From an optimization exercise on the open Yosys and OpenROAD flow, aimed at small area, a short achievable clock period and few clock cycles; shortcuts taken in it are not production practice. Where RTL was checked, it was by simulation tests only, not by an equivalence proof against the original. Some runs may be left out. An edit can pass the tests and still lose a function that they never use. No functional check of the RTL was part of runs 2 to 6.

--- flow/run.sh ---
#!/bin/bash
# synth_recipe.tcl (not shown) runs the flow's synth.tcl, then flattens the netlist and writes it again
# the make line also repeats each setting of config.mk as NAME=value (left out here)
make -C /OpenROAD-flow-scripts/flow DESIGN_CONFIG=/design/flow/config.mk WORK_HOME=/design/flow/orfs CLKGATE_MAP_FILE= SYNTH_SCRIPT=/design/flow/synth_recipe.tcl finish
--- flow/config.mk ---
export PLATFORM = sky130hd
export DESIGN_NAME = booth_multiplier
export DESIGN_NICKNAME = booth_multiplier
export VERILOG_FILES = /design/flow/design.v
export SDC_FILE = /design/flow/constraint.sdc
export NUM_CORES = 4
export LEC_CHECK = 0
export CAP_MARGIN = 20
export CORE_MARGIN = 2
export CORE_UTILIZATION = 40
export PLACE_DENSITY = 0.6
export SLEW_MARGIN = 20
--- flow/constraint.sdc ---
create_clock -name core_clock -period 5.5 [get_ports {clk}]
set_input_delay 1.1000 -clock core_clock [delete_from_list [all_inputs] [get_ports {clk}]]
set_output_delay 1.1000 -clock core_clock [all_outputs]
set_load 0.01 [all_outputs]
--- flow/design.v ---
module _and2(a, b, y);		 
	input a, b;
	output y;
	assign y = a & b;
endmodule
module _nand2(a, b, y);		 
	input a, b;
	output y;
	assign y = ~(a & b);
endmodule
module _or2(a, b, y);		 
	input a, b;
	output y;
	assign y = a | b;
endmodule
module _inv(a, y);		 
	input a;
	output y;
	assign y = ~a;
endmodule
module _xor2(a, b, y);		 
	input a, b;
	output y;
	wire inv_a, inv_b;
	wire w0, w1;
	_inv inv0(.a(a), .y(inv_a));
	_inv inv1(.a(b), .y(inv_b));
	_and2 ad20(a, inv_b, w0);
	_and2 ad21(b, inv_a, w1);
	_or2 or20(w0, w1, y);
endmodule
module _and3(a, b, c, y);		 
	input a, b, c;
	output y;
	assign y = a & b & c;
endmodule
module _and4(a, b, c, d, y);		 
	input a, b, c, d;
	output y;
	assign y = a & b & c & d;
endmodule
module _and5(a, b, c, d, e, y);		 
	input a, b, c, d, e;
	output y;
	assign y = a & b & c & d & e;
endmodule
module _or3(a, b, c, y);		 
	input a, b, c;
	output y;
	assign y = a | b | c;
endmodule
module _or4(a, b, c, d, y);		 
	input a, b, c, d;
	output y;
	assign y = a | b | c | d;
endmodule
module _or5(a, b, c, d, e, y);		 
	input a, b, c, d, e;
	output y;
	assign y = a | b | c | d | e;
endmodule
module _inv_4bits(a, y);		 
	input [3:0] a;
	output [3:0] y;
	assign y = ~a;
endmodule
module _and2_4bits(a, b, y);		 
	input [3:0] a, b;
	output [3:0] y;
	assign y = a & b;
endmodule
module _or2_4bits(a, b, y);		 
	input [3:0] a, b;
	output [3:0] y;
	assign y = a | b;
endmodule
module _xor2_4bits(a, b, y);		 
	input [3:0] a, b;
	output [3:0] y;
	_xor2 xor20(.a(a[0]), .b(b[0]), .y(y[0]));
	_xor2 xor21(.a(a[1]), .b(b[1]), .y(y[1]));
	_xor2 xor22(.a(a[2]), .b(b[2]), .y(y[2]));
	_xor2 xor23(.a(a[3]), .b(b[3]), .y(y[3]));
endmodule
module _xnor2_4bits(a, b, y);		 
	input [3:0] a, b;
	output [3:0] y;
	wire [3:0] w;
	_xor2_4bits xor20_4bits(.a(a), .b(b), .y(w));
	_inv_4bits inv_bits(.a(w), .y(y));
endmodule
module _inv_32bits(a, y);		 
	input [31:0] a;
	output [31:0] y;
	assign y = ~a;
endmodule
module _and2_32bits(a, b, y);		 
	input [31:0] a, b;
	output [31:0] y;
	assign y = a & b;
endmodule
module _or2_32bits(a, b, y);		 
	input [31:0] a, b;
	output [31:0] y;
	assign y = a | b;
endmodule
module _xor2_32bits(a, b, y);		 
	input [31:0] a, b;
	output [31:0] y;
	_xor2_4bits X0_xor2_4bits(.a(a[3:0]), .b(b[3:0]), .y(y[3:0]));
	_xor2_4bits X1_xor2_4bits(.a(a[7:4]), .b(b[7:4]), .y(y[7:4]));
	_xor2_4bits X2_xor2_4bits(.a(a[11:8]), .b(b[11:8]), .y(y[11:8]));
	_xor2_4bits X3_xor2_4bits(.a(a[15:12]), .b(b[15:12]), .y(y[15:12]));
	_xor2_4bits X4_xor2_4bits(.a(a[19:16]), .b(b[19:16]), .y(y[19:16]));
	_xor2_4bits X5_xor2_4bits(.a(a[23:20]), .b(b[23:20]), .y(y[23:20]));
	_xor2_4bits X6_xor2_4bits(.a(a[27:24]), .b(b[27:24]), .y(y[27:24]));
	_xor2_4bits X7_xor2_4bits(.a(a[31:28]), .b(b[31:28]), .y(y[31:28]));
endmodule
module _xnor2_32bits(a, b, y);		 
	input [31:0] a, b;
	output [31:0] y;
	_xnor2_4bits XN0_xnor2_4bits(.a(a[3:0]), .b(b[3:0]), .y(y[3:0]));
	_xnor2_4bits XN1_xnor2_4bits(.a(a[7:4]), .b(b[7:4]), .y(y[7:4]));
	_xnor2_4bits XN2_xnor2_4bits(.a(a[11:8]), .b(b[11:8]), .y(y[11:8]));
	_xnor2_4bits XN3_xnor2_4bits(.a(a[15:12]), .b(b[15:12]), .y(y[15:12]));
	_xnor2_4bits xN4_xnor2_4bits(.a(a[19:16]), .b(b[19:16]), .y(y[19:16]));
	_xnor2_4bits XN5_xnor2_4bits(.a(a[23:20]), .b(b[23:20]), .y(y[23:20]));
	_xnor2_4bits XN6_xnor2_4bits(.a(a[27:24]), .b(b[27:24]), .y(y[27:24]));
	_xnor2_4bits XN7_xnor2_4bits(.a(a[31:28]), .b(b[31:28]), .y(y[31:28]));
endmodule
module fa_v2(a, b, ci, s);
	input a, b, ci;
	output s;
	wire w0;
	_xor2 fa_xor20(.a(a), .b(b), .y(w0));
	_xor2 fa_xor21(.a(ci), .b(w0), .y(s));
endmodule
module clb4(a, b, ci, c1, c2 ,c3 ,co);
	input [3:0] a, b;
	input ci;
	output c1, c2, c3, co;
	wire [3:0] g, p;
	wire w0_c1;
	wire w0_c2, w1_c2;
	wire w0_c3, w1_c3, w2_c3;
	wire w0_co, w1_co, w2_co, w3_co;
	_and2 clb_and20(.a(a[0]), .b(b[0]), .y(g[0]));
	_and2 clb_and21(.a(a[1]), .b(b[1]), .y(g[1]));
	_and2 clb_and22(.a(a[2]), .b(b[2]), .y(g[2]));
	_and2 clb_and23(.a(a[3]), .b(b[3]), .y(g[3]));
	_or2 clb_or20(.a(a[0]), .b(b[0]), .y(p[0]));
	_or2 clb_or21(.a(a[1]), .b(b[1]), .y(p[1]));
	_or2 clb_or22(.a(a[2]), .b(b[2]), .y(p[2]));
	_or2 clb_or23(.a(a[3]), .b(b[3]), .y(p[3]));
	_and2 c1_and20(.a(p[0]), .b(ci), .y(w0_c1));
	_or2 c1_or20(.a(g[0]), .b(w0_c1), .y(c1));
	_and2 c2_and20(.a(p[1]), .b(g[0]), .y(w0_c2));
	_and3 c2_and30(.a(p[1]), .b(p[0]), .c(ci), .y(w1_c2));
	_or3 c2_or30(.a(g[1]), .b(w0_c2), .c(w1_c2), .y(c2));
	_and2 c3_and20(.a(p[2]), .b(g[1]), .y(w0_c3));
	_and3 c3_and30(.a(p[2]), .b(p[1]), .c(g[0]), .y(w1_c3));
	_and4 c3_and40(.a(p[2]), .b(p[1]), .c(p[0]), .d(ci), .y(w2_c3));
	_or4 c3_or40(.a(g[2]), .b(w0_c3), .c(w1_c3), .d(w2_c3), .y(c3));
	_and2 co_and20(.a(p[3]), .b(g[2]), .y(w0_co));
	_and3 co_and30(.a(p[3]), .b(p[2]), .c(g[1]), .y(w1_co));
	_and4 co_and40(.a(p[3]), .b(p[2]), .c(p[1]), .d(g[0]), .y(w2_co));
	_and5 co_and50(.a(p[3]), .b(p[2]), .c(p[1]), .d(p[0]), .e(ci), .y(w3_co));
	_or5 co_or50(.a(g[3]), .b(w0_co), .c(w1_co), .d(w2_co), .e(w3_co), .y(co));
endmodule
module cla4(a, b, ci, co, s);
	input [3:0] a, b;
	input ci;
	output co;
	output [3:0] s;
	wire [2:0] c;
	fa_v2 cla_fa0 (.a(a[0]), .b(b[0]), .ci(ci), .s(s[0]));
	fa_v2 cla_fa1 (.a(a[1]), .b(b[1]), .ci(c[0]), .s(s[1]));
	fa_v2 cla_fa2 (.a(a[2]), .b(b[2]), .ci(c[1]), .s(s[2]));
	fa_v2 cla_fa3 (.a(a[3]), .b(b[3]), .ci(c[2]), .s(s[3]));
	clb4 clb40(.a(a), .b(b), .ci(ci), .c1(c[0]), .c2(c[1]), .c3(c[2]), .co(co));
endmodule
module cla8(a, b, ci, co, s);
	input [7:0] a, b;
	input ci;
	output co;
	output [7:0] s;
	cla4 U0_cla4(.a(a[3:0]), .b(b[3:0]), .ci(ci), .co(c), .s(s[3:0]));
	cla4 U1_cla4(.a(a[7:4]), .b(b[7:4]), .ci(c), .co(co), .s(s[7:4]));
endmodule
module cla32(a, b, ci, co, s);
	input [31:0] a, b;
	input ci;
	output co;
	output [31:0] s;
	wire [6:0] c;
	cla4 cla40(.a(a[3:0]), .b(b[3:0]), .ci(ci), .co(c[0]), .s(s[3:0]));
	cla4 cla41(.a(a[7:4]), .b(b[7:4]), .ci(c[0]), .co(c[1]), .s(s[7:4]));
	cla4 cla42(.a(a[11:8]), .b(b[11:8]), .ci(c[1]), .co(c[2]), .s(s[11:8]));
	cla4 cla43(.a(a[15:12]), .b(b[15:12]), .ci(c[2]), .co(c[3]), .s(s[15:12]));
	cla4 cla44(.a(a[19:16]), .b(b[19:16]), .ci(c[3]), .co(c[4]), .s(s[19:16]));
	cla4 cla45(.a(a[23:20]), .b(b[23:20]), .ci(c[4]), .co(c[5]), .s(s[23:20]));
	cla4 cla46(.a(a[27:24]), .b(b[27:24]), .ci(c[5]), .co(c[6]), .s(s[27:24]));
	cla4 cla47(.a(a[31:28]), .b(b[31:28]), .ci(c[6]), .co(co), .s(s[31:28]));
endmodule
module cla64(a, b, ci, co, s);
	input [63:0] a, b;
	input ci;
	output co;
	output [63:0] s;
	wire c;
	cla32 U0_cla32(.a(a[31:0]), .b(b[31:0]), .ci(ci), .co(c), .s(s[31:0]));
	cla32 U1_cla32(.a(a[63:32]), .b(b[63:32]), .ci(c), .co(co), .s(s[63:32]));
endmodule
module ns_logic(clk, reset_n, op_start, op_clear, op_done, state, count);
	input clk, reset_n, op_start, op_clear, op_done;
	output state;
	output [6:0] count;
	reg state, next_state;
	reg [6:0] count, next_count;
	wire [7:0] added_cla;
	parameter IDLE_STATE = 1'b0;
	parameter MUL_STATE = 1'b1;
	cla8 U0_cla8(.a({1'b0, count}), .b(8'b0000_0001), .ci(1'b0), .s(added_cla));		 
	always @ (*) begin
		case(state)
		IDLE_STATE: begin
			if (op_start == 1'b1 && op_clear == 1'b0 && op_done == 1'b0) begin
				next_state = MUL_STATE;
				next_count = 7'b0;
			end
			else begin
				next_state = IDLE_STATE;
				next_count = count;
			end
			if (op_clear == 1'b1) begin
				next_state = IDLE_STATE;
				next_count = 7'b0;
			end
		end
		MUL_STATE: begin
			if (op_clear == 1'b1) begin
				next_state = IDLE_STATE;
				next_count = 7'b0;
			end
			else begin
				if (count == 7'b1000000) begin
					next_state = MUL_STATE;
					next_count = count;
				end
				else begin
					next_state = MUL_STATE;
					next_count = added_cla[6:0];
				end
			end
		end
		default: begin
			next_state = IDLE_STATE;
			next_count = 7'b0;
		end
		endcase
	end
	always @ (posedge clk or negedge reset_n) begin
		if(reset_n == 0) begin
			state <= IDLE_STATE;
			count <= 7'b0;
		end
		else begin
			state <= next_state;
			count <= next_count;
		end
	end
endmodule
module os_logic(clk, reset_n, op_clear, multiplier, multiplicand, count, state, op_done, result);
	input clk, reset_n, op_clear;
	input [63:0] multiplier, multiplicand;
	input [6:0] count;
	input state;
	output op_done;
	output [127:0] result;
	reg op_done;
	reg [127:0] result;
	reg [127:0] next_result, temp_result;		 
	reg m_bit, next_m_bit, sign_bit;		 
	reg [63:0] add, sub;		 
	reg add_sign, sub_sign;		 
	wire [63:0] w_add, w_sub;		 
	wire co_add, co_sub;		 
	parameter IDLE_STATE = 1'b0;
	parameter MUL_STATE = 1'b1;
	cla64 U0_cla64(.a(next_result[127:64]), .b(multiplicand[63:0]), .ci(1'b0), .co(co_add), .s(w_add));
	cla64 U1_cla64(.a(next_result[127:64]), .b(~multiplicand[63:0]), .ci(1'b1), .co(co_sub), .s(w_sub));
	always @ (posedge clk or negedge reset_n) begin
		if (reset_n == 0) begin
			result <= 128'b0;
			add <= 64'b0;
			sub <= 64'b0;
			add_sign <= 1'b0;
			sub_sign <= 1'b0;
			m_bit <= 1'b0;
		end
		else begin
			if (op_clear == 1) result <= 128'b0;
			else result <= next_result;
			add <= w_add;
			sub <= w_sub;
			add_sign <= next_result[127] ^ multiplicand[63] ^ co_add;		 
			sub_sign <= next_result[127] ^ ~multiplicand[63] ^ co_sub;		 
			m_bit <= next_m_bit;
		end
	end
	always @ (*) begin
		op_done = 1'b0;
		temp_result = 128'b0;
		sign_bit = 1'b0;
		next_m_bit = 1'b0;
		next_result = 128'b0;
		case (state)
		IDLE_STATE: begin
			op_done = 1'b0;
			if (op_clear == 1) next_result = 128'b0;		 
			else next_result = {64'b0, multiplier};		 
			temp_result = 128'b0;
			next_m_bit = 1'b0;
			sign_bit = 1'b0;
		end
		MUL_STATE: begin
			if (count == 7'b1000000) begin
				op_done = 1'b1;
				next_result = result;
				temp_result = 128'b0;
				next_m_bit = m_bit;
				sign_bit = 1'b0;
			end
			else begin	
				case ({result[0], m_bit})
				{1'b0, 1'b0}: begin
					temp_result = result;		 
					next_m_bit = result[0];		 
					sign_bit = temp_result[127];		 
					next_result = {sign_bit, temp_result[127:1]};		 
				end
				{1'b0, 1'b1}: begin
					temp_result[127:64] = add;
					temp_result[63:0] = result[63:0];
					next_m_bit = result[0];		 
					sign_bit = add_sign;		 
					next_result = {sign_bit, temp_result[127:1]};		 
				end
				{1'b1, 1'b0}: begin
					temp_result[127:64] = sub;
					temp_result[63:0] = result[63:0];
					next_m_bit = result[0];		 
					sign_bit = sub_sign;		 
					next_result = {sign_bit, temp_result[127:1]};		 
				end
				default: begin
					temp_result = result;		 
					next_m_bit = result[0];		 
					sign_bit = temp_result[127];		 
					next_result = {sign_bit, temp_result[127:1]};		 
				end
				endcase
			end
		end
		endcase
	end
endmodule
module booth_multiplier(clk, reset_n, multiplier, multiplicand, op_start, op_clear, op_done, result);
	input clk, reset_n, op_start, op_clear;
	input [63:0] multiplier, multiplicand;
	output op_done;
	output [127:0] result;
	wire state;
	wire [6:0] count;
	ns_logic Unit_ns_logic(.clk(clk), .reset_n(reset_n), .count(count), .op_start(op_start), .op_clear(op_clear), .op_done(op_done), .state(state));
	os_logic Unit_os_logic(.clk(clk), .reset_n(reset_n), .op_clear(op_clear), .multiplier(multiplier), .multiplicand(multiplicand), .count(count), .op_done(op_done), .state(state), .result(result));
endmodule
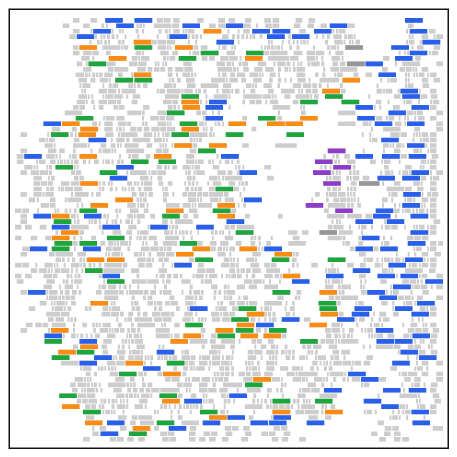
Run 1: where the registers sit
Drawn at 2 px/um. Other sequential cells in the stronger grey, the rest of the logic in the fainter grey.
Key: Unit_ns_logic.count = purple [placed flops 7]; Unit_os_logic.result = blue [placed flops 128, where spread over the die]; Unit_os_logic.sub = orange [placed flops 63]; Unit_os_logic.add = green [placed flops 64]
Another 4 sequential cells are not coloured.
share of cell area taken by flip-flops and latches: 0.2887

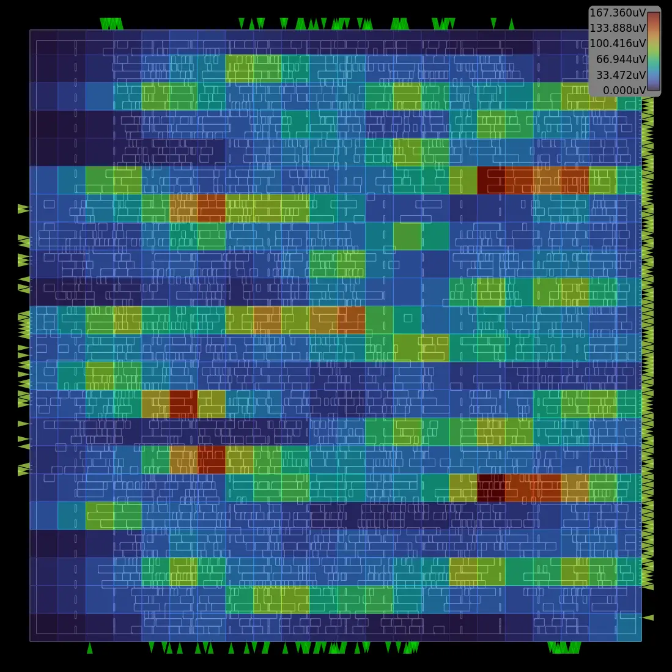
Run 1: supply voltage drop heat map

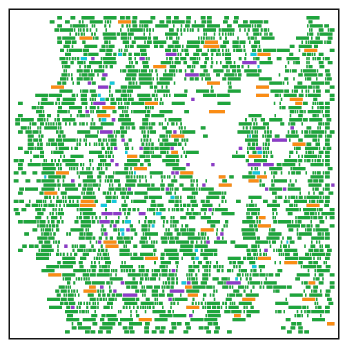
Run 1: cells by drive strength
Drawn at 1.5 px/um.
Key: _6 and larger = orange [cells 53, most used clkbuf_16]; _0 and _1 cells = green [cells 2196, most used nor2_1]; _2 cells = cyan [cells 28, most used clkinv_2]; _3 and _4 cells = purple [cells 62, most used buf_4]
worst setup slack after layout: 270.7 ps
synth-to-layout area growth: 25.12%
Design Area, Final: 23070 um^2

==> results by group, run 1 <==
Detailed routing
  – Number of vias per cell: 5.146
  – Initial detailed-routing violation count: 872
  – Post-detailed-route count of antenna-violating nets: 0
  – Detailed-router iteration count before antenna repair: 5
  – Routed WL per cell: 18.14 um
  – Final wirelength: 53380 um
  – Via count: 15150
  – DRC violation count after routing: 0

Worst setup path
  – Arrival time of the worst setup path: 5640 ps
  – Master of the slowest instance on the critical path: sky130_fd_sc_hd__and3_2
  – Number of buffers and inverters on the critical path: 0
  – Critical-path cell list: nor4_4 -> and3_2 -> nand2_1 -> o21ai_0 -> nand2_1 -> ha_1 -> nor2b_1 -> o21a_1 -> o41ai_4 -> a2111oi_4 -> a211oi_2 -> nor4b_1 -> o21a_1 -> o21a_2 -> o22a_1 -> nand2b_1 -> a21oi_1 -> fa_1 -> xor2_1
  – Slowest Stage Delay on Critical Path: 660 ps
  – Critical path required time: 5910 ps
  – Family of cells with the greatest summed delay on the critical path: compound AO/OA/AOI/OAI gates
  – Type of destination of the critical path: register
  – Largest fanout on the critical path: 22
  – Critical path class: register to register
  – Startpoint class of the critical path: register

Timing
  – Remaining max-slew budget at the tightest pin: 0.3870
  – Fraction of the cycle the final worst path needs: 0.9508
  – Max frequency: 191.2 MHz
  – Final Hold Slack: 565.2 ps
  – Min cycle time layout: 5229 ps
  – Worst slew pin tran: 919.5 ps
  – Final Hold Vio Count: 0
  – Setup tns final: 0 ps
  – Setup violators final: 0
  – Skew final: 18.66 ps
  – Final Max Slew Viols: 0

Clock network
  – Skew-Pair Late Insertion Delay: 540 ps
  – Buffer cell driving the clock tree root: sky130_fd_sc_hd__clkbuf_16
  – CTS tree: built
  – Total CTS buffers: 35
  – CTS clk-pin slew, worst paths: 60 ps
  – Sinks on Clock Net: 266
  – H-tree depth: 2
  – Max clock buf depth: 3

Global routing
  – Remaining global-route overflow: 0
  – Met2 GRT Util: 0.3641
  – Met3 capacity usage during global routing: 0.03744
  – Busiest layer in global routing: met2
  – Met1 GRT Util: 0.2935
  – Wire length of the first global-routing pass: 83210 um
  – Pin count of the biggest net entering global routing: 112
  – Initial antenna violation count: 4
  – Total Routing Usage GR: 0.2200
  – Number of global-route vias before repair: 15240

Synthesis
  – Number of flip-flops and latches in the synthesized netlist: 266
  – Share of the synthesized area in the top cell type: 0.3610
  – Post-synthesis async set-or-reset flop share: 1.000
  – Number of instances in the synthesized netlist: 2068
  – Largest area contributor in the netlist: sky130_fd_sc_hd__dfrtp_1
  – Mapped cell area: 18440 um^2
  – EDFF count, synth: 0
  – Avg Inst Size Synth: 8.916 um^2
  – Most used flip-flop cell after synthesis: sky130_fd_sc_hd__dfrtp_1
  – Synth cell types: 71
  – Sequential area share after synthesis: 0.3610
  – Total number of yosys warnings: 3
  – Cell types occupying the most area after synthesis: sky130_fd_sc_hd__dfrtp_1 36%, sky130_fd_sc_hd__ha_1 18%, sky130_fd_sc_hd__nor2_1 5.5%

Final layout
  – Fraction of layout instances using a drive strength above 1: 0.06114
  – Top library cells by usage in the layout, fill and taps aside: 269 x sky130_fd_sc_hd__nor2_1, 267 x sky130_fd_sc_hd__nand2_1, 265 x sky130_fd_sc_hd__dfrtp_1, 258 x sky130_fd_sc_hd__ha_1, 258 x sky130_fd_sc_hd__clkdlybuf4s50_1
  – Share of the core filled with cells in the final layout: 0.5073
  – Filler cell count: 4273
  – Leading cell type in the layout, fill and taps excluded: sky130_fd_sc_hd__nor2_1
  – Net count of the finished layout: 2741

Floorplan
  – Horizontal extent of the die: 218.7 um
  – Starting density of the core: 0.4054
  – Cell row count: 78
  – DIE HEIGHT: 218.7 um
  – Total die area: 47830 um^2
  – Total core area: 45480 um^2
  – I/O pins: 261

Place
  – Post-place setup slack: 158.8 ps
  – Half-perimeter wire length after placement: 38210 um
  – Number of buffers added on ports: 260
  – Gp weighted congestion: 0.8723

Job
  – Max-capacitance violation count: 0

Run status
  – Outcome: no timing/DRC/antenna violations

Min path
  – Class of the most critical hold timing path: register to register
Testbench counts for the RTL of run 1, summed over its fixed seeds: cycles 25,344.
==> run 1: flip-flops by register name (all words and copies together) (netlist names) <==
name                    flops
Unit_os_logic.m_bit         1
Unit_os_logic.add          64
Unit_os_logic.sub          63
Unit_ns_logic.state         1
Unit_os_logic.sub_sign      1
Unit_os_logic.add_sign      1
Unit_ns_logic.count         7
Unit_os_logic.result      128
==> run 1: cell type report <==
type	count	area, um^2	share of cell area
antenna	4	10.01	0.0004339
clock buffer	50	1055	0.04572
clock inverter	8	115.1	0.004990
inverter	224	840.8	0.03645
multi-input combinational	1485	10640	0.4611
sequential	266	6660	0.2887
tap	600	750.7	0.03254
timing repair buffer	306	3000	0.1301
==> run 1: timing repair <==
item | CTS | global route
setup buffers | 0 | 1
setup endpoints to repair | 0 | 5
hold endpoints to repair | 0 | 0
gates resized for setup | 0 | 3
hold buffers | 0 | 0
==> run 1: synth_stat cells, types with 4 or more instances <==
cell type and count:
sky130_fd_sc_hd__nor3_1 18, sky130_fd_sc_hd__or4_1 8, sky130_fd_sc_hd__ha_1 260, sky130_fd_sc_hd__o21a_1 6, sky130_fd_sc_hd__clkbuf_1 88, sky130_fd_sc_hd__nand3_1 9
sky130_fd_sc_hd__or3_1 5, sky130_fd_sc_hd__nor2_1 269, sky130_fd_sc_hd__o31ai_1 6, sky130_fd_sc_hd__nor3b_1 5, sky130_fd_sc_hd__a21oi_1 146, sky130_fd_sc_hd__a311oi_1 63
sky130_fd_sc_hd__dfrtp_1 266, sky130_fd_sc_hd__inv_1 224, sky130_fd_sc_hd__buf_1 6, sky130_fd_sc_hd__o21bai_1 30, sky130_fd_sc_hd__a21o_1 10, sky130_fd_sc_hd__nor2b_1 16
sky130_fd_sc_hd__xor2_1 72, sky130_fd_sc_hd__or2_2 4, sky130_fd_sc_hd__o21ai_0 83, sky130_fd_sc_hd__a22oi_1 64, sky130_fd_sc_hd__xnor2_1 28, sky130_fd_sc_hd__nand2_1 267
sky130_fd_sc_hd__nor4_1 9, sky130_fd_sc_hd__fa_1 31, sky130_fd_sc_hd__o211ai_1 7, sky130_fd_sc_hd__nand2b_1 7
==> run 1: metrics by stage <==
step,std cells,cell area [um^2]
after detailed placement,2878,21840
after global routing,2941,23060
after floorplan,2068,18440
after global placement,2878,21840
after CTS,2936,23010
final,2943,23070
==> run 1: worst paths after layout <==
| path | slack (ps) | cells after the start | to | startpoint |
|---|---|---|---|---|
| setup / recovery | 270 | 19 | Unit_os_logic.sub[61] | Unit_ns_logic.count[3] |
| hold / removal | 570 | 2 | Unit_os_logic.result[26] | Unit_os_logic.result[27] |
| setup reg to reg | 270 | 19 | Unit_os_logic.sub[61] | Unit_ns_logic.count[3] |
| hold reg to reg | 570 | 2 | Unit_os_logic.result[26] | Unit_os_logic.result[27] |
| max in group asynchronous | 3730 | 2 | Unit_os_logic.result[106] | reset_n |
| min in group asynchronous | 610 | 1 | Unit_os_logic.result[40] | reset_n |
==> run 1: layer usage <==
metal	vias up	routed length, um
met2	391	24600
met1	7336	24320
met4	0	1265
li1	7351	-
met5	-	0
met3	68	3195
==> run 1: kinds of logic (layout without fill, tap and decap cells) <==
logic type               count (synthesis)  in the layout  synth area share
AND/OR/NAND/NOR                        634            636            0.1465
AO/OA/AOI/OAI                          458            458            0.1699
buffers and inverters                  319            588           0.06501
adder cells (fa/ha/maj)                291            291            0.2101
flip-flops                             266            266            0.3610
XOR/XNOR                               100            100           0.04750
other                                    0              4                 0
==> run 1: worst min-delay path: cells and delay by family, from the launching register on <==
kind               cells  cell delay (ps)
DFF                    1              380
AOI/OAI and AO/OA      1               80
and+or+nand+nor        1               60
Run 1, clock distribution:
Drawn at 2 px/um.
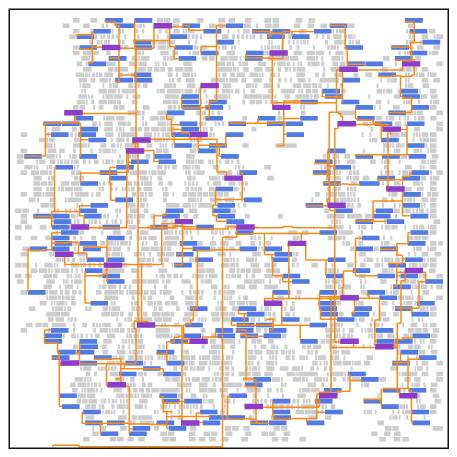

==> run 2: a larger rewrite; changed files in full <==
==> flow/design.v <==
module booth_multiplier(clk, reset_n, multiplier, multiplicand, op_start, op_clear, op_done, result);
	input clk, reset_n, op_start, op_clear;
	input [63:0] multiplier, multiplicand;
	output op_done;
	output [127:0] result;
	reg run, done;
	reg [3:0] cnt;
	reg [63:0] a;             
	reg [3:0] one, two, neg;  
	reg [65:0] S, C;         
	reg [7:0] L0, L1;       
	reg lc;                    
	reg [63:0] rlo;            
	assign op_done = done;
	assign result = {S[63:0], rlo};
	wire last = (cnt == 4'd8);
	wire step = run & ~last;
	always @(posedge clk or negedge reset_n) begin
		if (!reset_n) begin
			run <= 1'b0;
			done <= 1'b0;
		end else if (op_clear) begin
			run <= 1'b0;
			done <= 1'b0;
		end else if (!run) begin
			run <= op_start;
		end else if (last) begin
			done <= 1'b1;
		end
	end
	wire [3:0] m = run ? cnt + 4'd1 : 4'd0;
	wire [64:0] bx = {{0{multiplier[63]}}, multiplier, 1'b0};
	reg [8:0] chunk;
	integer i;
	always @(*) begin
		chunk = 9'd0;
		for (i = 0; i < 8; i = i + 1)
			if (m == i) chunk = bx[8*i +: 9];
	end
	reg [3:0] one_n, two_n, neg_n;
	always @(*) begin
		for (i = 0; i < 4; i = i + 1) begin
			one_n[i] = chunk[2*i+1] ^ chunk[2*i];
			two_n[i] = (chunk[2*i+2] & ~chunk[2*i+1] & ~chunk[2*i]) | (~chunk[2*i+2] & chunk[2*i+1] & chunk[2*i]);
			neg_n[i] = chunk[2*i+2];
		end
	end
	wire [64:0] ae = {a[63], a};
	wire [65:0] ae1 = {a[63], a, 1'b0};
	wire [65:0] pp0;
	assign pp0[64:0] = (({65{one[0]}} & ae) | ({65{two[0]}} & ae1[64:0])) ^ {65{neg[0]}};
	assign pp0[65] = ~pp0[64];
	wire [65:0] pp1;
	assign pp1[64:0] = (({65{one[1]}} & ae) | ({65{two[1]}} & ae1[64:0])) ^ {65{neg[1]}};
	assign pp1[65] = ~pp1[64];
	wire [65:0] pp2;
	assign pp2[64:0] = (({65{one[2]}} & ae) | ({65{two[2]}} & ae1[64:0])) ^ {65{neg[2]}};
	assign pp2[65] = ~pp2[64];
	wire [65:0] pp3;
	assign pp3[64:0] = (({65{one[3]}} & ae) | ({65{two[3]}} & ae1[64:0])) ^ {65{neg[3]}};
	assign pp3[65] = ~pp3[64];
	wire fs0, fc0;
	bm_fa u_fa0(.a(neg[0]), .b(S[0]), .c(C[0]), .s(fs0), .co(fc0));
	wire fs1, fc1;
	bm_fa u_fa1(.a(S[1]), .b(C[1]), .c(pp0[1]), .s(fs1), .co(fc1));
	wire fs2, fc2;
	bm_fa u_fa2(.a(neg[1]), .b(S[2]), .c(C[2]), .s(fs2), .co(fc2));
	wire fs3, fc3;
	bm_fa u_fa3(.a(pp0[2]), .b(pp1[0]), .c(fs2), .s(fs3), .co(fc3));
	wire fs4, fc4;
	bm_fa u_fa4(.a(S[3]), .b(C[3]), .c(pp0[3]), .s(fs4), .co(fc4));
	wire fs5, fc5;
	bm_fa u_fa5(.a(pp1[1]), .b(fc2), .c(fc3), .s(fs5), .co(fc5));
	wire fs6, fc6;
	bm_fa u_fa6(.a(neg[2]), .b(S[4]), .c(C[4]), .s(fs6), .co(fc6));
	wire fs7, fc7;
	bm_fa u_fa7(.a(pp0[4]), .b(pp1[2]), .c(pp2[0]), .s(fs7), .co(fc7));
	wire fs8, fc8;
	bm_fa u_fa8(.a(fs6), .b(fc4), .c(fs7), .s(fs8), .co(fc8));
	wire fs9, fc9;
	bm_fa u_fa9(.a(S[5]), .b(C[5]), .c(pp0[5]), .s(fs9), .co(fc9));
	wire fs10, fc10;
	bm_fa u_fa10(.a(pp1[3]), .b(pp2[1]), .c(fc6), .s(fs10), .co(fc10));
	wire fs11, fc11;
	bm_fa u_fa11(.a(fc7), .b(fs9), .c(fs10), .s(fs11), .co(fc11));
	wire fs12, fc12;
	bm_fa u_fa12(.a(neg[3]), .b(S[6]), .c(C[6]), .s(fs12), .co(fc12));
	wire fs13, fc13;
	bm_fa u_fa13(.a(pp0[6]), .b(pp1[4]), .c(pp2[2]), .s(fs13), .co(fc13));
	wire fs14, fc14;
	bm_fa u_fa14(.a(pp3[0]), .b(fs12), .c(fc9), .s(fs14), .co(fc14));
	wire fs15, fc15;
	bm_fa u_fa15(.a(fc10), .b(fs13), .c(fc11), .s(fs15), .co(fc15));
	wire fs16, fc16;
	bm_fa u_fa16(.a(S[7]), .b(C[7]), .c(pp0[7]), .s(fs16), .co(fc16));
	wire fs17, fc17;
	bm_fa u_fa17(.a(pp1[5]), .b(pp2[3]), .c(pp3[1]), .s(fs17), .co(fc17));
	wire fs18, fc18;
	bm_fa u_fa18(.a(fc12), .b(fc13), .c(fs16), .s(fs18), .co(fc18));
	wire fs19, fc19;
	bm_fa u_fa19(.a(fs17), .b(fc14), .c(fs18), .s(fs19), .co(fc19));
	wire fs20, fc20;
	bm_fa u_fa20(.a(S[8]), .b(C[8]), .c(pp0[8]), .s(fs20), .co(fc20));
	wire fs21, fc21;
	bm_fa u_fa21(.a(pp1[6]), .b(pp2[4]), .c(pp3[2]), .s(fs21), .co(fc21));
	wire fs22, fc22;
	bm_fa u_fa22(.a(fc16), .b(fc17), .c(fs20), .s(fs22), .co(fc22));
	wire fs23, fc23;
	bm_fa u_fa23(.a(fs21), .b(fc18), .c(fs22), .s(fs23), .co(fc23));
	wire fs24, fc24;
	bm_fa u_fa24(.a(S[9]), .b(C[9]), .c(pp0[9]), .s(fs24), .co(fc24));
	wire fs25, fc25;
	bm_fa u_fa25(.a(pp1[7]), .b(pp2[5]), .c(pp3[3]), .s(fs25), .co(fc25));
	wire fs26, fc26;
	bm_fa u_fa26(.a(fc20), .b(fc21), .c(fs24), .s(fs26), .co(fc26));
	wire fs27, fc27;
	bm_fa u_fa27(.a(fs25), .b(fc22), .c(fs26), .s(fs27), .co(fc27));
	wire fs28, fc28;
	bm_fa u_fa28(.a(S[10]), .b(C[10]), .c(pp0[10]), .s(fs28), .co(fc28));
	wire fs29, fc29;
	bm_fa u_fa29(.a(pp1[8]), .b(pp2[6]), .c(pp3[4]), .s(fs29), .co(fc29));
	wire fs30, fc30;
	bm_fa u_fa30(.a(fc24), .b(fc25), .c(fs28), .s(fs30), .co(fc30));
	wire fs31, fc31;
	bm_fa u_fa31(.a(fs29), .b(fc26), .c(fs30), .s(fs31), .co(fc31));
	wire fs32, fc32;
	bm_fa u_fa32(.a(S[11]), .b(C[11]), .c(pp0[11]), .s(fs32), .co(fc32));
	wire fs33, fc33;
	bm_fa u_fa33(.a(pp1[9]), .b(pp2[7]), .c(pp3[5]), .s(fs33), .co(fc33));
	wire fs34, fc34;
	bm_fa u_fa34(.a(fc28), .b(fc29), .c(fs32), .s(fs34), .co(fc34));
	wire fs35, fc35;
	bm_fa u_fa35(.a(fs33), .b(fc30), .c(fs34), .s(fs35), .co(fc35));
	wire fs36, fc36;
	bm_fa u_fa36(.a(S[12]), .b(C[12]), .c(pp0[12]), .s(fs36), .co(fc36));
	wire fs37, fc37;
	bm_fa u_fa37(.a(pp1[10]), .b(pp2[8]), .c(pp3[6]), .s(fs37), .co(fc37));
	wire fs38, fc38;
	bm_fa u_fa38(.a(fc32), .b(fc33), .c(fs36), .s(fs38), .co(fc38));
	wire fs39, fc39;
	bm_fa u_fa39(.a(fs37), .b(fc34), .c(fs38), .s(fs39), .co(fc39));
	wire fs40, fc40;
	bm_fa u_fa40(.a(S[13]), .b(C[13]), .c(pp0[13]), .s(fs40), .co(fc40));
	wire fs41, fc41;
	bm_fa u_fa41(.a(pp1[11]), .b(pp2[9]), .c(pp3[7]), .s(fs41), .co(fc41));
	wire fs42, fc42;
	bm_fa u_fa42(.a(fc36), .b(fc37), .c(fs40), .s(fs42), .co(fc42));
	wire fs43, fc43;
	bm_fa u_fa43(.a(fs41), .b(fc38), .c(fs42), .s(fs43), .co(fc43));
	wire fs44, fc44;
	bm_fa u_fa44(.a(S[14]), .b(C[14]), .c(pp0[14]), .s(fs44), .co(fc44));
	wire fs45, fc45;
	bm_fa u_fa45(.a(pp1[12]), .b(pp2[10]), .c(pp3[8]), .s(fs45), .co(fc45));
	wire fs46, fc46;
	bm_fa u_fa46(.a(fc40), .b(fc41), .c(fs44), .s(fs46), .co(fc46));
	wire fs47, fc47;
	bm_fa u_fa47(.a(fs45), .b(fc42), .c(fs46), .s(fs47), .co(fc47));
	wire fs48, fc48;
	bm_fa u_fa48(.a(S[15]), .b(C[15]), .c(pp0[15]), .s(fs48), .co(fc48));
	wire fs49, fc49;
	bm_fa u_fa49(.a(pp1[13]), .b(pp2[11]), .c(pp3[9]), .s(fs49), .co(fc49));
	wire fs50, fc50;
	bm_fa u_fa50(.a(fc44), .b(fc45), .c(fs48), .s(fs50), .co(fc50));
	wire fs51, fc51;
	bm_fa u_fa51(.a(fs49), .b(fc46), .c(fs50), .s(fs51), .co(fc51));
	wire fs52, fc52;
	bm_fa u_fa52(.a(S[16]), .b(C[16]), .c(pp0[16]), .s(fs52), .co(fc52));
	wire fs53, fc53;
	bm_fa u_fa53(.a(pp1[14]), .b(pp2[12]), .c(pp3[10]), .s(fs53), .co(fc53));
	wire fs54, fc54;
	bm_fa u_fa54(.a(fc48), .b(fc49), .c(fs52), .s(fs54), .co(fc54));
	wire fs55, fc55;
	bm_fa u_fa55(.a(fs53), .b(fc50), .c(fs54), .s(fs55), .co(fc55));
	wire fs56, fc56;
	bm_fa u_fa56(.a(S[17]), .b(C[17]), .c(pp0[17]), .s(fs56), .co(fc56));
	wire fs57, fc57;
	bm_fa u_fa57(.a(pp1[15]), .b(pp2[13]), .c(pp3[11]), .s(fs57), .co(fc57));
	wire fs58, fc58;
	bm_fa u_fa58(.a(fc52), .b(fc53), .c(fs56), .s(fs58), .co(fc58));
	wire fs59, fc59;
	bm_fa u_fa59(.a(fs57), .b(fc54), .c(fs58), .s(fs59), .co(fc59));
	wire fs60, fc60;
	bm_fa u_fa60(.a(S[18]), .b(C[18]), .c(pp0[18]), .s(fs60), .co(fc60));
	wire fs61, fc61;
	bm_fa u_fa61(.a(pp1[16]), .b(pp2[14]), .c(pp3[12]), .s(fs61), .co(fc61));
	wire fs62, fc62;
	bm_fa u_fa62(.a(fc56), .b(fc57), .c(fs60), .s(fs62), .co(fc62));
	wire fs63, fc63;
	bm_fa u_fa63(.a(fs61), .b(fc58), .c(fs62), .s(fs63), .co(fc63));
	wire fs64, fc64;
	bm_fa u_fa64(.a(S[19]), .b(C[19]), .c(pp0[19]), .s(fs64), .co(fc64));
	wire fs65, fc65;
	bm_fa u_fa65(.a(pp1[17]), .b(pp2[15]), .c(pp3[13]), .s(fs65), .co(fc65));
	wire fs66, fc66;
	bm_fa u_fa66(.a(fc60), .b(fc61), .c(fs64), .s(fs66), .co(fc66));
	wire fs67, fc67;
	bm_fa u_fa67(.a(fs65), .b(fc62), .c(fs66), .s(fs67), .co(fc67));
	wire fs68, fc68;
	bm_fa u_fa68(.a(S[20]), .b(C[20]), .c(pp0[20]), .s(fs68), .co(fc68));
	wire fs69, fc69;
	bm_fa u_fa69(.a(pp1[18]), .b(pp2[16]), .c(pp3[14]), .s(fs69), .co(fc69));
	wire fs70, fc70;
	bm_fa u_fa70(.a(fc64), .b(fc65), .c(fs68), .s(fs70), .co(fc70));
	wire fs71, fc71;
	bm_fa u_fa71(.a(fs69), .b(fc66), .c(fs70), .s(fs71), .co(fc71));
	wire fs72, fc72;
	bm_fa u_fa72(.a(S[21]), .b(C[21]), .c(pp0[21]), .s(fs72), .co(fc72));
	wire fs73, fc73;
	bm_fa u_fa73(.a(pp1[19]), .b(pp2[17]), .c(pp3[15]), .s(fs73), .co(fc73));
	wire fs74, fc74;
	bm_fa u_fa74(.a(fc68), .b(fc69), .c(fs72), .s(fs74), .co(fc74));
	wire fs75, fc75;
	bm_fa u_fa75(.a(fs73), .b(fc70), .c(fs74), .s(fs75), .co(fc75));
	wire fs76, fc76;
	bm_fa u_fa76(.a(S[22]), .b(C[22]), .c(pp0[22]), .s(fs76), .co(fc76));
	wire fs77, fc77;
	bm_fa u_fa77(.a(pp1[20]), .b(pp2[18]), .c(pp3[16]), .s(fs77), .co(fc77));
	wire fs78, fc78;
	bm_fa u_fa78(.a(fc72), .b(fc73), .c(fs76), .s(fs78), .co(fc78));
	wire fs79, fc79;
	bm_fa u_fa79(.a(fs77), .b(fc74), .c(fs78), .s(fs79), .co(fc79));
	wire fs80, fc80;
	bm_fa u_fa80(.a(S[23]), .b(C[23]), .c(pp0[23]), .s(fs80), .co(fc80));
	wire fs81, fc81;
	bm_fa u_fa81(.a(pp1[21]), .b(pp2[19]), .c(pp3[17]), .s(fs81), .co(fc81));
	wire fs82, fc82;
	bm_fa u_fa82(.a(fc76), .b(fc77), .c(fs80), .s(fs82), .co(fc82));
	wire fs83, fc83;
	bm_fa u_fa83(.a(fs81), .b(fc78), .c(fs82), .s(fs83), .co(fc83));
	wire fs84, fc84;
	bm_fa u_fa84(.a(S[24]), .b(C[24]), .c(pp0[24]), .s(fs84), .co(fc84));
	wire fs85, fc85;
	bm_fa u_fa85(.a(pp1[22]), .b(pp2[20]), .c(pp3[18]), .s(fs85), .co(fc85));
	wire fs86, fc86;
	bm_fa u_fa86(.a(fc80), .b(fc81), .c(fs84), .s(fs86), .co(fc86));
	wire fs87, fc87;
	bm_fa u_fa87(.a(fs85), .b(fc82), .c(fs86), .s(fs87), .co(fc87));
	wire fs88, fc88;
	bm_fa u_fa88(.a(S[25]), .b(C[25]), .c(pp0[25]), .s(fs88), .co(fc88));
	wire fs89, fc89;
	bm_fa u_fa89(.a(pp1[23]), .b(pp2[21]), .c(pp3[19]), .s(fs89), .co(fc89));
	wire fs90, fc90;
	bm_fa u_fa90(.a(fc84), .b(fc85), .c(fs88), .s(fs90), .co(fc90));
	wire fs91, fc91;
	bm_fa u_fa91(.a(fs89), .b(fc86), .c(fs90), .s(fs91), .co(fc91));
	wire fs92, fc92;
	bm_fa u_fa92(.a(S[26]), .b(C[26]), .c(pp0[26]), .s(fs92), .co(fc92));
	wire fs93, fc93;
	bm_fa u_fa93(.a(pp1[24]), .b(pp2[22]), .c(pp3[20]), .s(fs93), .co(fc93));
	wire fs94, fc94;
	bm_fa u_fa94(.a(fc88), .b(fc89), .c(fs92), .s(fs94), .co(fc94));
	wire fs95, fc95;
	bm_fa u_fa95(.a(fs93), .b(fc90), .c(fs94), .s(fs95), .co(fc95));
	wire fs96, fc96;
	bm_fa u_fa96(.a(S[27]), .b(C[27]), .c(pp0[27]), .s(fs96), .co(fc96));
	wire fs97, fc97;
	bm_fa u_fa97(.a(pp1[25]), .b(pp2[23]), .c(pp3[21]), .s(fs97), .co(fc97));
	wire fs98, fc98;
	bm_fa u_fa98(.a(fc92), .b(fc93), .c(fs96), .s(fs98), .co(fc98));
	wire fs99, fc99;
	bm_fa u_fa99(.a(fs97), .b(fc94), .c(fs98), .s(fs99), .co(fc99));
	wire fs100, fc100;
	bm_fa u_fa100(.a(S[28]), .b(C[28]), .c(pp0[28]), .s(fs100), .co(fc100));
	wire fs101, fc101;
	bm_fa u_fa101(.a(pp1[26]), .b(pp2[24]), .c(pp3[22]), .s(fs101), .co(fc101));
	wire fs102, fc102;
	bm_fa u_fa102(.a(fc96), .b(fc97), .c(fs100), .s(fs102), .co(fc102));
	wire fs103, fc103;
	bm_fa u_fa103(.a(fs101), .b(fc98), .c(fs102), .s(fs103), .co(fc103));
	wire fs104, fc104;
	bm_fa u_fa104(.a(S[29]), .b(C[29]), .c(pp0[29]), .s(fs104), .co(fc104));
	wire fs105, fc105;
	bm_fa u_fa105(.a(pp1[27]), .b(pp2[25]), .c(pp3[23]), .s(fs105), .co(fc105));
	wire fs106, fc106;
	bm_fa u_fa106(.a(fc100), .b(fc101), .c(fs104), .s(fs106), .co(fc106));
	wire fs107, fc107;
	bm_fa u_fa107(.a(fs105), .b(fc102), .c(fs106), .s(fs107), .co(fc107));
	wire fs108, fc108;
	bm_fa u_fa108(.a(S[30]), .b(C[30]), .c(pp0[30]), .s(fs108), .co(fc108));
	wire fs109, fc109;
	bm_fa u_fa109(.a(pp1[28]), .b(pp2[26]), .c(pp3[24]), .s(fs109), .co(fc109));
	wire fs110, fc110;
	bm_fa u_fa110(.a(fc104), .b(fc105), .c(fs108), .s(fs110), .co(fc110));
	wire fs111, fc111;
	bm_fa u_fa111(.a(fs109), .b(fc106), .c(fs110), .s(fs111), .co(fc111));
	wire fs112, fc112;
	bm_fa u_fa112(.a(S[31]), .b(C[31]), .c(pp0[31]), .s(fs112), .co(fc112));
	wire fs113, fc113;
	bm_fa u_fa113(.a(pp1[29]), .b(pp2[27]), .c(pp3[25]), .s(fs113), .co(fc113));
	wire fs114, fc114;
	bm_fa u_fa114(.a(fc108), .b(fc109), .c(fs112), .s(fs114), .co(fc114));
	wire fs115, fc115;
	bm_fa u_fa115(.a(fs113), .b(fc110), .c(fs114), .s(fs115), .co(fc115));
	wire fs116, fc116;
	bm_fa u_fa116(.a(S[32]), .b(C[32]), .c(pp0[32]), .s(fs116), .co(fc116));
	wire fs117, fc117;
	bm_fa u_fa117(.a(pp1[30]), .b(pp2[28]), .c(pp3[26]), .s(fs117), .co(fc117));
	wire fs118, fc118;
	bm_fa u_fa118(.a(fc112), .b(fc113), .c(fs116), .s(fs118), .co(fc118));
	wire fs119, fc119;
	bm_fa u_fa119(.a(fs117), .b(fc114), .c(fs118), .s(fs119), .co(fc119));
	wire fs120, fc120;
	bm_fa u_fa120(.a(S[33]), .b(C[33]), .c(pp0[33]), .s(fs120), .co(fc120));
	wire fs121, fc121;
	bm_fa u_fa121(.a(pp1[31]), .b(pp2[29]), .c(pp3[27]), .s(fs121), .co(fc121));
	wire fs122, fc122;
	bm_fa u_fa122(.a(fc116), .b(fc117), .c(fs120), .s(fs122), .co(fc122));
	wire fs123, fc123;
	bm_fa u_fa123(.a(fs121), .b(fc118), .c(fs122), .s(fs123), .co(fc123));
	wire fs124, fc124;
	bm_fa u_fa124(.a(S[34]), .b(C[34]), .c(pp0[34]), .s(fs124), .co(fc124));
	wire fs125, fc125;
	bm_fa u_fa125(.a(pp1[32]), .b(pp2[30]), .c(pp3[28]), .s(fs125), .co(fc125));
	wire fs126, fc126;
	bm_fa u_fa126(.a(fc120), .b(fc121), .c(fs124), .s(fs126), .co(fc126));
	wire fs127, fc127;
	bm_fa u_fa127(.a(fs125), .b(fc122), .c(fs126), .s(fs127), .co(fc127));
	wire fs128, fc128;
	bm_fa u_fa128(.a(S[35]), .b(C[35]), .c(pp0[35]), .s(fs128), .co(fc128));
	wire fs129, fc129;
	bm_fa u_fa129(.a(pp1[33]), .b(pp2[31]), .c(pp3[29]), .s(fs129), .co(fc129));
	wire fs130, fc130;
	bm_fa u_fa130(.a(fc124), .b(fc125), .c(fs128), .s(fs130), .co(fc130));
	wire fs131, fc131;
	bm_fa u_fa131(.a(fs129), .b(fc126), .c(fs130), .s(fs131), .co(fc131));
	wire fs132, fc132;
	bm_fa u_fa132(.a(S[36]), .b(C[36]), .c(pp0[36]), .s(fs132), .co(fc132));
	wire fs133, fc133;
	bm_fa u_fa133(.a(pp1[34]), .b(pp2[32]), .c(pp3[30]), .s(fs133), .co(fc133));
	wire fs134, fc134;
	bm_fa u_fa134(.a(fc128), .b(fc129), .c(fs132), .s(fs134), .co(fc134));
	wire fs135, fc135;
	bm_fa u_fa135(.a(fs133), .b(fc130), .c(fs134), .s(fs135), .co(fc135));
	wire fs136, fc136;
	bm_fa u_fa136(.a(S[37]), .b(C[37]), .c(pp0[37]), .s(fs136), .co(fc136));
	wire fs137, fc137;
	bm_fa u_fa137(.a(pp1[35]), .b(pp2[33]), .c(pp3[31]), .s(fs137), .co(fc137));
	wire fs138, fc138;
	bm_fa u_fa138(.a(fc132), .b(fc133), .c(fs136), .s(fs138), .co(fc138));
	wire fs139, fc139;
	bm_fa u_fa139(.a(fs137), .b(fc134), .c(fs138), .s(fs139), .co(fc139));
	wire fs140, fc140;
	bm_fa u_fa140(.a(S[38]), .b(C[38]), .c(pp0[38]), .s(fs140), .co(fc140));
	wire fs141, fc141;
	bm_fa u_fa141(.a(pp1[36]), .b(pp2[34]), .c(pp3[32]), .s(fs141), .co(fc141));
	wire fs142, fc142;
	bm_fa u_fa142(.a(fc136), .b(fc137), .c(fs140), .s(fs142), .co(fc142));
	wire fs143, fc143;
	bm_fa u_fa143(.a(fs141), .b(fc138), .c(fs142), .s(fs143), .co(fc143));
	wire fs144, fc144;
	bm_fa u_fa144(.a(S[39]), .b(C[39]), .c(pp0[39]), .s(fs144), .co(fc144));
	wire fs145, fc145;
	bm_fa u_fa145(.a(pp1[37]), .b(pp2[35]), .c(pp3[33]), .s(fs145), .co(fc145));
	wire fs146, fc146;
	bm_fa u_fa146(.a(fc140), .b(fc141), .c(fs144), .s(fs146), .co(fc146));
	wire fs147, fc147;
	bm_fa u_fa147(.a(fs145), .b(fc142), .c(fs146), .s(fs147), .co(fc147));
	wire fs148, fc148;
	bm_fa u_fa148(.a(S[40]), .b(C[40]), .c(pp0[40]), .s(fs148), .co(fc148));
	wire fs149, fc149;
	bm_fa u_fa149(.a(pp1[38]), .b(pp2[36]), .c(pp3[34]), .s(fs149), .co(fc149));
	wire fs150, fc150;
	bm_fa u_fa150(.a(fc144), .b(fc145), .c(fs148), .s(fs150), .co(fc150));
	wire fs151, fc151;
	bm_fa u_fa151(.a(fs149), .b(fc146), .c(fs150), .s(fs151), .co(fc151));
	wire fs152, fc152;
	bm_fa u_fa152(.a(S[41]), .b(C[41]), .c(pp0[41]), .s(fs152), .co(fc152));
	wire fs153, fc153;
	bm_fa u_fa153(.a(pp1[39]), .b(pp2[37]), .c(pp3[35]), .s(fs153), .co(fc153));
	wire fs154, fc154;
	bm_fa u_fa154(.a(fc148), .b(fc149), .c(fs152), .s(fs154), .co(fc154));
	wire fs155, fc155;
	bm_fa u_fa155(.a(fs153), .b(fc150), .c(fs154), .s(fs155), .co(fc155));
	wire fs156, fc156;
	bm_fa u_fa156(.a(S[42]), .b(C[42]), .c(pp0[42]), .s(fs156), .co(fc156));
	wire fs157, fc157;
	bm_fa u_fa157(.a(pp1[40]), .b(pp2[38]), .c(pp3[36]), .s(fs157), .co(fc157));
	wire fs158, fc158;
	bm_fa u_fa158(.a(fc152), .b(fc153), .c(fs156), .s(fs158), .co(fc158));
	wire fs159, fc159;
	bm_fa u_fa159(.a(fs157), .b(fc154), .c(fs158), .s(fs159), .co(fc159));
	wire fs160, fc160;
	bm_fa u_fa160(.a(S[43]), .b(C[43]), .c(pp0[43]), .s(fs160), .co(fc160));
	wire fs161, fc161;
	bm_fa u_fa161(.a(pp1[41]), .b(pp2[39]), .c(pp3[37]), .s(fs161), .co(fc161));
	wire fs162, fc162;
	bm_fa u_fa162(.a(fc156), .b(fc157), .c(fs160), .s(fs162), .co(fc162));
	wire fs163, fc163;
	bm_fa u_fa163(.a(fs161), .b(fc158), .c(fs162), .s(fs163), .co(fc163));
	wire fs164, fc164;
	bm_fa u_fa164(.a(S[44]), .b(C[44]), .c(pp0[44]), .s(fs164), .co(fc164));
	wire fs165, fc165;
	bm_fa u_fa165(.a(pp1[42]), .b(pp2[40]), .c(pp3[38]), .s(fs165), .co(fc165));
	wire fs166, fc166;
	bm_fa u_fa166(.a(fc160), .b(fc161), .c(fs164), .s(fs166), .co(fc166));
	wire fs167, fc167;
	bm_fa u_fa167(.a(fs165), .b(fc162), .c(fs166), .s(fs167), .co(fc167));
	wire fs168, fc168;
	bm_fa u_fa168(.a(S[45]), .b(C[45]), .c(pp0[45]), .s(fs168), .co(fc168));
	wire fs169, fc169;
	bm_fa u_fa169(.a(pp1[43]), .b(pp2[41]), .c(pp3[39]), .s(fs169), .co(fc169));
	wire fs170, fc170;
	bm_fa u_fa170(.a(fc164), .b(fc165), .c(fs168), .s(fs170), .co(fc170));
	wire fs171, fc171;
	bm_fa u_fa171(.a(fs169), .b(fc166), .c(fs170), .s(fs171), .co(fc171));
	wire fs172, fc172;
	bm_fa u_fa172(.a(S[46]), .b(C[46]), .c(pp0[46]), .s(fs172), .co(fc172));
	wire fs173, fc173;
	bm_fa u_fa173(.a(pp1[44]), .b(pp2[42]), .c(pp3[40]), .s(fs173), .co(fc173));
	wire fs174, fc174;
	bm_fa u_fa174(.a(fc168), .b(fc169), .c(fs172), .s(fs174), .co(fc174));
	wire fs175, fc175;
	bm_fa u_fa175(.a(fs173), .b(fc170), .c(fs174), .s(fs175), .co(fc175));
	wire fs176, fc176;
	bm_fa u_fa176(.a(S[47]), .b(C[47]), .c(pp0[47]), .s(fs176), .co(fc176));
	wire fs177, fc177;
	bm_fa u_fa177(.a(pp1[45]), .b(pp2[43]), .c(pp3[41]), .s(fs177), .co(fc177));
	wire fs178, fc178;
	bm_fa u_fa178(.a(fc172), .b(fc173), .c(fs176), .s(fs178), .co(fc178));
	wire fs179, fc179;
	bm_fa u_fa179(.a(fs177), .b(fc174), .c(fs178), .s(fs179), .co(fc179));
	wire fs180, fc180;
	bm_fa u_fa180(.a(S[48]), .b(C[48]), .c(pp0[48]), .s(fs180), .co(fc180));
	wire fs181, fc181;
	bm_fa u_fa181(.a(pp1[46]), .b(pp2[44]), .c(pp3[42]), .s(fs181), .co(fc181));
	wire fs182, fc182;
	bm_fa u_fa182(.a(fc176), .b(fc177), .c(fs180), .s(fs182), .co(fc182));
	wire fs183, fc183;
	bm_fa u_fa183(.a(fs181), .b(fc178), .c(fs182), .s(fs183), .co(fc183));
	wire fs184, fc184;
	bm_fa u_fa184(.a(S[49]), .b(C[49]), .c(pp0[49]), .s(fs184), .co(fc184));
	wire fs185, fc185;
	bm_fa u_fa185(.a(pp1[47]), .b(pp2[45]), .c(pp3[43]), .s(fs185), .co(fc185));
	wire fs186, fc186;
	bm_fa u_fa186(.a(fc180), .b(fc181), .c(fs184), .s(fs186), .co(fc186));
	wire fs187, fc187;
	bm_fa u_fa187(.a(fs185), .b(fc182), .c(fs186), .s(fs187), .co(fc187));
	wire fs188, fc188;
	bm_fa u_fa188(.a(S[50]), .b(C[50]), .c(pp0[50]), .s(fs188), .co(fc188));
	wire fs189, fc189;
	bm_fa u_fa189(.a(pp1[48]), .b(pp2[46]), .c(pp3[44]), .s(fs189), .co(fc189));
	wire fs190, fc190;
	bm_fa u_fa190(.a(fc184), .b(fc185), .c(fs188), .s(fs190), .co(fc190));
	wire fs191, fc191;
	bm_fa u_fa191(.a(fs189), .b(fc186), .c(fs190), .s(fs191), .co(fc191));
	wire fs192, fc192;
	bm_fa u_fa192(.a(S[51]), .b(C[51]), .c(pp0[51]), .s(fs192), .co(fc192));
	wire fs193, fc193;
	bm_fa u_fa193(.a(pp1[49]), .b(pp2[47]), .c(pp3[45]), .s(fs193), .co(fc193));
	wire fs194, fc194;
	bm_fa u_fa194(.a(fc188), .b(fc189), .c(fs192), .s(fs194), .co(fc194));
	wire fs195, fc195;
	bm_fa u_fa195(.a(fs193), .b(fc190), .c(fs194), .s(fs195), .co(fc195));
	wire fs196, fc196;
	bm_fa u_fa196(.a(S[52]), .b(C[52]), .c(pp0[52]), .s(fs196), .co(fc196));
	wire fs197, fc197;
	bm_fa u_fa197(.a(pp1[50]), .b(pp2[48]), .c(pp3[46]), .s(fs197), .co(fc197));
	wire fs198, fc198;
	bm_fa u_fa198(.a(fc192), .b(fc193), .c(fs196), .s(fs198), .co(fc198));
	wire fs199, fc199;
	bm_fa u_fa199(.a(fs197), .b(fc194), .c(fs198), .s(fs199), .co(fc199));
	wire fs200, fc200;
	bm_fa u_fa200(.a(S[53]), .b(C[53]), .c(pp0[53]), .s(fs200), .co(fc200));
	wire fs201, fc201;
	bm_fa u_fa201(.a(pp1[51]), .b(pp2[49]), .c(pp3[47]), .s(fs201), .co(fc201));
	wire fs202, fc202;
	bm_fa u_fa202(.a(fc196), .b(fc197), .c(fs200), .s(fs202), .co(fc202));
	wire fs203, fc203;
	bm_fa u_fa203(.a(fs201), .b(fc198), .c(fs202), .s(fs203), .co(fc203));
	wire fs204, fc204;
	bm_fa u_fa204(.a(S[54]), .b(C[54]), .c(pp0[54]), .s(fs204), .co(fc204));
	wire fs205, fc205;
	bm_fa u_fa205(.a(pp1[52]), .b(pp2[50]), .c(pp3[48]), .s(fs205), .co(fc205));
	wire fs206, fc206;
	bm_fa u_fa206(.a(fc200), .b(fc201), .c(fs204), .s(fs206), .co(fc206));
	wire fs207, fc207;
	bm_fa u_fa207(.a(fs205), .b(fc202), .c(fs206), .s(fs207), .co(fc207));
	wire fs208, fc208;
	bm_fa u_fa208(.a(S[55]), .b(C[55]), .c(pp0[55]), .s(fs208), .co(fc208));
	wire fs209, fc209;
	bm_fa u_fa209(.a(pp1[53]), .b(pp2[51]), .c(pp3[49]), .s(fs209), .co(fc209));
	wire fs210, fc210;
	bm_fa u_fa210(.a(fc204), .b(fc205), .c(fs208), .s(fs210), .co(fc210));
	wire fs211, fc211;
	bm_fa u_fa211(.a(fs209), .b(fc206), .c(fs210), .s(fs211), .co(fc211));
	wire fs212, fc212;
	bm_fa u_fa212(.a(S[56]), .b(C[56]), .c(pp0[56]), .s(fs212), .co(fc212));
	wire fs213, fc213;
	bm_fa u_fa213(.a(pp1[54]), .b(pp2[52]), .c(pp3[50]), .s(fs213), .co(fc213));
	wire fs214, fc214;
	bm_fa u_fa214(.a(fc208), .b(fc209), .c(fs212), .s(fs214), .co(fc214));
	wire fs215, fc215;
	bm_fa u_fa215(.a(fs213), .b(fc210), .c(fs214), .s(fs215), .co(fc215));
	wire fs216, fc216;
	bm_fa u_fa216(.a(S[57]), .b(C[57]), .c(pp0[57]), .s(fs216), .co(fc216));
	wire fs217, fc217;
	bm_fa u_fa217(.a(pp1[55]), .b(pp2[53]), .c(pp3[51]), .s(fs217), .co(fc217));
	wire fs218, fc218;
	bm_fa u_fa218(.a(fc212), .b(fc213), .c(fs216), .s(fs218), .co(fc218));
	wire fs219, fc219;
	bm_fa u_fa219(.a(fs217), .b(fc214), .c(fs218), .s(fs219), .co(fc219));
	wire fs220, fc220;
	bm_fa u_fa220(.a(S[58]), .b(C[58]), .c(pp0[58]), .s(fs220), .co(fc220));
	wire fs221, fc221;
	bm_fa u_fa221(.a(pp1[56]), .b(pp2[54]), .c(pp3[52]), .s(fs221), .co(fc221));
	wire fs222, fc222;
	bm_fa u_fa222(.a(fc216), .b(fc217), .c(fs220), .s(fs222), .co(fc222));
	wire fs223, fc223;
	bm_fa u_fa223(.a(fs221), .b(fc218), .c(fs222), .s(fs223), .co(fc223));
	wire fs224, fc224;
	bm_fa u_fa224(.a(S[59]), .b(C[59]), .c(pp0[59]), .s(fs224), .co(fc224));
	wire fs225, fc225;
	bm_fa u_fa225(.a(pp1[57]), .b(pp2[55]), .c(pp3[53]), .s(fs225), .co(fc225));
	wire fs226, fc226;
	bm_fa u_fa226(.a(fc220), .b(fc221), .c(fs224), .s(fs226), .co(fc226));
	wire fs227, fc227;
	bm_fa u_fa227(.a(fs225), .b(fc222), .c(fs226), .s(fs227), .co(fc227));
	wire fs228, fc228;
	bm_fa u_fa228(.a(S[60]), .b(C[60]), .c(pp0[60]), .s(fs228), .co(fc228));
	wire fs229, fc229;
	bm_fa u_fa229(.a(pp1[58]), .b(pp2[56]), .c(pp3[54]), .s(fs229), .co(fc229));
	wire fs230, fc230;
	bm_fa u_fa230(.a(fc224), .b(fc225), .c(fs228), .s(fs230), .co(fc230));
	wire fs231, fc231;
	bm_fa u_fa231(.a(fs229), .b(fc226), .c(fs230), .s(fs231), .co(fc231));
	wire fs232, fc232;
	bm_fa u_fa232(.a(S[61]), .b(C[61]), .c(pp0[61]), .s(fs232), .co(fc232));
	wire fs233, fc233;
	bm_fa u_fa233(.a(pp1[59]), .b(pp2[57]), .c(pp3[55]), .s(fs233), .co(fc233));
	wire fs234, fc234;
	bm_fa u_fa234(.a(fc228), .b(fc229), .c(fs232), .s(fs234), .co(fc234));
	wire fs235, fc235;
	bm_fa u_fa235(.a(fs233), .b(fc230), .c(fs234), .s(fs235), .co(fc235));
	wire fs236, fc236;
	bm_fa u_fa236(.a(S[62]), .b(C[62]), .c(pp0[62]), .s(fs236), .co(fc236));
	wire fs237, fc237;
	bm_fa u_fa237(.a(pp1[60]), .b(pp2[58]), .c(pp3[56]), .s(fs237), .co(fc237));
	wire fs238, fc238;
	bm_fa u_fa238(.a(fc232), .b(fc233), .c(fs236), .s(fs238), .co(fc238));
	wire fs239, fc239;
	bm_fa u_fa239(.a(fs237), .b(fc234), .c(fs238), .s(fs239), .co(fc239));
	wire fs240, fc240;
	bm_fa u_fa240(.a(S[63]), .b(C[63]), .c(pp0[63]), .s(fs240), .co(fc240));
	wire fs241, fc241;
	bm_fa u_fa241(.a(pp1[61]), .b(pp2[59]), .c(pp3[57]), .s(fs241), .co(fc241));
	wire fs242, fc242;
	bm_fa u_fa242(.a(fc236), .b(fc237), .c(fs240), .s(fs242), .co(fc242));
	wire fs243, fc243;
	bm_fa u_fa243(.a(fs241), .b(fc238), .c(fs242), .s(fs243), .co(fc243));
	wire fs244, fc244;
	bm_fa u_fa244(.a(S[64]), .b(C[64]), .c(pp0[64]), .s(fs244), .co(fc244));
	wire fs245, fc245;
	bm_fa u_fa245(.a(pp1[62]), .b(pp2[60]), .c(pp3[58]), .s(fs245), .co(fc245));
	wire fs246, fc246;
	bm_fa u_fa246(.a(fc240), .b(fc241), .c(fs244), .s(fs246), .co(fc246));
	wire fs247, fc247;
	bm_fa u_fa247(.a(fs245), .b(fc242), .c(fs246), .s(fs247), .co(fc247));
	wire fs248, fc248;
	bm_fa u_fa248(.a(S[65]), .b(C[65]), .c(pp0[65]), .s(fs248), .co(fc248));
	wire fs249, fc249;
	bm_fa u_fa249(.a(pp1[63]), .b(pp2[61]), .c(pp3[59]), .s(fs249), .co(fc249));
	wire fs250, fc250;
	bm_fa u_fa250(.a(fc244), .b(fc245), .c(fs248), .s(fs250), .co(fc250));
	wire fs251, fc251;
	bm_fa u_fa251(.a(fs249), .b(fc246), .c(fs250), .s(fs251), .co(fc251));
	wire fs252, fc252;
	assign fs252 = ~(pp1[64] ^ pp2[62]);
	assign fc252 = pp1[64] | pp2[62];
	wire fs253, fc253;
	bm_fa u_fa253(.a(pp3[60]), .b(fc248), .c(fc249), .s(fs253), .co(fc253));
	wire fs254, fc254;
	bm_fa u_fa254(.a(fs252), .b(fc250), .c(fs253), .s(fs254), .co(fc254));
	wire fs255, fc255;
	bm_fa u_fa255(.a(pp1[65]), .b(pp2[63]), .c(pp3[61]), .s(fs255), .co(fc255));
	wire fs256, fc256;
	bm_fa u_fa256(.a(fc252), .b(fs255), .c(fc253), .s(fs256), .co(fc256));
	wire fs257, fc257;
	assign fs257 = ~(pp2[64] ^ pp3[62]);
	assign fc257 = pp2[64] | pp3[62];
	wire fs258, fc258;
	assign fs258 = fc255 ^ fs257;
	assign fc258 = fc255 & fs257;
	wire fs259, fc259;
	bm_fa u_fa259(.a(pp2[65]), .b(pp3[63]), .c(fc257), .s(fs259), .co(fc259));
	wire fs260, fc260;
	assign fs260 = ~(pp3[64] ^ fc259);
	assign fc260 = pp3[64] | fc259;
	wire [73:0] tS, tC;
	assign tS[0] = pp0[0];
	assign tC[0] = fs0;
	assign tS[1] = fc0;
	assign tC[1] = fs1;
	assign tS[2] = fc1;
	assign tC[2] = fs3;
	assign tS[3] = fs4;
	assign tC[3] = fs5;
	assign tS[4] = fc5;
	assign tC[4] = fs8;
	assign tS[5] = fc8;
	assign tC[5] = fs11;
	assign tS[6] = fs14;
	assign tC[6] = fs15;
	assign tS[7] = fc15;
	assign tC[7] = fs19;
	assign tS[8] = fc19;
	assign tC[8] = fs23;
	assign tS[9] = fc23;
	assign tC[9] = fs27;
	assign tS[10] = fc27;
	assign tC[10] = fs31;
	assign tS[11] = fc31;
	assign tC[11] = fs35;
	assign tS[12] = fc35;
	assign tC[12] = fs39;
	assign tS[13] = fc39;
	assign tC[13] = fs43;
	assign tS[14] = fc43;
	assign tC[14] = fs47;
	assign tS[15] = fc47;
	assign tC[15] = fs51;
	assign tS[16] = fc51;
	assign tC[16] = fs55;
	assign tS[17] = fc55;
	assign tC[17] = fs59;
	assign tS[18] = fc59;
	assign tC[18] = fs63;
	assign tS[19] = fc63;
	assign tC[19] = fs67;
	assign tS[20] = fc67;
	assign tC[20] = fs71;
	assign tS[21] = fc71;
	assign tC[21] = fs75;
	assign tS[22] = fc75;
	assign tC[22] = fs79;
	assign tS[23] = fc79;
	assign tC[23] = fs83;
	assign tS[24] = fc83;
	assign tC[24] = fs87;
	assign tS[25] = fc87;
	assign tC[25] = fs91;
	assign tS[26] = fc91;
	assign tC[26] = fs95;
	assign tS[27] = fc95;
	assign tC[27] = fs99;
	assign tS[28] = fc99;
	assign tC[28] = fs103;
	assign tS[29] = fc103;
	assign tC[29] = fs107;
	assign tS[30] = fc107;
	assign tC[30] = fs111;
	assign tS[31] = fc111;
	assign tC[31] = fs115;
	assign tS[32] = fc115;
	assign tC[32] = fs119;
	assign tS[33] = fc119;
	assign tC[33] = fs123;
	assign tS[34] = fc123;
	assign tC[34] = fs127;
	assign tS[35] = fc127;
	assign tC[35] = fs131;
	assign tS[36] = fc131;
	assign tC[36] = fs135;
	assign tS[37] = fc135;
	assign tC[37] = fs139;
	assign tS[38] = fc139;
	assign tC[38] = fs143;
	assign tS[39] = fc143;
	assign tC[39] = fs147;
	assign tS[40] = fc147;
	assign tC[40] = fs151;
	assign tS[41] = fc151;
	assign tC[41] = fs155;
	assign tS[42] = fc155;
	assign tC[42] = fs159;
	assign tS[43] = fc159;
	assign tC[43] = fs163;
	assign tS[44] = fc163;
	assign tC[44] = fs167;
	assign tS[45] = fc167;
	assign tC[45] = fs171;
	assign tS[46] = fc171;
	assign tC[46] = fs175;
	assign tS[47] = fc175;
	assign tC[47] = fs179;
	assign tS[48] = fc179;
	assign tC[48] = fs183;
	assign tS[49] = fc183;
	assign tC[49] = fs187;
	assign tS[50] = fc187;
	assign tC[50] = fs191;
	assign tS[51] = fc191;
	assign tC[51] = fs195;
	assign tS[52] = fc195;
	assign tC[52] = fs199;
	assign tS[53] = fc199;
	assign tC[53] = fs203;
	assign tS[54] = fc203;
	assign tC[54] = fs207;
	assign tS[55] = fc207;
	assign tC[55] = fs211;
	assign tS[56] = fc211;
	assign tC[56] = fs215;
	assign tS[57] = fc215;
	assign tC[57] = fs219;
	assign tS[58] = fc219;
	assign tC[58] = fs223;
	assign tS[59] = fc223;
	assign tC[59] = fs227;
	assign tS[60] = fc227;
	assign tC[60] = fs231;
	assign tS[61] = fc231;
	assign tC[61] = fs235;
	assign tS[62] = fc235;
	assign tC[62] = fs239;
	assign tS[63] = fc239;
	assign tC[63] = fs243;
	assign tS[64] = fc243;
	assign tC[64] = fs247;
	assign tS[65] = fc247;
	assign tC[65] = fs251;
	assign tS[66] = fc251;
	assign tC[66] = fs254;
	assign tS[67] = fc254;
	assign tC[67] = fs256;
	assign tS[68] = fc256;
	assign tC[68] = fs258;
	assign tS[69] = fc258;
	assign tC[69] = fs259;
	assign tS[70] = fs260;
	assign tC[70] = 1'b0;
	assign tS[71] = pp3[65];
	assign tC[71] = fc260;
	assign tS[72] = 1'b1;
	assign tC[72] = 1'b0;
	assign tS[73] = 1'b0;
	assign tC[73] = 1'b0;
	wire [8:0] lo = {1'b0, L0} + {1'b0, L1} + {8'b0, lc};
	wire [72:0] fullx = {S[63:0], L0, 1'b1} + {C[63:0], L1, lc};
	wire [71:0] full = fullx[72:1];
	always @(posedge clk) begin
		a <= multiplicand;
		one <= one_n;
		two <= two_n;
		neg <= neg_n;
		cnt <= run ? cnt + {3'b0, ~last} : 4'd0;
		if (step) begin
			S <= tS[73:8];
			C <= tC[73:8];
			L0 <= tS[7:0];
			L1 <= tC[7:0];
			lc <= lo[8];
		end else begin
			S <= run ? {2'b00, full[71:8]} : {2'b10, 64'd0};
			C <= 66'd0;
			L0 <= 8'd0;
			L1 <= 8'd0;
			lc <= 1'b0;
		end
		if (!done) rlo <= {lo[7:0], rlo[63:8]};
	end
endmodule
module bm_fa(a, b, c, s, co);
	input a, b, c;
	output s, co;
	assign s = a ^ b ^ c;
	assign co = (a & b) | (c & (a ^ b));
endmodule
==> flow/config.mk <==
export PLATFORM = sky130hd
export DESIGN_NAME = booth_multiplier
export DESIGN_NICKNAME = booth_multiplier
export VERILOG_FILES = /design/flow/design.v
export SDC_FILE = /design/flow/constraint.sdc
export NUM_CORES = 4
export LEC_CHECK = 0
export ABC_CLOCK_PERIOD_IN_PS = 2500
export CAP_MARGIN = 20
export CORE_MARGIN = 2
export CORE_UTILIZATION = 50
export PLACE_DENSITY = 0.65
export SETUP_SLACK_MARGIN = 2.8
export SLEW_MARGIN = 20
export SYNTH_HIERARCHICAL = 1
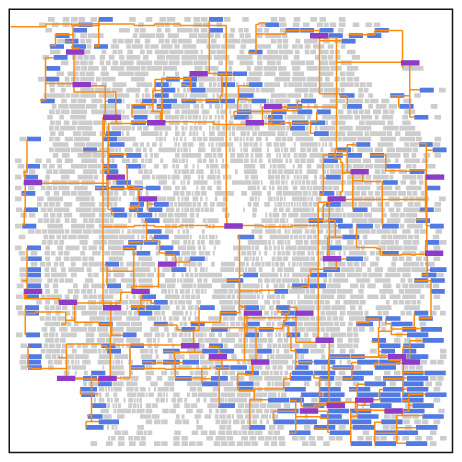
Run 2: clock distribution
Drawn at 2 px/um.
Key: clock drivers = purple [count 37]; flip-flops = blue [count 292]; clock wires = orange [length 4360 um]
There are 38 routed clock nets.

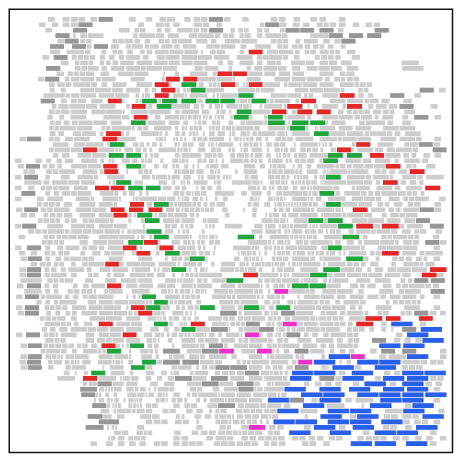
Run 2: where the registers sit
Drawn at 2 px/um. Other sequential cells in the stronger grey, the rest of the logic in the fainter grey.
Key: rlo = blue [placed flops 64, where south-east]; L1 = magenta [placed flops 8, where south]; C = red [placed flops 63]; S = green [placed flops 66]
share of the core filled with cells in the final layout: 0.6840
share of cell area taken by flip-flops and latches: 0.2107

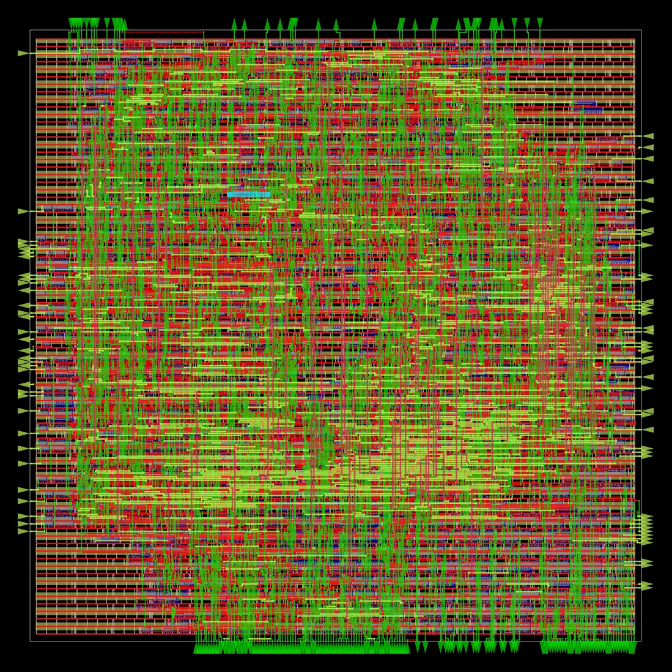
Run 2: routing view
wire length the detailed router placed on met1: 32700 um
Routed WL per cell: 26.98 um

==> run 2 against run 1 <==
Still clean on timing, DRC and antenna. Cell area up 38%. Clock-buffer cell count down 2. Synthesized area up 28%. Sequential share of layout area down 7.8 points. Synthesized cell count up 13%. Non-clock buffer count up 134. Wire length up 61%. Critical path type unchanged. Critical endpoint is now S[63]. Largest cell class unchanged.
==> results by group, run 2 <==
Timing
  – Final Hold Vio Count: 0 (unchanged)
  – Setup tns final: 0 ps (unchanged)
  – Setup violators final: 0 (unchanged)
  – Max frequency: 340.4 MHz (+78%)
  – Min cycle time layout: 2937 ps (-2292 ps)
  – Remaining max-slew budget at the tightest pin: 0.4185 (+0.03152)
  – Skew final: 31.50 ps (+12.84 ps)
  – Final Max Slew Viols: 0 (unchanged)
  – Unrepaired setup endpoints after global routing: true
  – Worst slew pin tran: 872.2 ps (-47.28 ps)
  – Fraction of the cycle the final worst path needs: 0.5341 (-0.4167)

Job
  – Max-capacitance violation count: 0 (unchanged)

Worst setup path
  – Critical-path cell list: fa_2 -> a211oi_2 -> o21ai_2 -> o2111ai_4 -> a2111oi_4 -> nor3_4 -> o41ai_4 -> buf_4 -> a31oi_4 -> o311ai_2 -> or3_1 -> nand3_1
  – Type of destination of the critical path: register
  – Critical path class: register to register
  – Startpoint class of the critical path: register
  – Critical path required time: 5990 ps (+80 ps)
  – Master of the slowest instance on the critical path: sky130_fd_sc_hd__fa_2
  – Slowest Stage Delay on Critical Path: 400 ps (-260 ps)
  – Largest fanout on the critical path: 3 (-86%)
  – Arrival time of the worst setup path: 3430 ps (-2210 ps)

Detailed routing
  – Detailed-router iteration count before antenna repair: 6 (+1)
  – DRC violation count after routing: 0 (unchanged)
  – Via count: 20230 (+34%)
  – Post-detailed-route count of antenna-violating nets: 0 (unchanged)
  – Initial detailed-routing violation count: 2213 (+150%)
  – Final wirelength: 85680 um (+61%)
  – Number of vias per cell: 6.370 (+24%)

Final layout
  – Number of inserted diodes: 0 (-4)
  – Largest register by flop count: S
  – Synth-to-layout area growth: 35.07%
  – Fraction of layout instances using a drive strength above 1: 0.3056 (+0.2444)
  – Top flop regs: S (66), a (64), rlo (64)
  – Max reg flops: 66 (-48%)
  – Net count of the finished layout: 3011 (+9.9%)
  – Top library cells by usage in the layout, fill and taps aside: 247 x sky130_fd_sc_hd__clkdlybuf4s50_1, 245 x sky130_fd_sc_hd__xnor2_1, 189 x sky130_fd_sc_hd__a22oi_1, 145 x sky130_fd_sc_hd__nand2_1, 135 x sky130_fd_sc_hd__fa_1
  – Leading cell type in the layout, fill and taps excluded: sky130_fd_sc_hd__clkdlybuf4s50_1

Synthesis
  – Synth cell types: 67 (-5.6%)
  – Share of the synthesized area in the top cell type: 0.2204 (-0.1406)
  – EDFF count, synth: 64 (+64)
  – Number of instances in the synthesized netlist: 2345 (+13%)
  – Synth top cells by count: 304 x sky130_fd_sc_hd__xnor2_1, 270 x sky130_fd_sc_hd__a22oi_1, 259 x sky130_fd_sc_hd__fa_1, 226 x sky130_fd_sc_hd__dfxtp_1, 165 x sky130_fd_sc_hd__nand2_1
  – Largest area contributor in the netlist: sky130_fd_sc_hd__fa_1
  – Cell types occupying the most area after synthesis: sky130_fd_sc_hd__fa_1 22%, sky130_fd_sc_hd__dfxtp_1 19%, sky130_fd_sc_hd__xnor2_1 11%
  – Most used flip-flop cell after synthesis: sky130_fd_sc_hd__dfxtp_1
  – Number of flip-flops and latches in the synthesized netlist: 292 (+9.8%)
  – Post-synthesis async set-or-reset flop share: 0.006849 (-0.9932)
  – Avg Inst Size Synth: 10.03 um^2 (+13%)
  – Total number of yosys warnings: 7 (+4)
  – Mapped cell area: 23530 um^2 (+28%)
  – Sequential area share after synthesis: 0.2761 (-0.08489)
  – Cell with the most instances after synthesis: sky130_fd_sc_hd__xnor2_1

Global routing
  – Number of global-route vias before repair: 20250 (+33%)
  – Pin count of the biggest net entering global routing: 66 (-41%)
  – Initial antenna violation count: 2 (-2)
  – Remaining global-route overflow: 0 (unchanged)
  – Wire length of the first global-routing pass: 124700 um (+50%)
  – Total Routing Usage GR: 0.3320 (+0.1120)

Clock network
  – Hold Buf Count CTS: 0 (unchanged)
  – Buffer cell driving the clock tree root: sky130_fd_sc_hd__clkbuf_16
  – CTS clk-pin slew, worst paths: 70 ps (about the same)
  – CTS tree: built
  – H-tree depth: 2 (unchanged)
  – Sinks on Clock Net: 292 (+9.8%)
  – Max clock buf depth: 3 (unchanged)
  – Total CTS buffers: 37 (+5.7%)
  – Skew-Pair Late Insertion Delay: 570 ps (+30 ps)

Place
  – Half-perimeter wire length after placement: 50650 um (+33%)
  – Number of buffers added on ports: 260 (unchanged)
  – Gp weighted congestion: 0.9481 (+8.7%)

Floorplan
  – DIE HEIGHT: 220.9 um (+1.0%)
  – Total core area: 46460 um^2 (+2.2%)
  – Total die area: 48800 um^2 (+2.0%)
  – Cell row count: 79 (+1.3%)
  – I/O pins: 261 (unchanged)
  – Starting density of the core: 0.5064 (+0.1010)
  – Horizontal extent of the die: 220.9 um (+1.0%)

Min path
  – Class of the most critical hold timing path: register to register

Run status
  – Outcome: no timing/DRC/antenna violations
==> run 2: stage by stage <==
step	setup slack, ps	hold slack, ps	std cells	cell area (um^2)	utilization
2_1_floorplan	2762	499.0	2347	23620	-
3_3_place_gp	1909	430.2	2949	25680	0.5528
3_5_place_dp	1874	432.0	2949	25680	0.5528
4_1_cts	2632	443.4	3133	30190	0.6497
5_1_grt	2477	446.6	3176	31780	0.6840
6_report	2563	441.0	3176	31780	0.6840
==> run 2: per-module statistics from Yosys, one instance, submodules excluded <==
module            cells inside  flip-flops and latches
booth_multiplier          2088                     292
bm_fa                        1                       0
==> run 2: layout make-up <==
cell class	instances	area [um^2]
Clock buffer	48	1007
Tap cell	607	759.5
Multi-Input combinational cell	1734	17930
Clock inverter	18	251.5
Inverter	37	146.4
Timing Repair Buffer	440	4981
Fill cell	3353	14680
Sequential cell	292	6696
==> run 2: path summary, 6_finish.rpt <==
| kind | cells after the start | slack (ps) | startpoint | end |
|---|---|---|---|---|
| worst max-delay path | 12 | 2560 | L1[0] | S[63] |
| worst min-delay path | 0 | 440 | rlo[20] | rlo[12] |
| worst max register to register | 12 | 2560 | L1[0] | S[63] |
| worst min register to register | 0 | 440 | rlo[20] | rlo[12] |
| max in group asynchronous | 1 | 4640 | reset_n | run |
| min in group asynchronous | 1 | 720 | reset_n | run |
==> run 2: critical path: cells and delay by family, from the launching register on <==
family                     cells  cell delay (ps)
and+or+nand+nor                3              720
AOI/OAI and AO/OA              7             1220
adders and majority gates      1              400
buffers and inverters          1              170
DFF                            1              360
==> run 2: cell families (layout without fill, tap and decap cells) <==
family,after synthesis,count (layout),share of synthesized area
AOI/OAI and AO/OA,634,634,0.1832
muxes,6,6,0.002712
DFF,292,292,0.2761
xor gates and xnor gates,333,333,0.1240
buffers and inverters,321,543,0.06520
and+or+nand+nor,421,421,0.08679
other,1,3,0.0001594
adders and majority gates,337,337,0.2619
==> run 2: repair_timing <==
action	in CTS	in global routing
setup endpoints to repair	196	147
endpoints found under the hold margin	0	0
cloned	10	3
buffers inserted	108	40
pin swaps	170	206
resized for setup	420	292
==> run 2: layer usage <==
layer  GRT usage  routed length [um]
met3     0.09494                9322
met4      0.1630                4240
met5           0                  13
met2      0.5134               39410
met1      0.4278               32700
Run 2, cells coloured by class:
Drawn at 2 px/um. Fill, decap, tap and diode cells in grey.
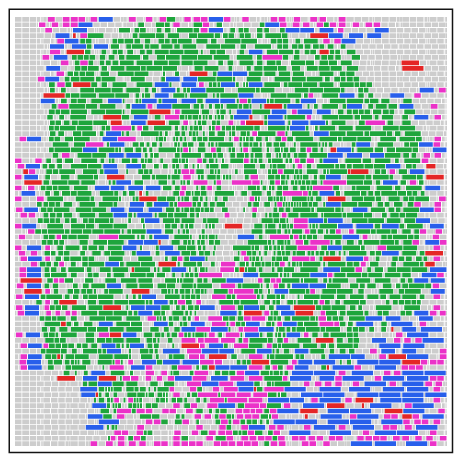

==> run 2 -> run 3 <==
--- a/flow/config.mk
+++ b/flow/config.mk
@@ -10,6 +10,5 @@
 export CORE_MARGIN = 2
 export CORE_UTILIZATION = 50
 export PLACE_DENSITY = 0.65
-export SETUP_SLACK_MARGIN = 2.8
 export SLEW_MARGIN = 20
 export SYNTH_HIERARCHICAL = 1
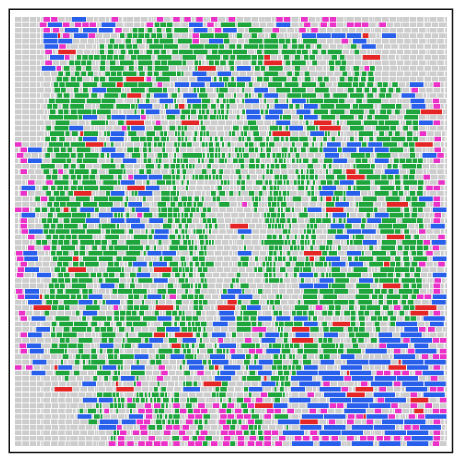
Run 3: cells coloured by class
Drawn at 2 px/um. Fill, decap, tap and diode cells in grey.
Key: other buffers and delay cells = magenta [cells 280, share of their area 11%]; flops = blue [cells 292, share of their area 25%]; clock drivers and dummy loads = red [cells 67, share of their area 4.9%]; combinational and other logic = green [cells 1771, share of their area 60%]

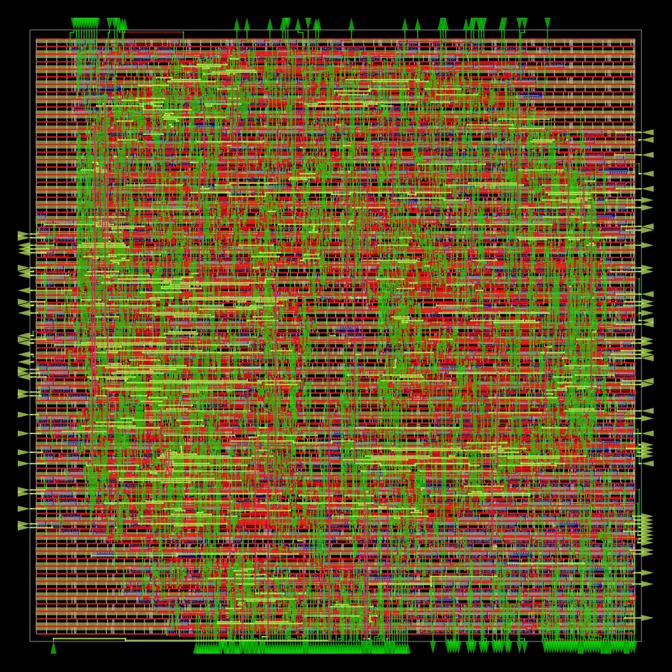
Run 3: routing view
Routed WL per cell: 22.57 um
DR WL met2: 31520 um
length of routed met3 wiring: 5161 um
Total Routing Usage GR: 0.2769

==> run 3 against run 2 <==
Wire length shrank 21%. Clock-buffer cell count is 1 lower. Synthesized area is the same. Sequential cell count unchanged. Register-to-register slack got worse by 820 ps. Worst hold slack better by 4.1 ps. Global-route usage is 5.5 points lower. Core utilization down 10 points. Still clean on timing, DRC and antenna. First-iteration DRC count down 15%. Critical path depth decreased by 1.
==> results by group, run 3 <==
Job
  – Max-capacitance violation count: 0 (unchanged)

Synthesis
  – Largest area contributor in the netlist: sky130_fd_sc_hd__fa_1
  – Most used flip-flop cell after synthesis: sky130_fd_sc_hd__dfxtp_1
  – Share of the synthesized area in the top cell type: 0.2204 (unchanged)
  – Combinational family with the most area after synthesis: adder cells
  – Synth top cells by count: 304 x sky130_fd_sc_hd__xnor2_1, 270 x sky130_fd_sc_hd__a22oi_1, 259 x sky130_fd_sc_hd__fa_1, 226 x sky130_fd_sc_hd__dfxtp_1, 165 x sky130_fd_sc_hd__nand2_1
  – Cell with the most instances after synthesis: sky130_fd_sc_hd__xnor2_1
  – Avg Inst Size Synth: 10.03 um^2 (unchanged)
  – Number of flip-flops and latches in the synthesized netlist: 292 (unchanged)
  – Cell types occupying the most area after synthesis: sky130_fd_sc_hd__fa_1 22%, sky130_fd_sc_hd__dfxtp_1 19%, sky130_fd_sc_hd__xnor2_1 11%
  – Total number of yosys warnings: 7 (unchanged)
  – Area share of xor/xnor cells in the synthesized design: 0.1240 (unchanged)
  – Synthesized-area fraction occupied by adder cells: 0.2619 (unchanged)
  – Mapped cell area: 23530 um^2 (unchanged)
  – Mux contribution to synthesized area: 0.002712 (unchanged)
  – Compound-gate portion of the synthesized area: 0.1832 (unchanged)
  – Number of instances in the synthesized netlist: 2345 (unchanged)
  – Post-synthesis async set-or-reset flop share: 0.006849 (unchanged)

Place
  – Number of buffers added on ports: 260 (unchanged)
  – Half-perimeter wire length after placement: 50720 um (+0.13%)
  – Gp weighted congestion: 0.9372 (-1.1%)
  – Post-place setup slack: 1823 ps (-51.18 ps)

Worst setup path
  – Family of cells with the greatest summed delay on the critical path: compound AO/OA/AOI/OAI gates
  – Startpoint class of the critical path: register
  – Number of buffers and inverters on the critical path: 0 (-1)
  – Critical-path cell list: fa_1 -> a211oi_1 -> o21ai_2 -> o2111ai_2 -> nand4_1 -> a21oi_1 -> o21bai_1 -> a31oi_1 -> o21ai_0 -> xnor2_1 -> o21ai_0
  – Critical path required time: 5930 ps (-60 ps)
  – Number of cells on the worst reg-to-reg path: 11 (-1)
  – Type of destination of the critical path: register
  – Critical R2R Launch: L0[0]
  – Stages on the worst setup path: 11 (-1)
  – Arrival time of the worst setup path: 4190 ps (+760 ps)
  – Master of the slowest instance on the critical path: sky130_fd_sc_hd__fa_1
  – Critical path class: register to register
  – Critical path launch point: L0[0]
  – Register-to-Register Setup Slack: 1740 ps (-820 ps)
  – Slowest Stage Delay on Critical Path: 470 ps (+70 ps)
  – Largest fanout on the critical path: 5 (+2)

Run status
  – Outcome: no timing/DRC/antenna violations

Detailed routing
  – DRC violation count after routing: 0 (unchanged)
  – Final wirelength: 68090 um (-21%)
  – Number of vias per cell: 6.052 (-5.0%)
  – Detailed-router iteration count before antenna repair: 6 (unchanged)
  – Initial detailed-routing violation count: 1880 (-15%)
  – Via count: 18260 (-9.7%)

Clock network
  – H-tree depth: 2 (unchanged)
  – Buffer count from post-CTS setup fixing: 0 (-100%)
  – Max clock buf depth: 3 (unchanged)
  – CTS tree: built
  – CTS clk-pin slew, worst paths: 60 ps (about the same)
  – Total CTS buffers: 37 (unchanged)
  – Skew-Pair Late Insertion Delay: 570 ps (about the same)
  – Buffer cell driving the clock tree root: sky130_fd_sc_hd__clkbuf_16
  – Post-cts gate resize count: 0 (-100%)
  – Sinks on Clock Net: 292 (unchanged)
  – Hold Buf Count CTS: 0 (unchanged)

Final layout
  – Net count of the finished layout: 2851 (-5.3%)
  – Top library cells by usage in the layout, fill and taps aside: 304 x sky130_fd_sc_hd__xnor2_1, 270 x sky130_fd_sc_hd__a22oi_1, 260 x sky130_fd_sc_hd__clkdlybuf4s50_1, 259 x sky130_fd_sc_hd__fa_1, 214 x sky130_fd_sc_hd__dfxtp_1
  – Layout Cells excl Fill: 3017 (-5.0%)
  – Synth-to-layout area growth: 14.68%
  – Largest register by flop count: S
  – Top flop regs: S (66), a (64), rlo (64)
  – Max reg flops: 66 (unchanged)
  – Number of inserted diodes: 0 (unchanged)
  – Fraction of layout instances using a drive strength above 1: 0.04647 (-0.2591)

Floorplan
  – DIE HEIGHT: 220.9 um (unchanged)
  – Horizontal extent of the die: 220.9 um (unchanged)
  – I/O pins: 261 (unchanged)
  – Total core area: 46460 um^2 (unchanged)
  – Total die area: 48800 um^2 (unchanged)

Global routing
  – Remaining global-route overflow: 0 (unchanged)
  – Pin count of the biggest net entering global routing: 111 (+68%)
  – Wire length of the first global-routing pass: 107900 um (-13%)
  – Initial antenna violation count: 0 (-2)
  – Number of global-route vias before repair: 18660 (-7.8%)

Min path
  – Worst hold path startpoint: rlo[41]
  – Class of the most critical hold timing path: register to register

Timing
  – Final Max Slew Viols: 0 (unchanged)
  – Remaining max-slew budget at the tightest pin: 0.2091 (-0.2094)
  – Worst setup slack after layout: 1741 ps (-821.6 ps)
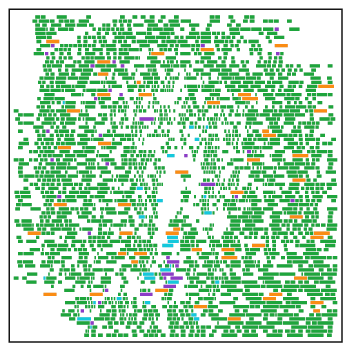
Run 3: cells by drive strength
Drawn at 1.5 px/um.
Key: _3 and _4 cells = purple [cells 35, most used buf_4]; _0 and _1 cells = green [cells 2298, most used xnor2_1]; _2 cells = cyan [cells 27, most used dfxtp_2]; _6 and larger = orange [cells 50, most used clkbuf_16]

run 3: through the flow:
step	util	instance area [um^2]	hold slack, ps
2_1_floorplan	-	23530	499.0
6_report	0.5808	26980	445.1
3_3_place_gp	0.5526	25670	428.4
5_1_grt	0.5808	26980	450.7
4_1_cts	0.5803	26960	446.8
3_5_place_dp	0.5526	25670	432.0
run 3: modules after synthesis, one instance, submodules excluded:
| module | copies in the design | area [um^2] |
|---|---|---|
| bm_fa | 257 | 20.02 |
| booth_multiplier | 1 | 18380 |
run 3: cells by family (layout without fill, tap and decap cells):
kind of cell	Yosys count	in the layout
and+or+nand+nor	421	421
buffers and inverters	321	384
other	1	3
DFF	292	292
xor gates and xnor gates	333	333
AOI/OAI and AO/OA	634	634
adders and majority gates	337	337
muxes	6	6
run 3: how the worst min path moves through the flow:
stage	to	depth (start not counted)	slack (ps)
after detailed placement	rlo[16]	0	430
final	rlo[33]	0	450
after CTS	rlo[16]	0	450
after global routing	rlo[16]	0	450
after global placement	rlo[2]	0	430
after floorplan	rlo[0]	0	500
run 3: worst register-to-register path: cells and delay by family, from the launching register on:
| family | cells | cell delay (ps) |
|---|---|---|
| AOI/OAI and AO/OA | 8 | 2310 |
| adders and majority gates | 1 | 470 |
| xor gates and xnor gates | 1 | 360 |
| DFF | 1 | 340 |
| and+or+nand+nor | 1 | 150 |
run 3: per-layer routing:
| layer | GRT usage | vias to the layer above | part of all wire | wire length, um |
|---|---|---|---|---|
| met2 | 0.4400 | 789 | 0.46 | 31520 |
| met4 | 0.07837 | 0 | 0.027 | 1809 |
| met1 | 0.3884 | 9119 | 0.43 | 29600 |
| met3 | 0.05046 | 114 | 0.076 | 5161 |
| met5 | 0 | - | 0 | 0 |
| li1 | - | 8236 | - | - |
run 3: layout make-up:
cell class | count | area [um^2]
fill | 3993 | 19480
multi-input combinational | 1734 | 15510
sequential | 292 | 6525
timing repair buffer | 280 | 2765
clock buffer | 47 | 1003
tap | 607 | 759.5
clock inverter | 20 | 282.8
inverter | 37 | 138.9
Run 3, supply voltage drop heat map:
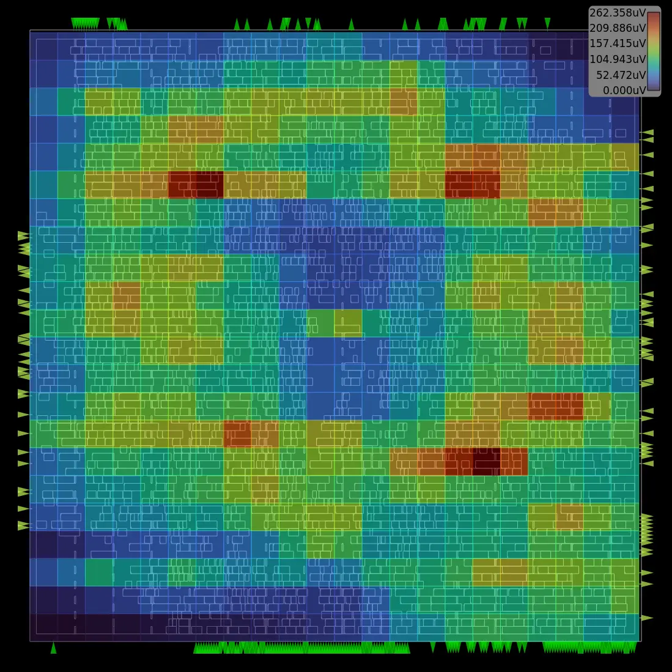

## Run 4: large edit since run 3, in outline
flow/design.v: 767 -> 1198 lines; modules unchanged: 1
  booth_multiplier: edited, 761 -> 1192 lines
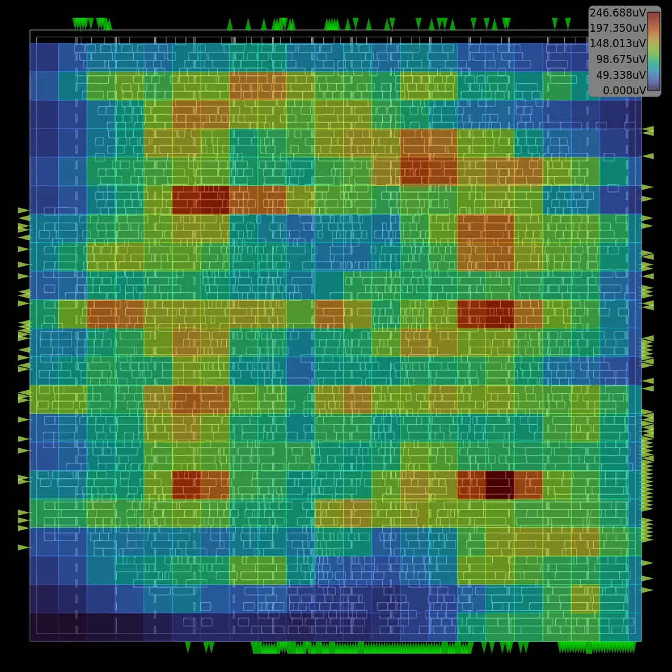
Run 4: supply voltage drop heat map

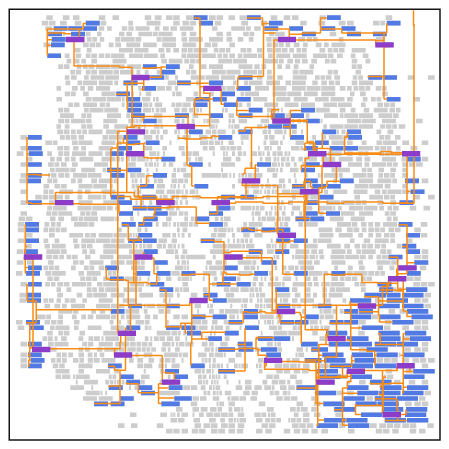
Run 4: clock distribution
Drawn at 2 px/um.
Key: clock drivers = purple [count 36]; clock wires = orange [length 4260 um]; flip-flops = blue [count 292]
There are 37 routed clock nets.
Skew-Pair Late Insertion Delay: 560 ps

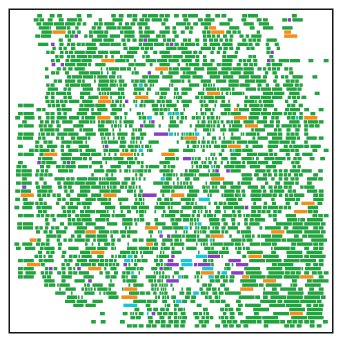
Run 4: cells by drive strength
Drawn at 1.5 px/um.
Key: _3 and _4 cells = purple [cells 41, most used buf_4]; _2 cells = cyan [cells 32, most used clkinv_2]; _6 and larger = orange [cells 45, most used clkbuf_16]; _0 and _1 cells = green [cells 2058, most used xnor2_1]
worst setup slack after layout: 1766 ps
Design Area, Final: 25660 um^2
synth-to-layout area growth: 15.67%
Non-clk bufs: 288

==> run 4 against run 3 <==
Still clean. Final cell count decreased by 8.3%. Wire length fell by 10%. Register-to-register slack improved by 20 ps. Worst setup slack better by 25 ps. Die area fell by 5.6%. First-iteration DRC count is 30% lower. Largest cell class unchanged. Highest routed layer unchanged.
==> results by group, run 4 <==
Synthesis
  – Cell with the most instances after synthesis: sky130_fd_sc_hd__xnor2_1
  – Mapped cell area: 22180 um^2 (-5.7%)
  – Post-synthesis async set-or-reset flop share: 0.006849 (unchanged)
  – Total number of yosys warnings: 7 (unchanged)
  – Avg Inst Size Synth: 10.70 um^2 (+6.6%)
  – Number of instances in the synthesized netlist: 2074 (-12%)
  – Largest area contributor in the netlist: sky130_fd_sc_hd__fa_1
  – Number of flip-flops and latches in the synthesized netlist: 292 (unchanged)
  – Synth top cells by count: 277 x sky130_fd_sc_hd__xnor2_1, 266 x sky130_fd_sc_hd__a22oi_1, 263 x sky130_fd_sc_hd__fa_1, 226 x sky130_fd_sc_hd__dfxtp_1, 106 x sky130_fd_sc_hd__nand2_1
  – Most used flip-flop cell after synthesis: sky130_fd_sc_hd__dfxtp_1

Worst setup path
  – Startpoint class of the critical path: register
  – Type of destination of the critical path: register
  – Slowest Stage Delay on Critical Path: 550 ps (+80 ps)
  – Master of the slowest instance on the critical path: sky130_fd_sc_hd__or4_1
  – Critical path required time: 6000 ps (+70 ps)
  – Arrival time of the worst setup path: 4230 ps (+40 ps)
  – Number of buffers and inverters on the critical path: 1 (+1)
  – Family of cells with the greatest summed delay on the critical path: compound AO/OA/AOI/OAI gates
  – Largest fanout on the critical path: 8 (+3)

Final layout
  – Filler cell count: 3680 (-7.8%)
  – Leading cell type in the layout, fill and taps excluded: sky130_fd_sc_hd__xnor2_1
  – Max reg flops: 66 (unchanged)
  – Net count of the finished layout: 2623 (-8.0%)
  – Largest register by flop count: S
  – Top library cells by usage in the layout, fill and taps aside: 277 x sky130_fd_sc_hd__xnor2_1, 266 x sky130_fd_sc_hd__a22oi_1, 263 x sky130_fd_sc_hd__fa_1, 260 x sky130_fd_sc_hd__clkdlybuf4s50_1, 214 x sky130_fd_sc_hd__dfxtp_1
  – Number of inserted diodes: 0 (unchanged)
  – Top flop regs: S (66), a (64), rlo (64)

Floorplan
  – DIE HEIGHT: 214.6 um (-2.8%)
  – I/O pins: 261 (unchanged)
  – Total die area: 46070 um^2 (-5.6%)
  – Horizontal extent of the die: 214.6 um (-2.8%)

Clock network
  – Max clock buf depth: 3 (unchanged)
  – CTS clk-pin slew, worst paths: 60 ps (about the same)
  – H-tree depth: 2 (unchanged)
  – Post-cts gate resize count: 0 (unchanged)
  – Hold Buf Count CTS: 0 (unchanged)
  – Buffer count from post-CTS setup fixing: 0 (unchanged)
  – Buffer cell driving the clock tree root: sky130_fd_sc_hd__clkbuf_16
  – Total CTS buffers: 36 (-2.7%)
  – CTS tree: built

Detailed routing
  – Number of vias per cell: 5.872 (-3.0%)
  – DRC violation count after routing: 0 (unchanged)
  – Via count: 16250 (-11%)
  – Routed WL per cell: 22.08 um (-2.2%)
  – Final wirelength: 61120 um (-10%)
  – Detailed-router iteration count before antenna repair: 8 (+2)
  – Initial detailed-routing violation count: 1322 (-30%)

Global routing
  – Met3 capacity usage during global routing: 0.04511 (-0.005352)
  – Initial antenna violation count: 0 (unchanged)
  – Number of global-route vias before repair: 16510 (-12%)
  – Total Routing Usage GR: 0.2653 (-0.01161)
  – Busiest layer in global routing: met2
  – Met2 GRT Util: 0.4110 (-0.02898)
  – Pin count of the biggest net entering global routing: 68 (-39%)
  – Met1 GRT Util: 0.3842 (-0.004254)
  – Wire length of the first global-routing pass: 96220 um (-11%)

Timing
  – Final Max Slew Viols: 0 (unchanged)
  – Unrepaired setup endpoints after global routing: false
  – Setup tns final: 0 ps
  – Remaining max-slew budget at the tightest pin: 0.2688 (+0.05969)

Run status
  – Outcome: no timing/DRC/antenna violations

Job
  – Max-capacitance violation count: 0 (unchanged)

Place
  – Half-perimeter wire length after placement: 45130 um (-11%)
  – Number of buffers added on ports: 260 (unchanged)
  – Gp weighted congestion: 0.8747 (-6.7%)

Min path
  – Class of the most critical hold timing path: register to register
[run 4: cell types whose count changed after synthesis, moves of 15 or more]
| cell | change |
|---|---|
| sky130_fd_sc_hd__clkbuf_1 | -28 |
| sky130_fd_sc_hd__xnor2_1 | -27 |
| sky130_fd_sc_hd__o21bai_1 | -17 |
| sky130_fd_sc_hd__nand4_1 | -15 |
| sky130_fd_sc_hd__o21ai_0 | -38 |
| sky130_fd_sc_hd__nor2_1 | -18 |
| sky130_fd_sc_hd__nand2_1 | -59 |
| sky130_fd_sc_hd__a21oi_1 | -55 |
[run 4: area by class of cell]
type,count,area [um^2],area share
Clock buffer,51,1007,0.03925
Clock inverter,12,121.4,0.004730
Inverter,35,132.6,0.005169
Multi-Input combinational cell,1498,14310,0.5579
Sequential cell,292,6530,0.2545
Tap cell,592,740.7,0.02887
Timing Repair Buffer,288,2813,0.1096
[run 4: layer usage]
| layer | wire length [um] | share of wire | vias to the layer above |
|---|---|---|---|
| met4 | 1459 | 0.024 | 0 |
| li1 | - | - | 7352 |
| met5 | 0 | 0 | - |
| met2 | 27930 | 0.46 | 641 |
| met3 | 4373 | 0.072 | 92 |
| met1 | 27360 | 0.45 | 8169 |
[run 4: logic make-up (layout without fill, tap and decap cells)]
group	Yosys count	in the layout	share of synthesized area
buf+inv	286	386	0.06255
compound gates	499	499	0.1582
flops	292	292	0.2929
other cells	1	3	0.0001691
mux	17	17	0.007896
fa+ha+maj	340	340	0.2808
simple gates	330	330	0.07553
xor+xnor	309	309	0.1220
[run 4: final timing paths]
kind / from / end / slack, ps / depth (start not counted)
setup reg to reg: L0[0] / S[63] / 1770 / 12
hold reg to reg: rlo[21] / rlo[13] / 450 / 0
hold / removal: rlo[21] / rlo[13] / 450 / 0
max in group asynchronous: reset_n / run / 4640 / 1
setup / recovery: L0[0] / S[63] / 1770 / 12
min in group asynchronous: reset_n / done / 720 / 1
[run 4: stage by stage]
stage | hold slack (ps) | cells | setup slack [ps] | cell area, um^2 | utilization
after floorplan | 499.0 | 2076 | 2334 | 22190 | -
after global placement | 429.8 | 2705 | 1928 | 24520 | 0.5570
after detailed placement | 434.6 | 2705 | 1833 | 24530 | 0.5571
after CTS | 447.9 | 2768 | 1799 | 25660 | 0.5827
after global routing | 460.9 | 2768 | 1548 | 25660 | 0.5828
final | 445.5 | 2768 | 1766 | 25660 | 0.5828
[run 4: modules after synthesis (local to each module, per instance)]
module / flops+latches / cells / copies in the design
booth_multiplier: 292 / 1817 / 1
bm_fa: 0 / 1 / 257
Run 4, routing view:
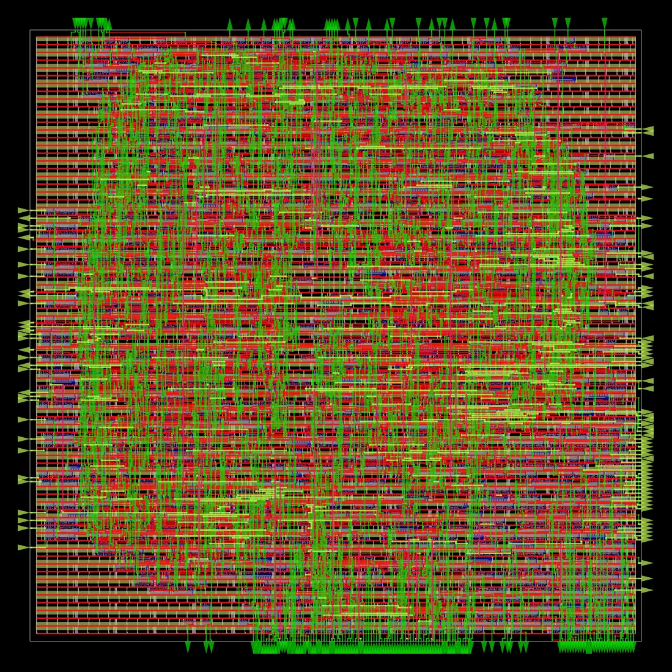

==> run 4 -> run 5 <==
--- a/flow/config.mk
+++ b/flow/config.mk
@@ -10,5 +10,6 @@
 export CORE_MARGIN = 2
 export CORE_UTILIZATION = 50
 export PLACE_DENSITY = 0.65
+export SETUP_SLACK_MARGIN = 3.0
 export SLEW_MARGIN = 20
 export SYNTH_HIERARCHICAL = 1
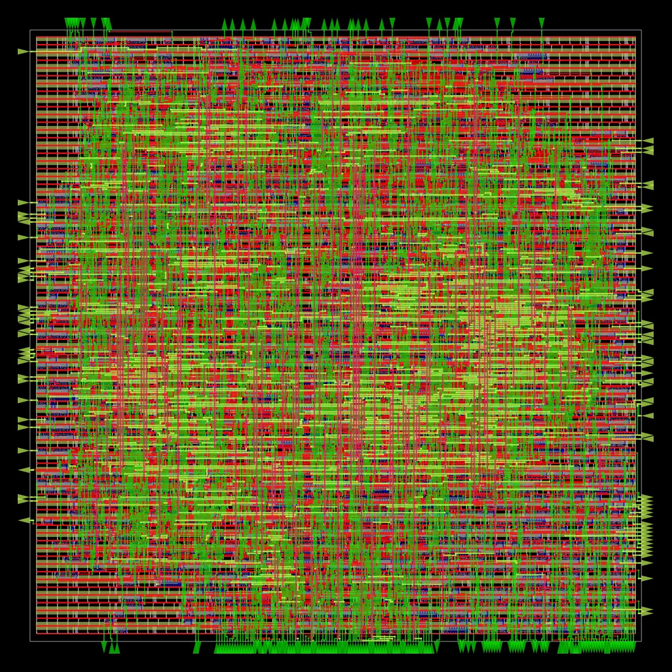
Run 5: routing view
wire length the detailed router placed on met1: 31350 um
final wirelength: 84160 um
length of routed met3 wiring: 8930 um

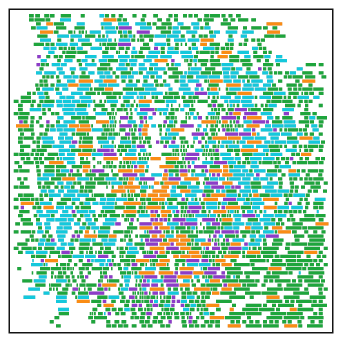
Run 5: cells by drive strength
Drawn at 1.5 px/um.
Key: _0 and _1 cells = green [cells 1487, most used xnor2_1]; _2 cells = cyan [cells 529, most used fa_2]; _6 and larger = orange [cells 154]; _3 and _4 cells = purple [cells 170, most used buf_4]

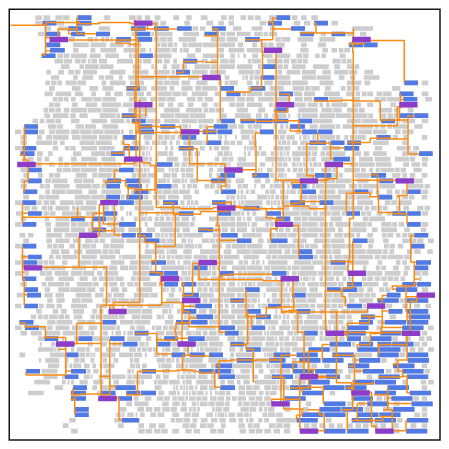
Run 5: clock distribution
Drawn at 2 px/um.
Key: clock wires = orange [length 4650 um]; clock drivers = purple [count 38]; flip-flops = blue [count 292]
There are 39 routed clock nets. Position of the flops: spread over the die.

==> run 5 against run 4 <==
Worst hold slack got worse by 6.7 ps. Largest cell class unchanged. Die area unchanged. Synthesized cell count is the same. Still clean on timing, DRC and antenna.
==> results by group, run 5 <==
Global routing
  – Total Routing Usage GR: 0.3593 (+0.09403)
  – Initial antenna violation count: 1 (+1)
  – Pin count of the biggest net entering global routing: 77 (+13%)
  – Wire length of the first global-routing pass: 123700 um (+29%)
  – Number of global-route vias before repair: 19190 (+16%)

Synthesis
  – Synth top cells by count: 277 x sky130_fd_sc_hd__xnor2_1, 266 x sky130_fd_sc_hd__a22oi_1, 263 x sky130_fd_sc_hd__fa_1, 226 x sky130_fd_sc_hd__dfxtp_1, 106 x sky130_fd_sc_hd__nand2_1
  – Number of flip-flops and latches in the synthesized netlist: 292 (unchanged)
  – Total number of yosys warnings: 7 (unchanged)
  – Avg Inst Size Synth: 10.70 um^2 (unchanged)
  – Mapped cell area: 22180 um^2 (unchanged)
  – Number of instances in the synthesized netlist: 2074 (unchanged)
  – Most used flip-flop cell after synthesis: sky130_fd_sc_hd__dfxtp_1
  – Largest area contributor in the netlist: sky130_fd_sc_hd__fa_1
  – Post-synthesis async set-or-reset flop share: 0.006849 (unchanged)
  – Cell with the most instances after synthesis: sky130_fd_sc_hd__xnor2_1

Worst setup path
  – Critical path launch point: S[2]
  – Arrival time of the worst setup path: 3630 ps (-600 ps)
  – Critical R2R Launch: S[2]
  – Critical path required time: 6010 ps (about the same)
  – Largest fanout on the critical path: 5 (-3)
  – Type of destination of the critical path: register
  – Startpoint class of the critical path: register

Place
  – Placement-stage cell area: 25150 um^2 (+2.6%)
  – Number of buffers added on ports: 260 (unchanged)
  – Placed cell count: 2698 (-0.26%)
  – Post-place setup slack: 1866 ps (+32.72 ps)
  – Gp weighted congestion: 0.8877 (+1.5%)
  – Half-perimeter wire length after placement: 47040 um (+4.2%)

Final layout
  – Design Area, Final: 30630 um^2 (+19%)
  – Layout Cells excl Fill: 2932 (+5.9%)
  – Max reg flops: 66 (unchanged)
  – Leading cell type in the layout, fill and taps excluded: sky130_fd_sc_hd__xnor2_1
  – Net count of the finished layout: 2782 (+6.1%)
  – Largest register by flop count: S
  – Top library cells by usage in the layout, fill and taps aside: 214 x sky130_fd_sc_hd__xnor2_1, 159 x sky130_fd_sc_hd__fa_2, 136 x sky130_fd_sc_hd__a22oi_1, 133 x sky130_fd_sc_hd__dfxtp_1, 131 x sky130_fd_sc_hd__clkdlybuf4s50_1
  – Number of inserted diodes: 0 (unchanged)
  – Filler cell count: 3131 (-15%)
  – Top flop regs: S (66), a (64), rlo (64)
  – Synth-to-layout area growth: 38.09%

Detailed routing
  – Detailed-router iteration count before antenna repair: 7 (-1)
  – Post-detailed-route count of antenna-violating nets: 0
  – Number of vias per cell: 6.325 (+7.7%)
  – Routed WL per cell: 28.70 um (+30%)
  – Initial detailed-routing violation count: 1912 (+45%)
  – Via count: 18540 (+14%)
  – DRC violation count after routing: 0 (unchanged)

Min path
  – Class of the most critical hold timing path: register to register
  – Worst hold path startpoint: rlo[61]

Clock network
  – H-tree depth: 2 (unchanged)
  – Buffer cell driving the clock tree root: sky130_fd_sc_hd__clkbuf_16
  – Skew-Pair Late Insertion Delay: 580 ps (+20 ps)
  – Hold Buf Count CTS: 0 (unchanged)
  – CTS tree: built
  – Total CTS buffers: 38 (+5.6%)
  – Max clock buf depth: 3 (unchanged)
  – CTS clk-pin slew, worst paths: 70 ps (about the same)

Timing
  – Final Hold Vio Count: 0
  – Unrepaired setup endpoints after global routing: true
  – Remaining max-slew budget at the tightest pin: 0.4426 (+0.1738)
  – Worst setup slack after layout: 2384 ps (+618.3 ps)
  – Setup tns final: 0 ps (unchanged)
  – Skew final: 25.30 ps
  – Final Max Slew Viols: 0 (unchanged)

Floorplan
  – I/O pins: 261 (unchanged)
  – Total die area: 46070 um^2 (unchanged)
  – Horizontal extent of the die: 214.6 um (unchanged)
  – DIE HEIGHT: 214.6 um (unchanged)

Run status
  – Outcome: no timing/DRC/antenna violations

Job
  – Max-capacitance violation count: 0 (unchanged)
==> run 5: cell count changes in the layout (fill, tap and decap cells not counted), sizes merged <==
cell / previous run / this run
bufinv: 1 / 5
clkinv: 10 / 13
clkdlybuf4s50: 260 / 131
inv: 35 / 37
clkdlybuf4s15: 0 / 5
dlygate4sd2: 0 / 124
buf: 28 / 183
clkinvlp: 1 / 4
bufbuf: 0 / 2
clkbuf: 51 / 46
==> run 5: worst paths after layout <==
kind / to / slack, ps / cells after the start
worst max-delay path: S[63] / 2380 / 12
min in group asynchronous: run / 700 / 1
max in group asynchronous: run / 4650 / 1
worst min-delay path: rlo[53] / 440 / 0
worst max register to register: S[63] / 2380 / 12
worst min register to register: rlo[53] / 440 / 0
==> run 5: routing by layer <==
layer / routed length [um] / vias up / global-route usage
met5: 0 / - / 0
met4: 5275 / 0 / 0.1896
met3: 8930 / 297 / 0.08340
met2: 38600 / 1166 / 0.5673
met1: 31350 / 9376 / 0.4613
li1: - / 7705 / -
==> run 5: worst max-delay path, stage by stage, from the launching register on <==
cell and delay (ps):
sky130_fd_sc_hd__dfxtp_4 360, sky130_fd_sc_hd__ha_4 290, sky130_fd_sc_hd__nand4_1 140, sky130_fd_sc_hd__a211oi_2 300, sky130_fd_sc_hd__o21ai_4 130, sky130_fd_sc_hd__a21bo_4 260
sky130_fd_sc_hd__a2111oi_4 340, sky130_fd_sc_hd__o21ai_2 140, sky130_fd_sc_hd__o41ai_4 240, sky130_fd_sc_hd__buf_6 180, sky130_fd_sc_hd__a211oi_4 60, sky130_fd_sc_hd__or4_1 510
sky130_fd_sc_hd__nand3_1 80
==> run 5: final cells by class <==
type | count | area (um^2) | share of cell area
clock inverter | 24 | 291.5 | 0.009517
tap | 592 | 740.7 | 0.02418
timing repair buffer | 445 | 5115 | 0.1670
sequential | 292 | 6676 | 0.2180
clock buffer | 46 | 1042 | 0.03402
multi-input combinational | 1498 | 16630 | 0.5430
inverter | 35 | 133.9 | 0.004371
==> run 5: logic make-up after synthesis <==
logic type               synth area share
flip-flops                         0.2929
XOR/XNOR                           0.1220
other                           0.0001691
multiplexers                     0.007896
buffers and inverters             0.06255
AO/OA/AOI/OAI                      0.1582
adder cells (fa/ha/maj)            0.2808
AND/OR/NAND/NOR                   0.07553
==> run 5: timing repair <==
item	4_1_cts	5_1_grt
gates resized for setup	542	162
gates cloned	22	0
pin swaps	210	127
setup buffers	123	19
endpoints found under the setup margin	287	143
==> run 5: per-stage QoR <==
step,util,hold WS [ps]
after detailed placement,0.5713,431.0
after global placement,0.5713,430.1
final,0.6957,438.8
after floorplan,-,499.0
after CTS,0.6768,441.3
after global routing,0.6957,447.9
==> run 5: per-module statistics from Yosys, one instance, submodules excluded <==
module            area, um^2  cells  copies in the design  flip-flops and latches
bm_fa                  20.02      1                   257                       0
booth_multiplier       17040   1817                     1                     292
Run 5, cells coloured by class:
Drawn at 2 px/um. Fill, decap, tap and diode cells in grey.
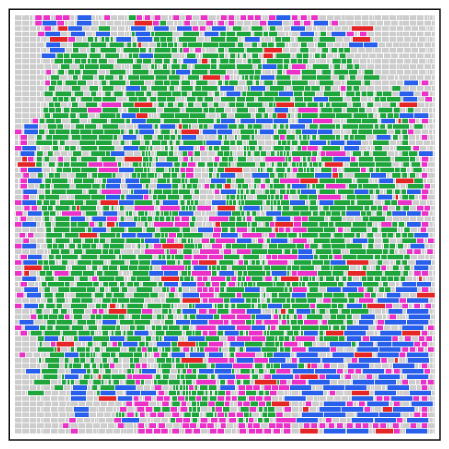

==> run 6: too many edits to list; what changed since run 5 <==
flow/design.v: 1198 -> 1358 lines; modules unchanged: 1
  booth_multiplier: edited, 1192 -> 1330 lines
  bm_gpn: new, 6 lines
  bm_gpp: new, 6 lines
  bm_gn: new, 5 lines
  bm_gp: new, 5 lines
==> module bm_gpp as of run 6 <==
module bm_gpp(gn1, pn1, gn0, pn0, g, p);
	input gn1, pn1, gn0, pn0;
	output g, p;
	assign g = ~(gn1 & (pn1 | gn0));
	assign p = ~(pn1 | pn0);
endmodule
==> module bm_gp as of run 6 <==
module bm_gp(gn1, pn1, gn0, g);
	input gn1, pn1, gn0;
	output g;
	assign g = ~(gn1 & (pn1 | gn0));
endmodule
==> module bm_gn as of run 6 <==
module bm_gn(g1, p1, g0, gn);
	input g1, p1, g0;
	output gn;
	assign gn = ~(g1 | (p1 & g0));
endmodule
==> module bm_gpn as of run 6 <==
module bm_gpn(g1, p1, g0, p0, gn, pn);
	input g1, p1, g0, p0;
	output gn, pn;
	assign gn = ~(g1 | (p1 & g0));
	assign pn = ~(p1 & p0);
endmodule
--- a/flow/config.mk
+++ b/flow/config.mk
@@ -11,5 +11,4 @@
 export CORE_UTILIZATION = 50
 export PLACE_DENSITY = 0.65
-export SETUP_SLACK_MARGIN = 3.0
 export SLEW_MARGIN = 20
 export SYNTH_HIERARCHICAL = 1
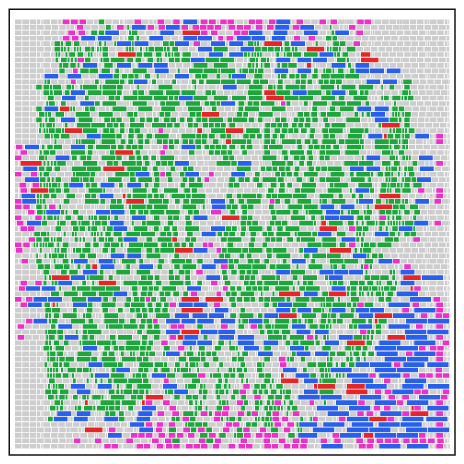
Run 6: cells coloured by class
Drawn at 2 px/um. Fill, decap, tap and diode cells in grey.
Key: other buffers and delay cells = magenta [cells 284, share of their area 11%]; flops = blue [cells 292, share of their area 25%]; combinational and other logic = green [cells 1777, share of their area 60%]; clock drivers and dummy loads = red [cells 63, share of their area 4.7%]

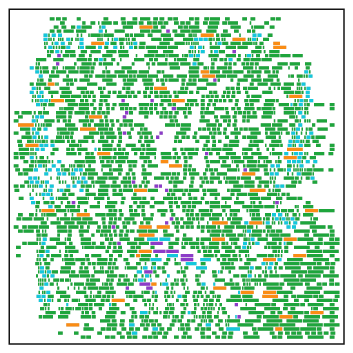
Run 6: cells by drive strength
Drawn at 1.5 px/um.
Key: _2 cells = cyan [cells 208, most used a21oi_2]; _3 and _4 cells = purple [cells 36, most used buf_4]; _6 and larger = orange [cells 49, most used clkbuf_16]; _0 and _1 cells = green [cells 2123, most used xnor2_1]
Design Area, Final: 27300 um^2
synth-to-layout area growth: 14.70%
Non-clk bufs: 284
worst setup slack after layout: 1853 ps

==> run 6 against run 5 <==
Synthesized cell count up 12%. Wire length is 21% lower. First-iteration DRC count down 14%. Worst hold slack better by 4.8 ps. Global-route usage fell by 9.1 points. Non-clock buffer count fell by 161. Largest cell class unchanged.
==> results by group, run 6 <==
Run status
  – Outcome: no timing/DRC/antenna violations

Floorplan
  – I/O pins: 261 (unchanged)

Global routing
  – Pin count of the biggest net entering global routing: 96 (+25%)
  – Number of global-route vias before repair: 18180 (-5.3%)
  – Wire length of the first global-routing pass: 105300 um (-15%)

Clock network
  – Buffer cell driving the clock tree root: sky130_fd_sc_hd__clkbuf_16
  – CTS tree: built

Final layout
  – Total number of sequential cells: 292 (unchanged)
  – Filler cell count: 4017 (+28%)
  – Share of cell area taken by flip-flops and latches: 0.2390 (+0.02105)
  – Share of final layout cell area taken by clock buffers and inverters: 0.04560 (+0.002058)
  – Number of inserted diodes: 3 (+3)
  – Top flop regs: S (66), a (64), rlo (64)

Min path
  – Class of the most critical hold timing path: register to register

Synthesis
  – Total number of yosys warnings: 7 (unchanged)
  – Number of flip-flops and latches in the synthesized netlist: 292 (unchanged)
  – Synth top cells by count: 324 x sky130_fd_sc_hd__xnor2_1, 259 x sky130_fd_sc_hd__fa_1, 253 x sky130_fd_sc_hd__a22oi_1, 226 x sky130_fd_sc_hd__dfxtp_1, 176 x sky130_fd_sc_hd__nand2_1

Place
  – Placement-stage cell area: 26030 um^2 (+3.5%)

Worst setup path
  – Stages on the worst setup path: 14 (+2)
  – Number of buffers and inverters on the critical path: 2 (+1)
  – Critical R2R Launch: S[23]

Detailed routing
  – Wire length the detailed router placed on met1: 29240 um (-6.7%)
  – Max Used Layer: met4
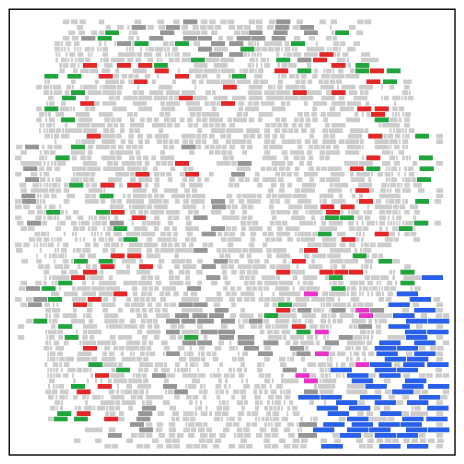
Run 6: where the registers sit
Drawn at 2 px/um. Other sequential cells in the stronger grey, the rest of the logic in the fainter grey.
Key: S = green [placed flops 66, where spread over the die]; C = red [placed flops 63]; L1 = magenta [placed flops 8]; rlo = blue [placed flops 64, where south-east]

run 6: cell count changes in the layout (fill, tap and decap cells not counted), moves of 117 or more:
cell	delta
sky130_fd_sc_hd__fa_2	-159
sky130_fd_sc_hd__a22oi_2	-130
sky130_fd_sc_hd__clkdlybuf4s50_1	+129
sky130_fd_sc_hd__fa_1	+155
sky130_fd_sc_hd__dlygate4sd2_1	-124
sky130_fd_sc_hd__a22oi_1	+117
run 6: worst min-delay path by stage:
stage	from	to	slack, ps	cells past startpoint
floorplan	rlo[8]	rlo[0]	500	0
global placement	rlo[42]	rlo[34]	430	0
detailed placement	rlo[37]	rlo[29]	430	0
CTS	rlo[27]	rlo[19]	450	0
global route	rlo[27]	rlo[19]	450	0
finish	rlo[27]	rlo[19]	440	0
run 6: Yosys stat by module, one instance, submodules excluded:
| module | cells | copies in the design | cell area, um^2 |
|---|---|---|---|
| bm_gp | 1 | 33 | 5.005 |
| bm_gpp | 2 | 53 | 12.51 |
| bm_gpn | 2 | 87 | 12.51 |
| bm_fa | 1 | 257 | 20.02 |
| bm_gn | 1 | 34 | 8.758 |
| booth_multiplier | 1725 | 1 | 16440 |
run 6: kinds of logic after synthesis:
logic type | after synthesis | share of synthesized area
flops | 292 | 0.2729
buf+inv | 344 | 0.06954
compound gates | 615 | 0.1955
other cells | 1 | 0.0001575
simple gates | 390 | 0.07322
xor+xnor | 336 | 0.1236
fa+ha+maj | 337 | 0.2588
mux | 14 | 0.006150
run 6: worst register-to-register path: cells and delay by family (launching register included):
family                     cells  cell delay [ps]
adders and majority gates      1              390
buffers and inverters          2              430
AOI/OAI and AO/OA              3             1010
DFF                            1              350
and+or+nand+nor                6             1100
xor gates and xnor gates       2              280

## what the ideal ports hide
Ports are ideal in the flow. The routed layouts listed here were re-timed in OpenROAD. Step 1 (the two cells are an assumption about what drives the block):
set clk [get_ports {clk}]
set_driving_cell -lib_cell sky130_fd_sc_hd__clkbuf_16 $clk
set_driving_cell -lib_cell sky130_fd_sc_hd__buf_2 [delete_from_list [all_inputs] $clk]
Step 2 adds t to the input delays and takes it off the output delays; t is the mean of the earliest and latest rising clock arrival at the registers after step 1. Input paths then give back, and output paths get back, about the clock's delay inside the block. Three values: no drivers, after step 1, after step 2; two values: the first two.
run | t, ns | setup slack, ns | cell pins on the clock port's net
run 1 | 0.586 | 0.271 / 0.271 / 0.224 | 1
run 2 | 0.609 | 2.563 / 2.563 / 2.531 | 1
run 3 | 0.614 | 1.741 / 1.741 / 1.741 | 1
run 4 | 0.607 | 1.766 / 1.766 / 1.766 | 1
run 5 | 0.629 | 2.384 / 2.384 / 2.384 | 1
run 6 | 0.612 | 1.853 / 1.853 / 1.853 | 1
After both steps every run listed still meets setup and hold. For run 1, which loses most, drivers alone change the setup slack by 0.000 ns; drivers and shift together by -0.047 ns.
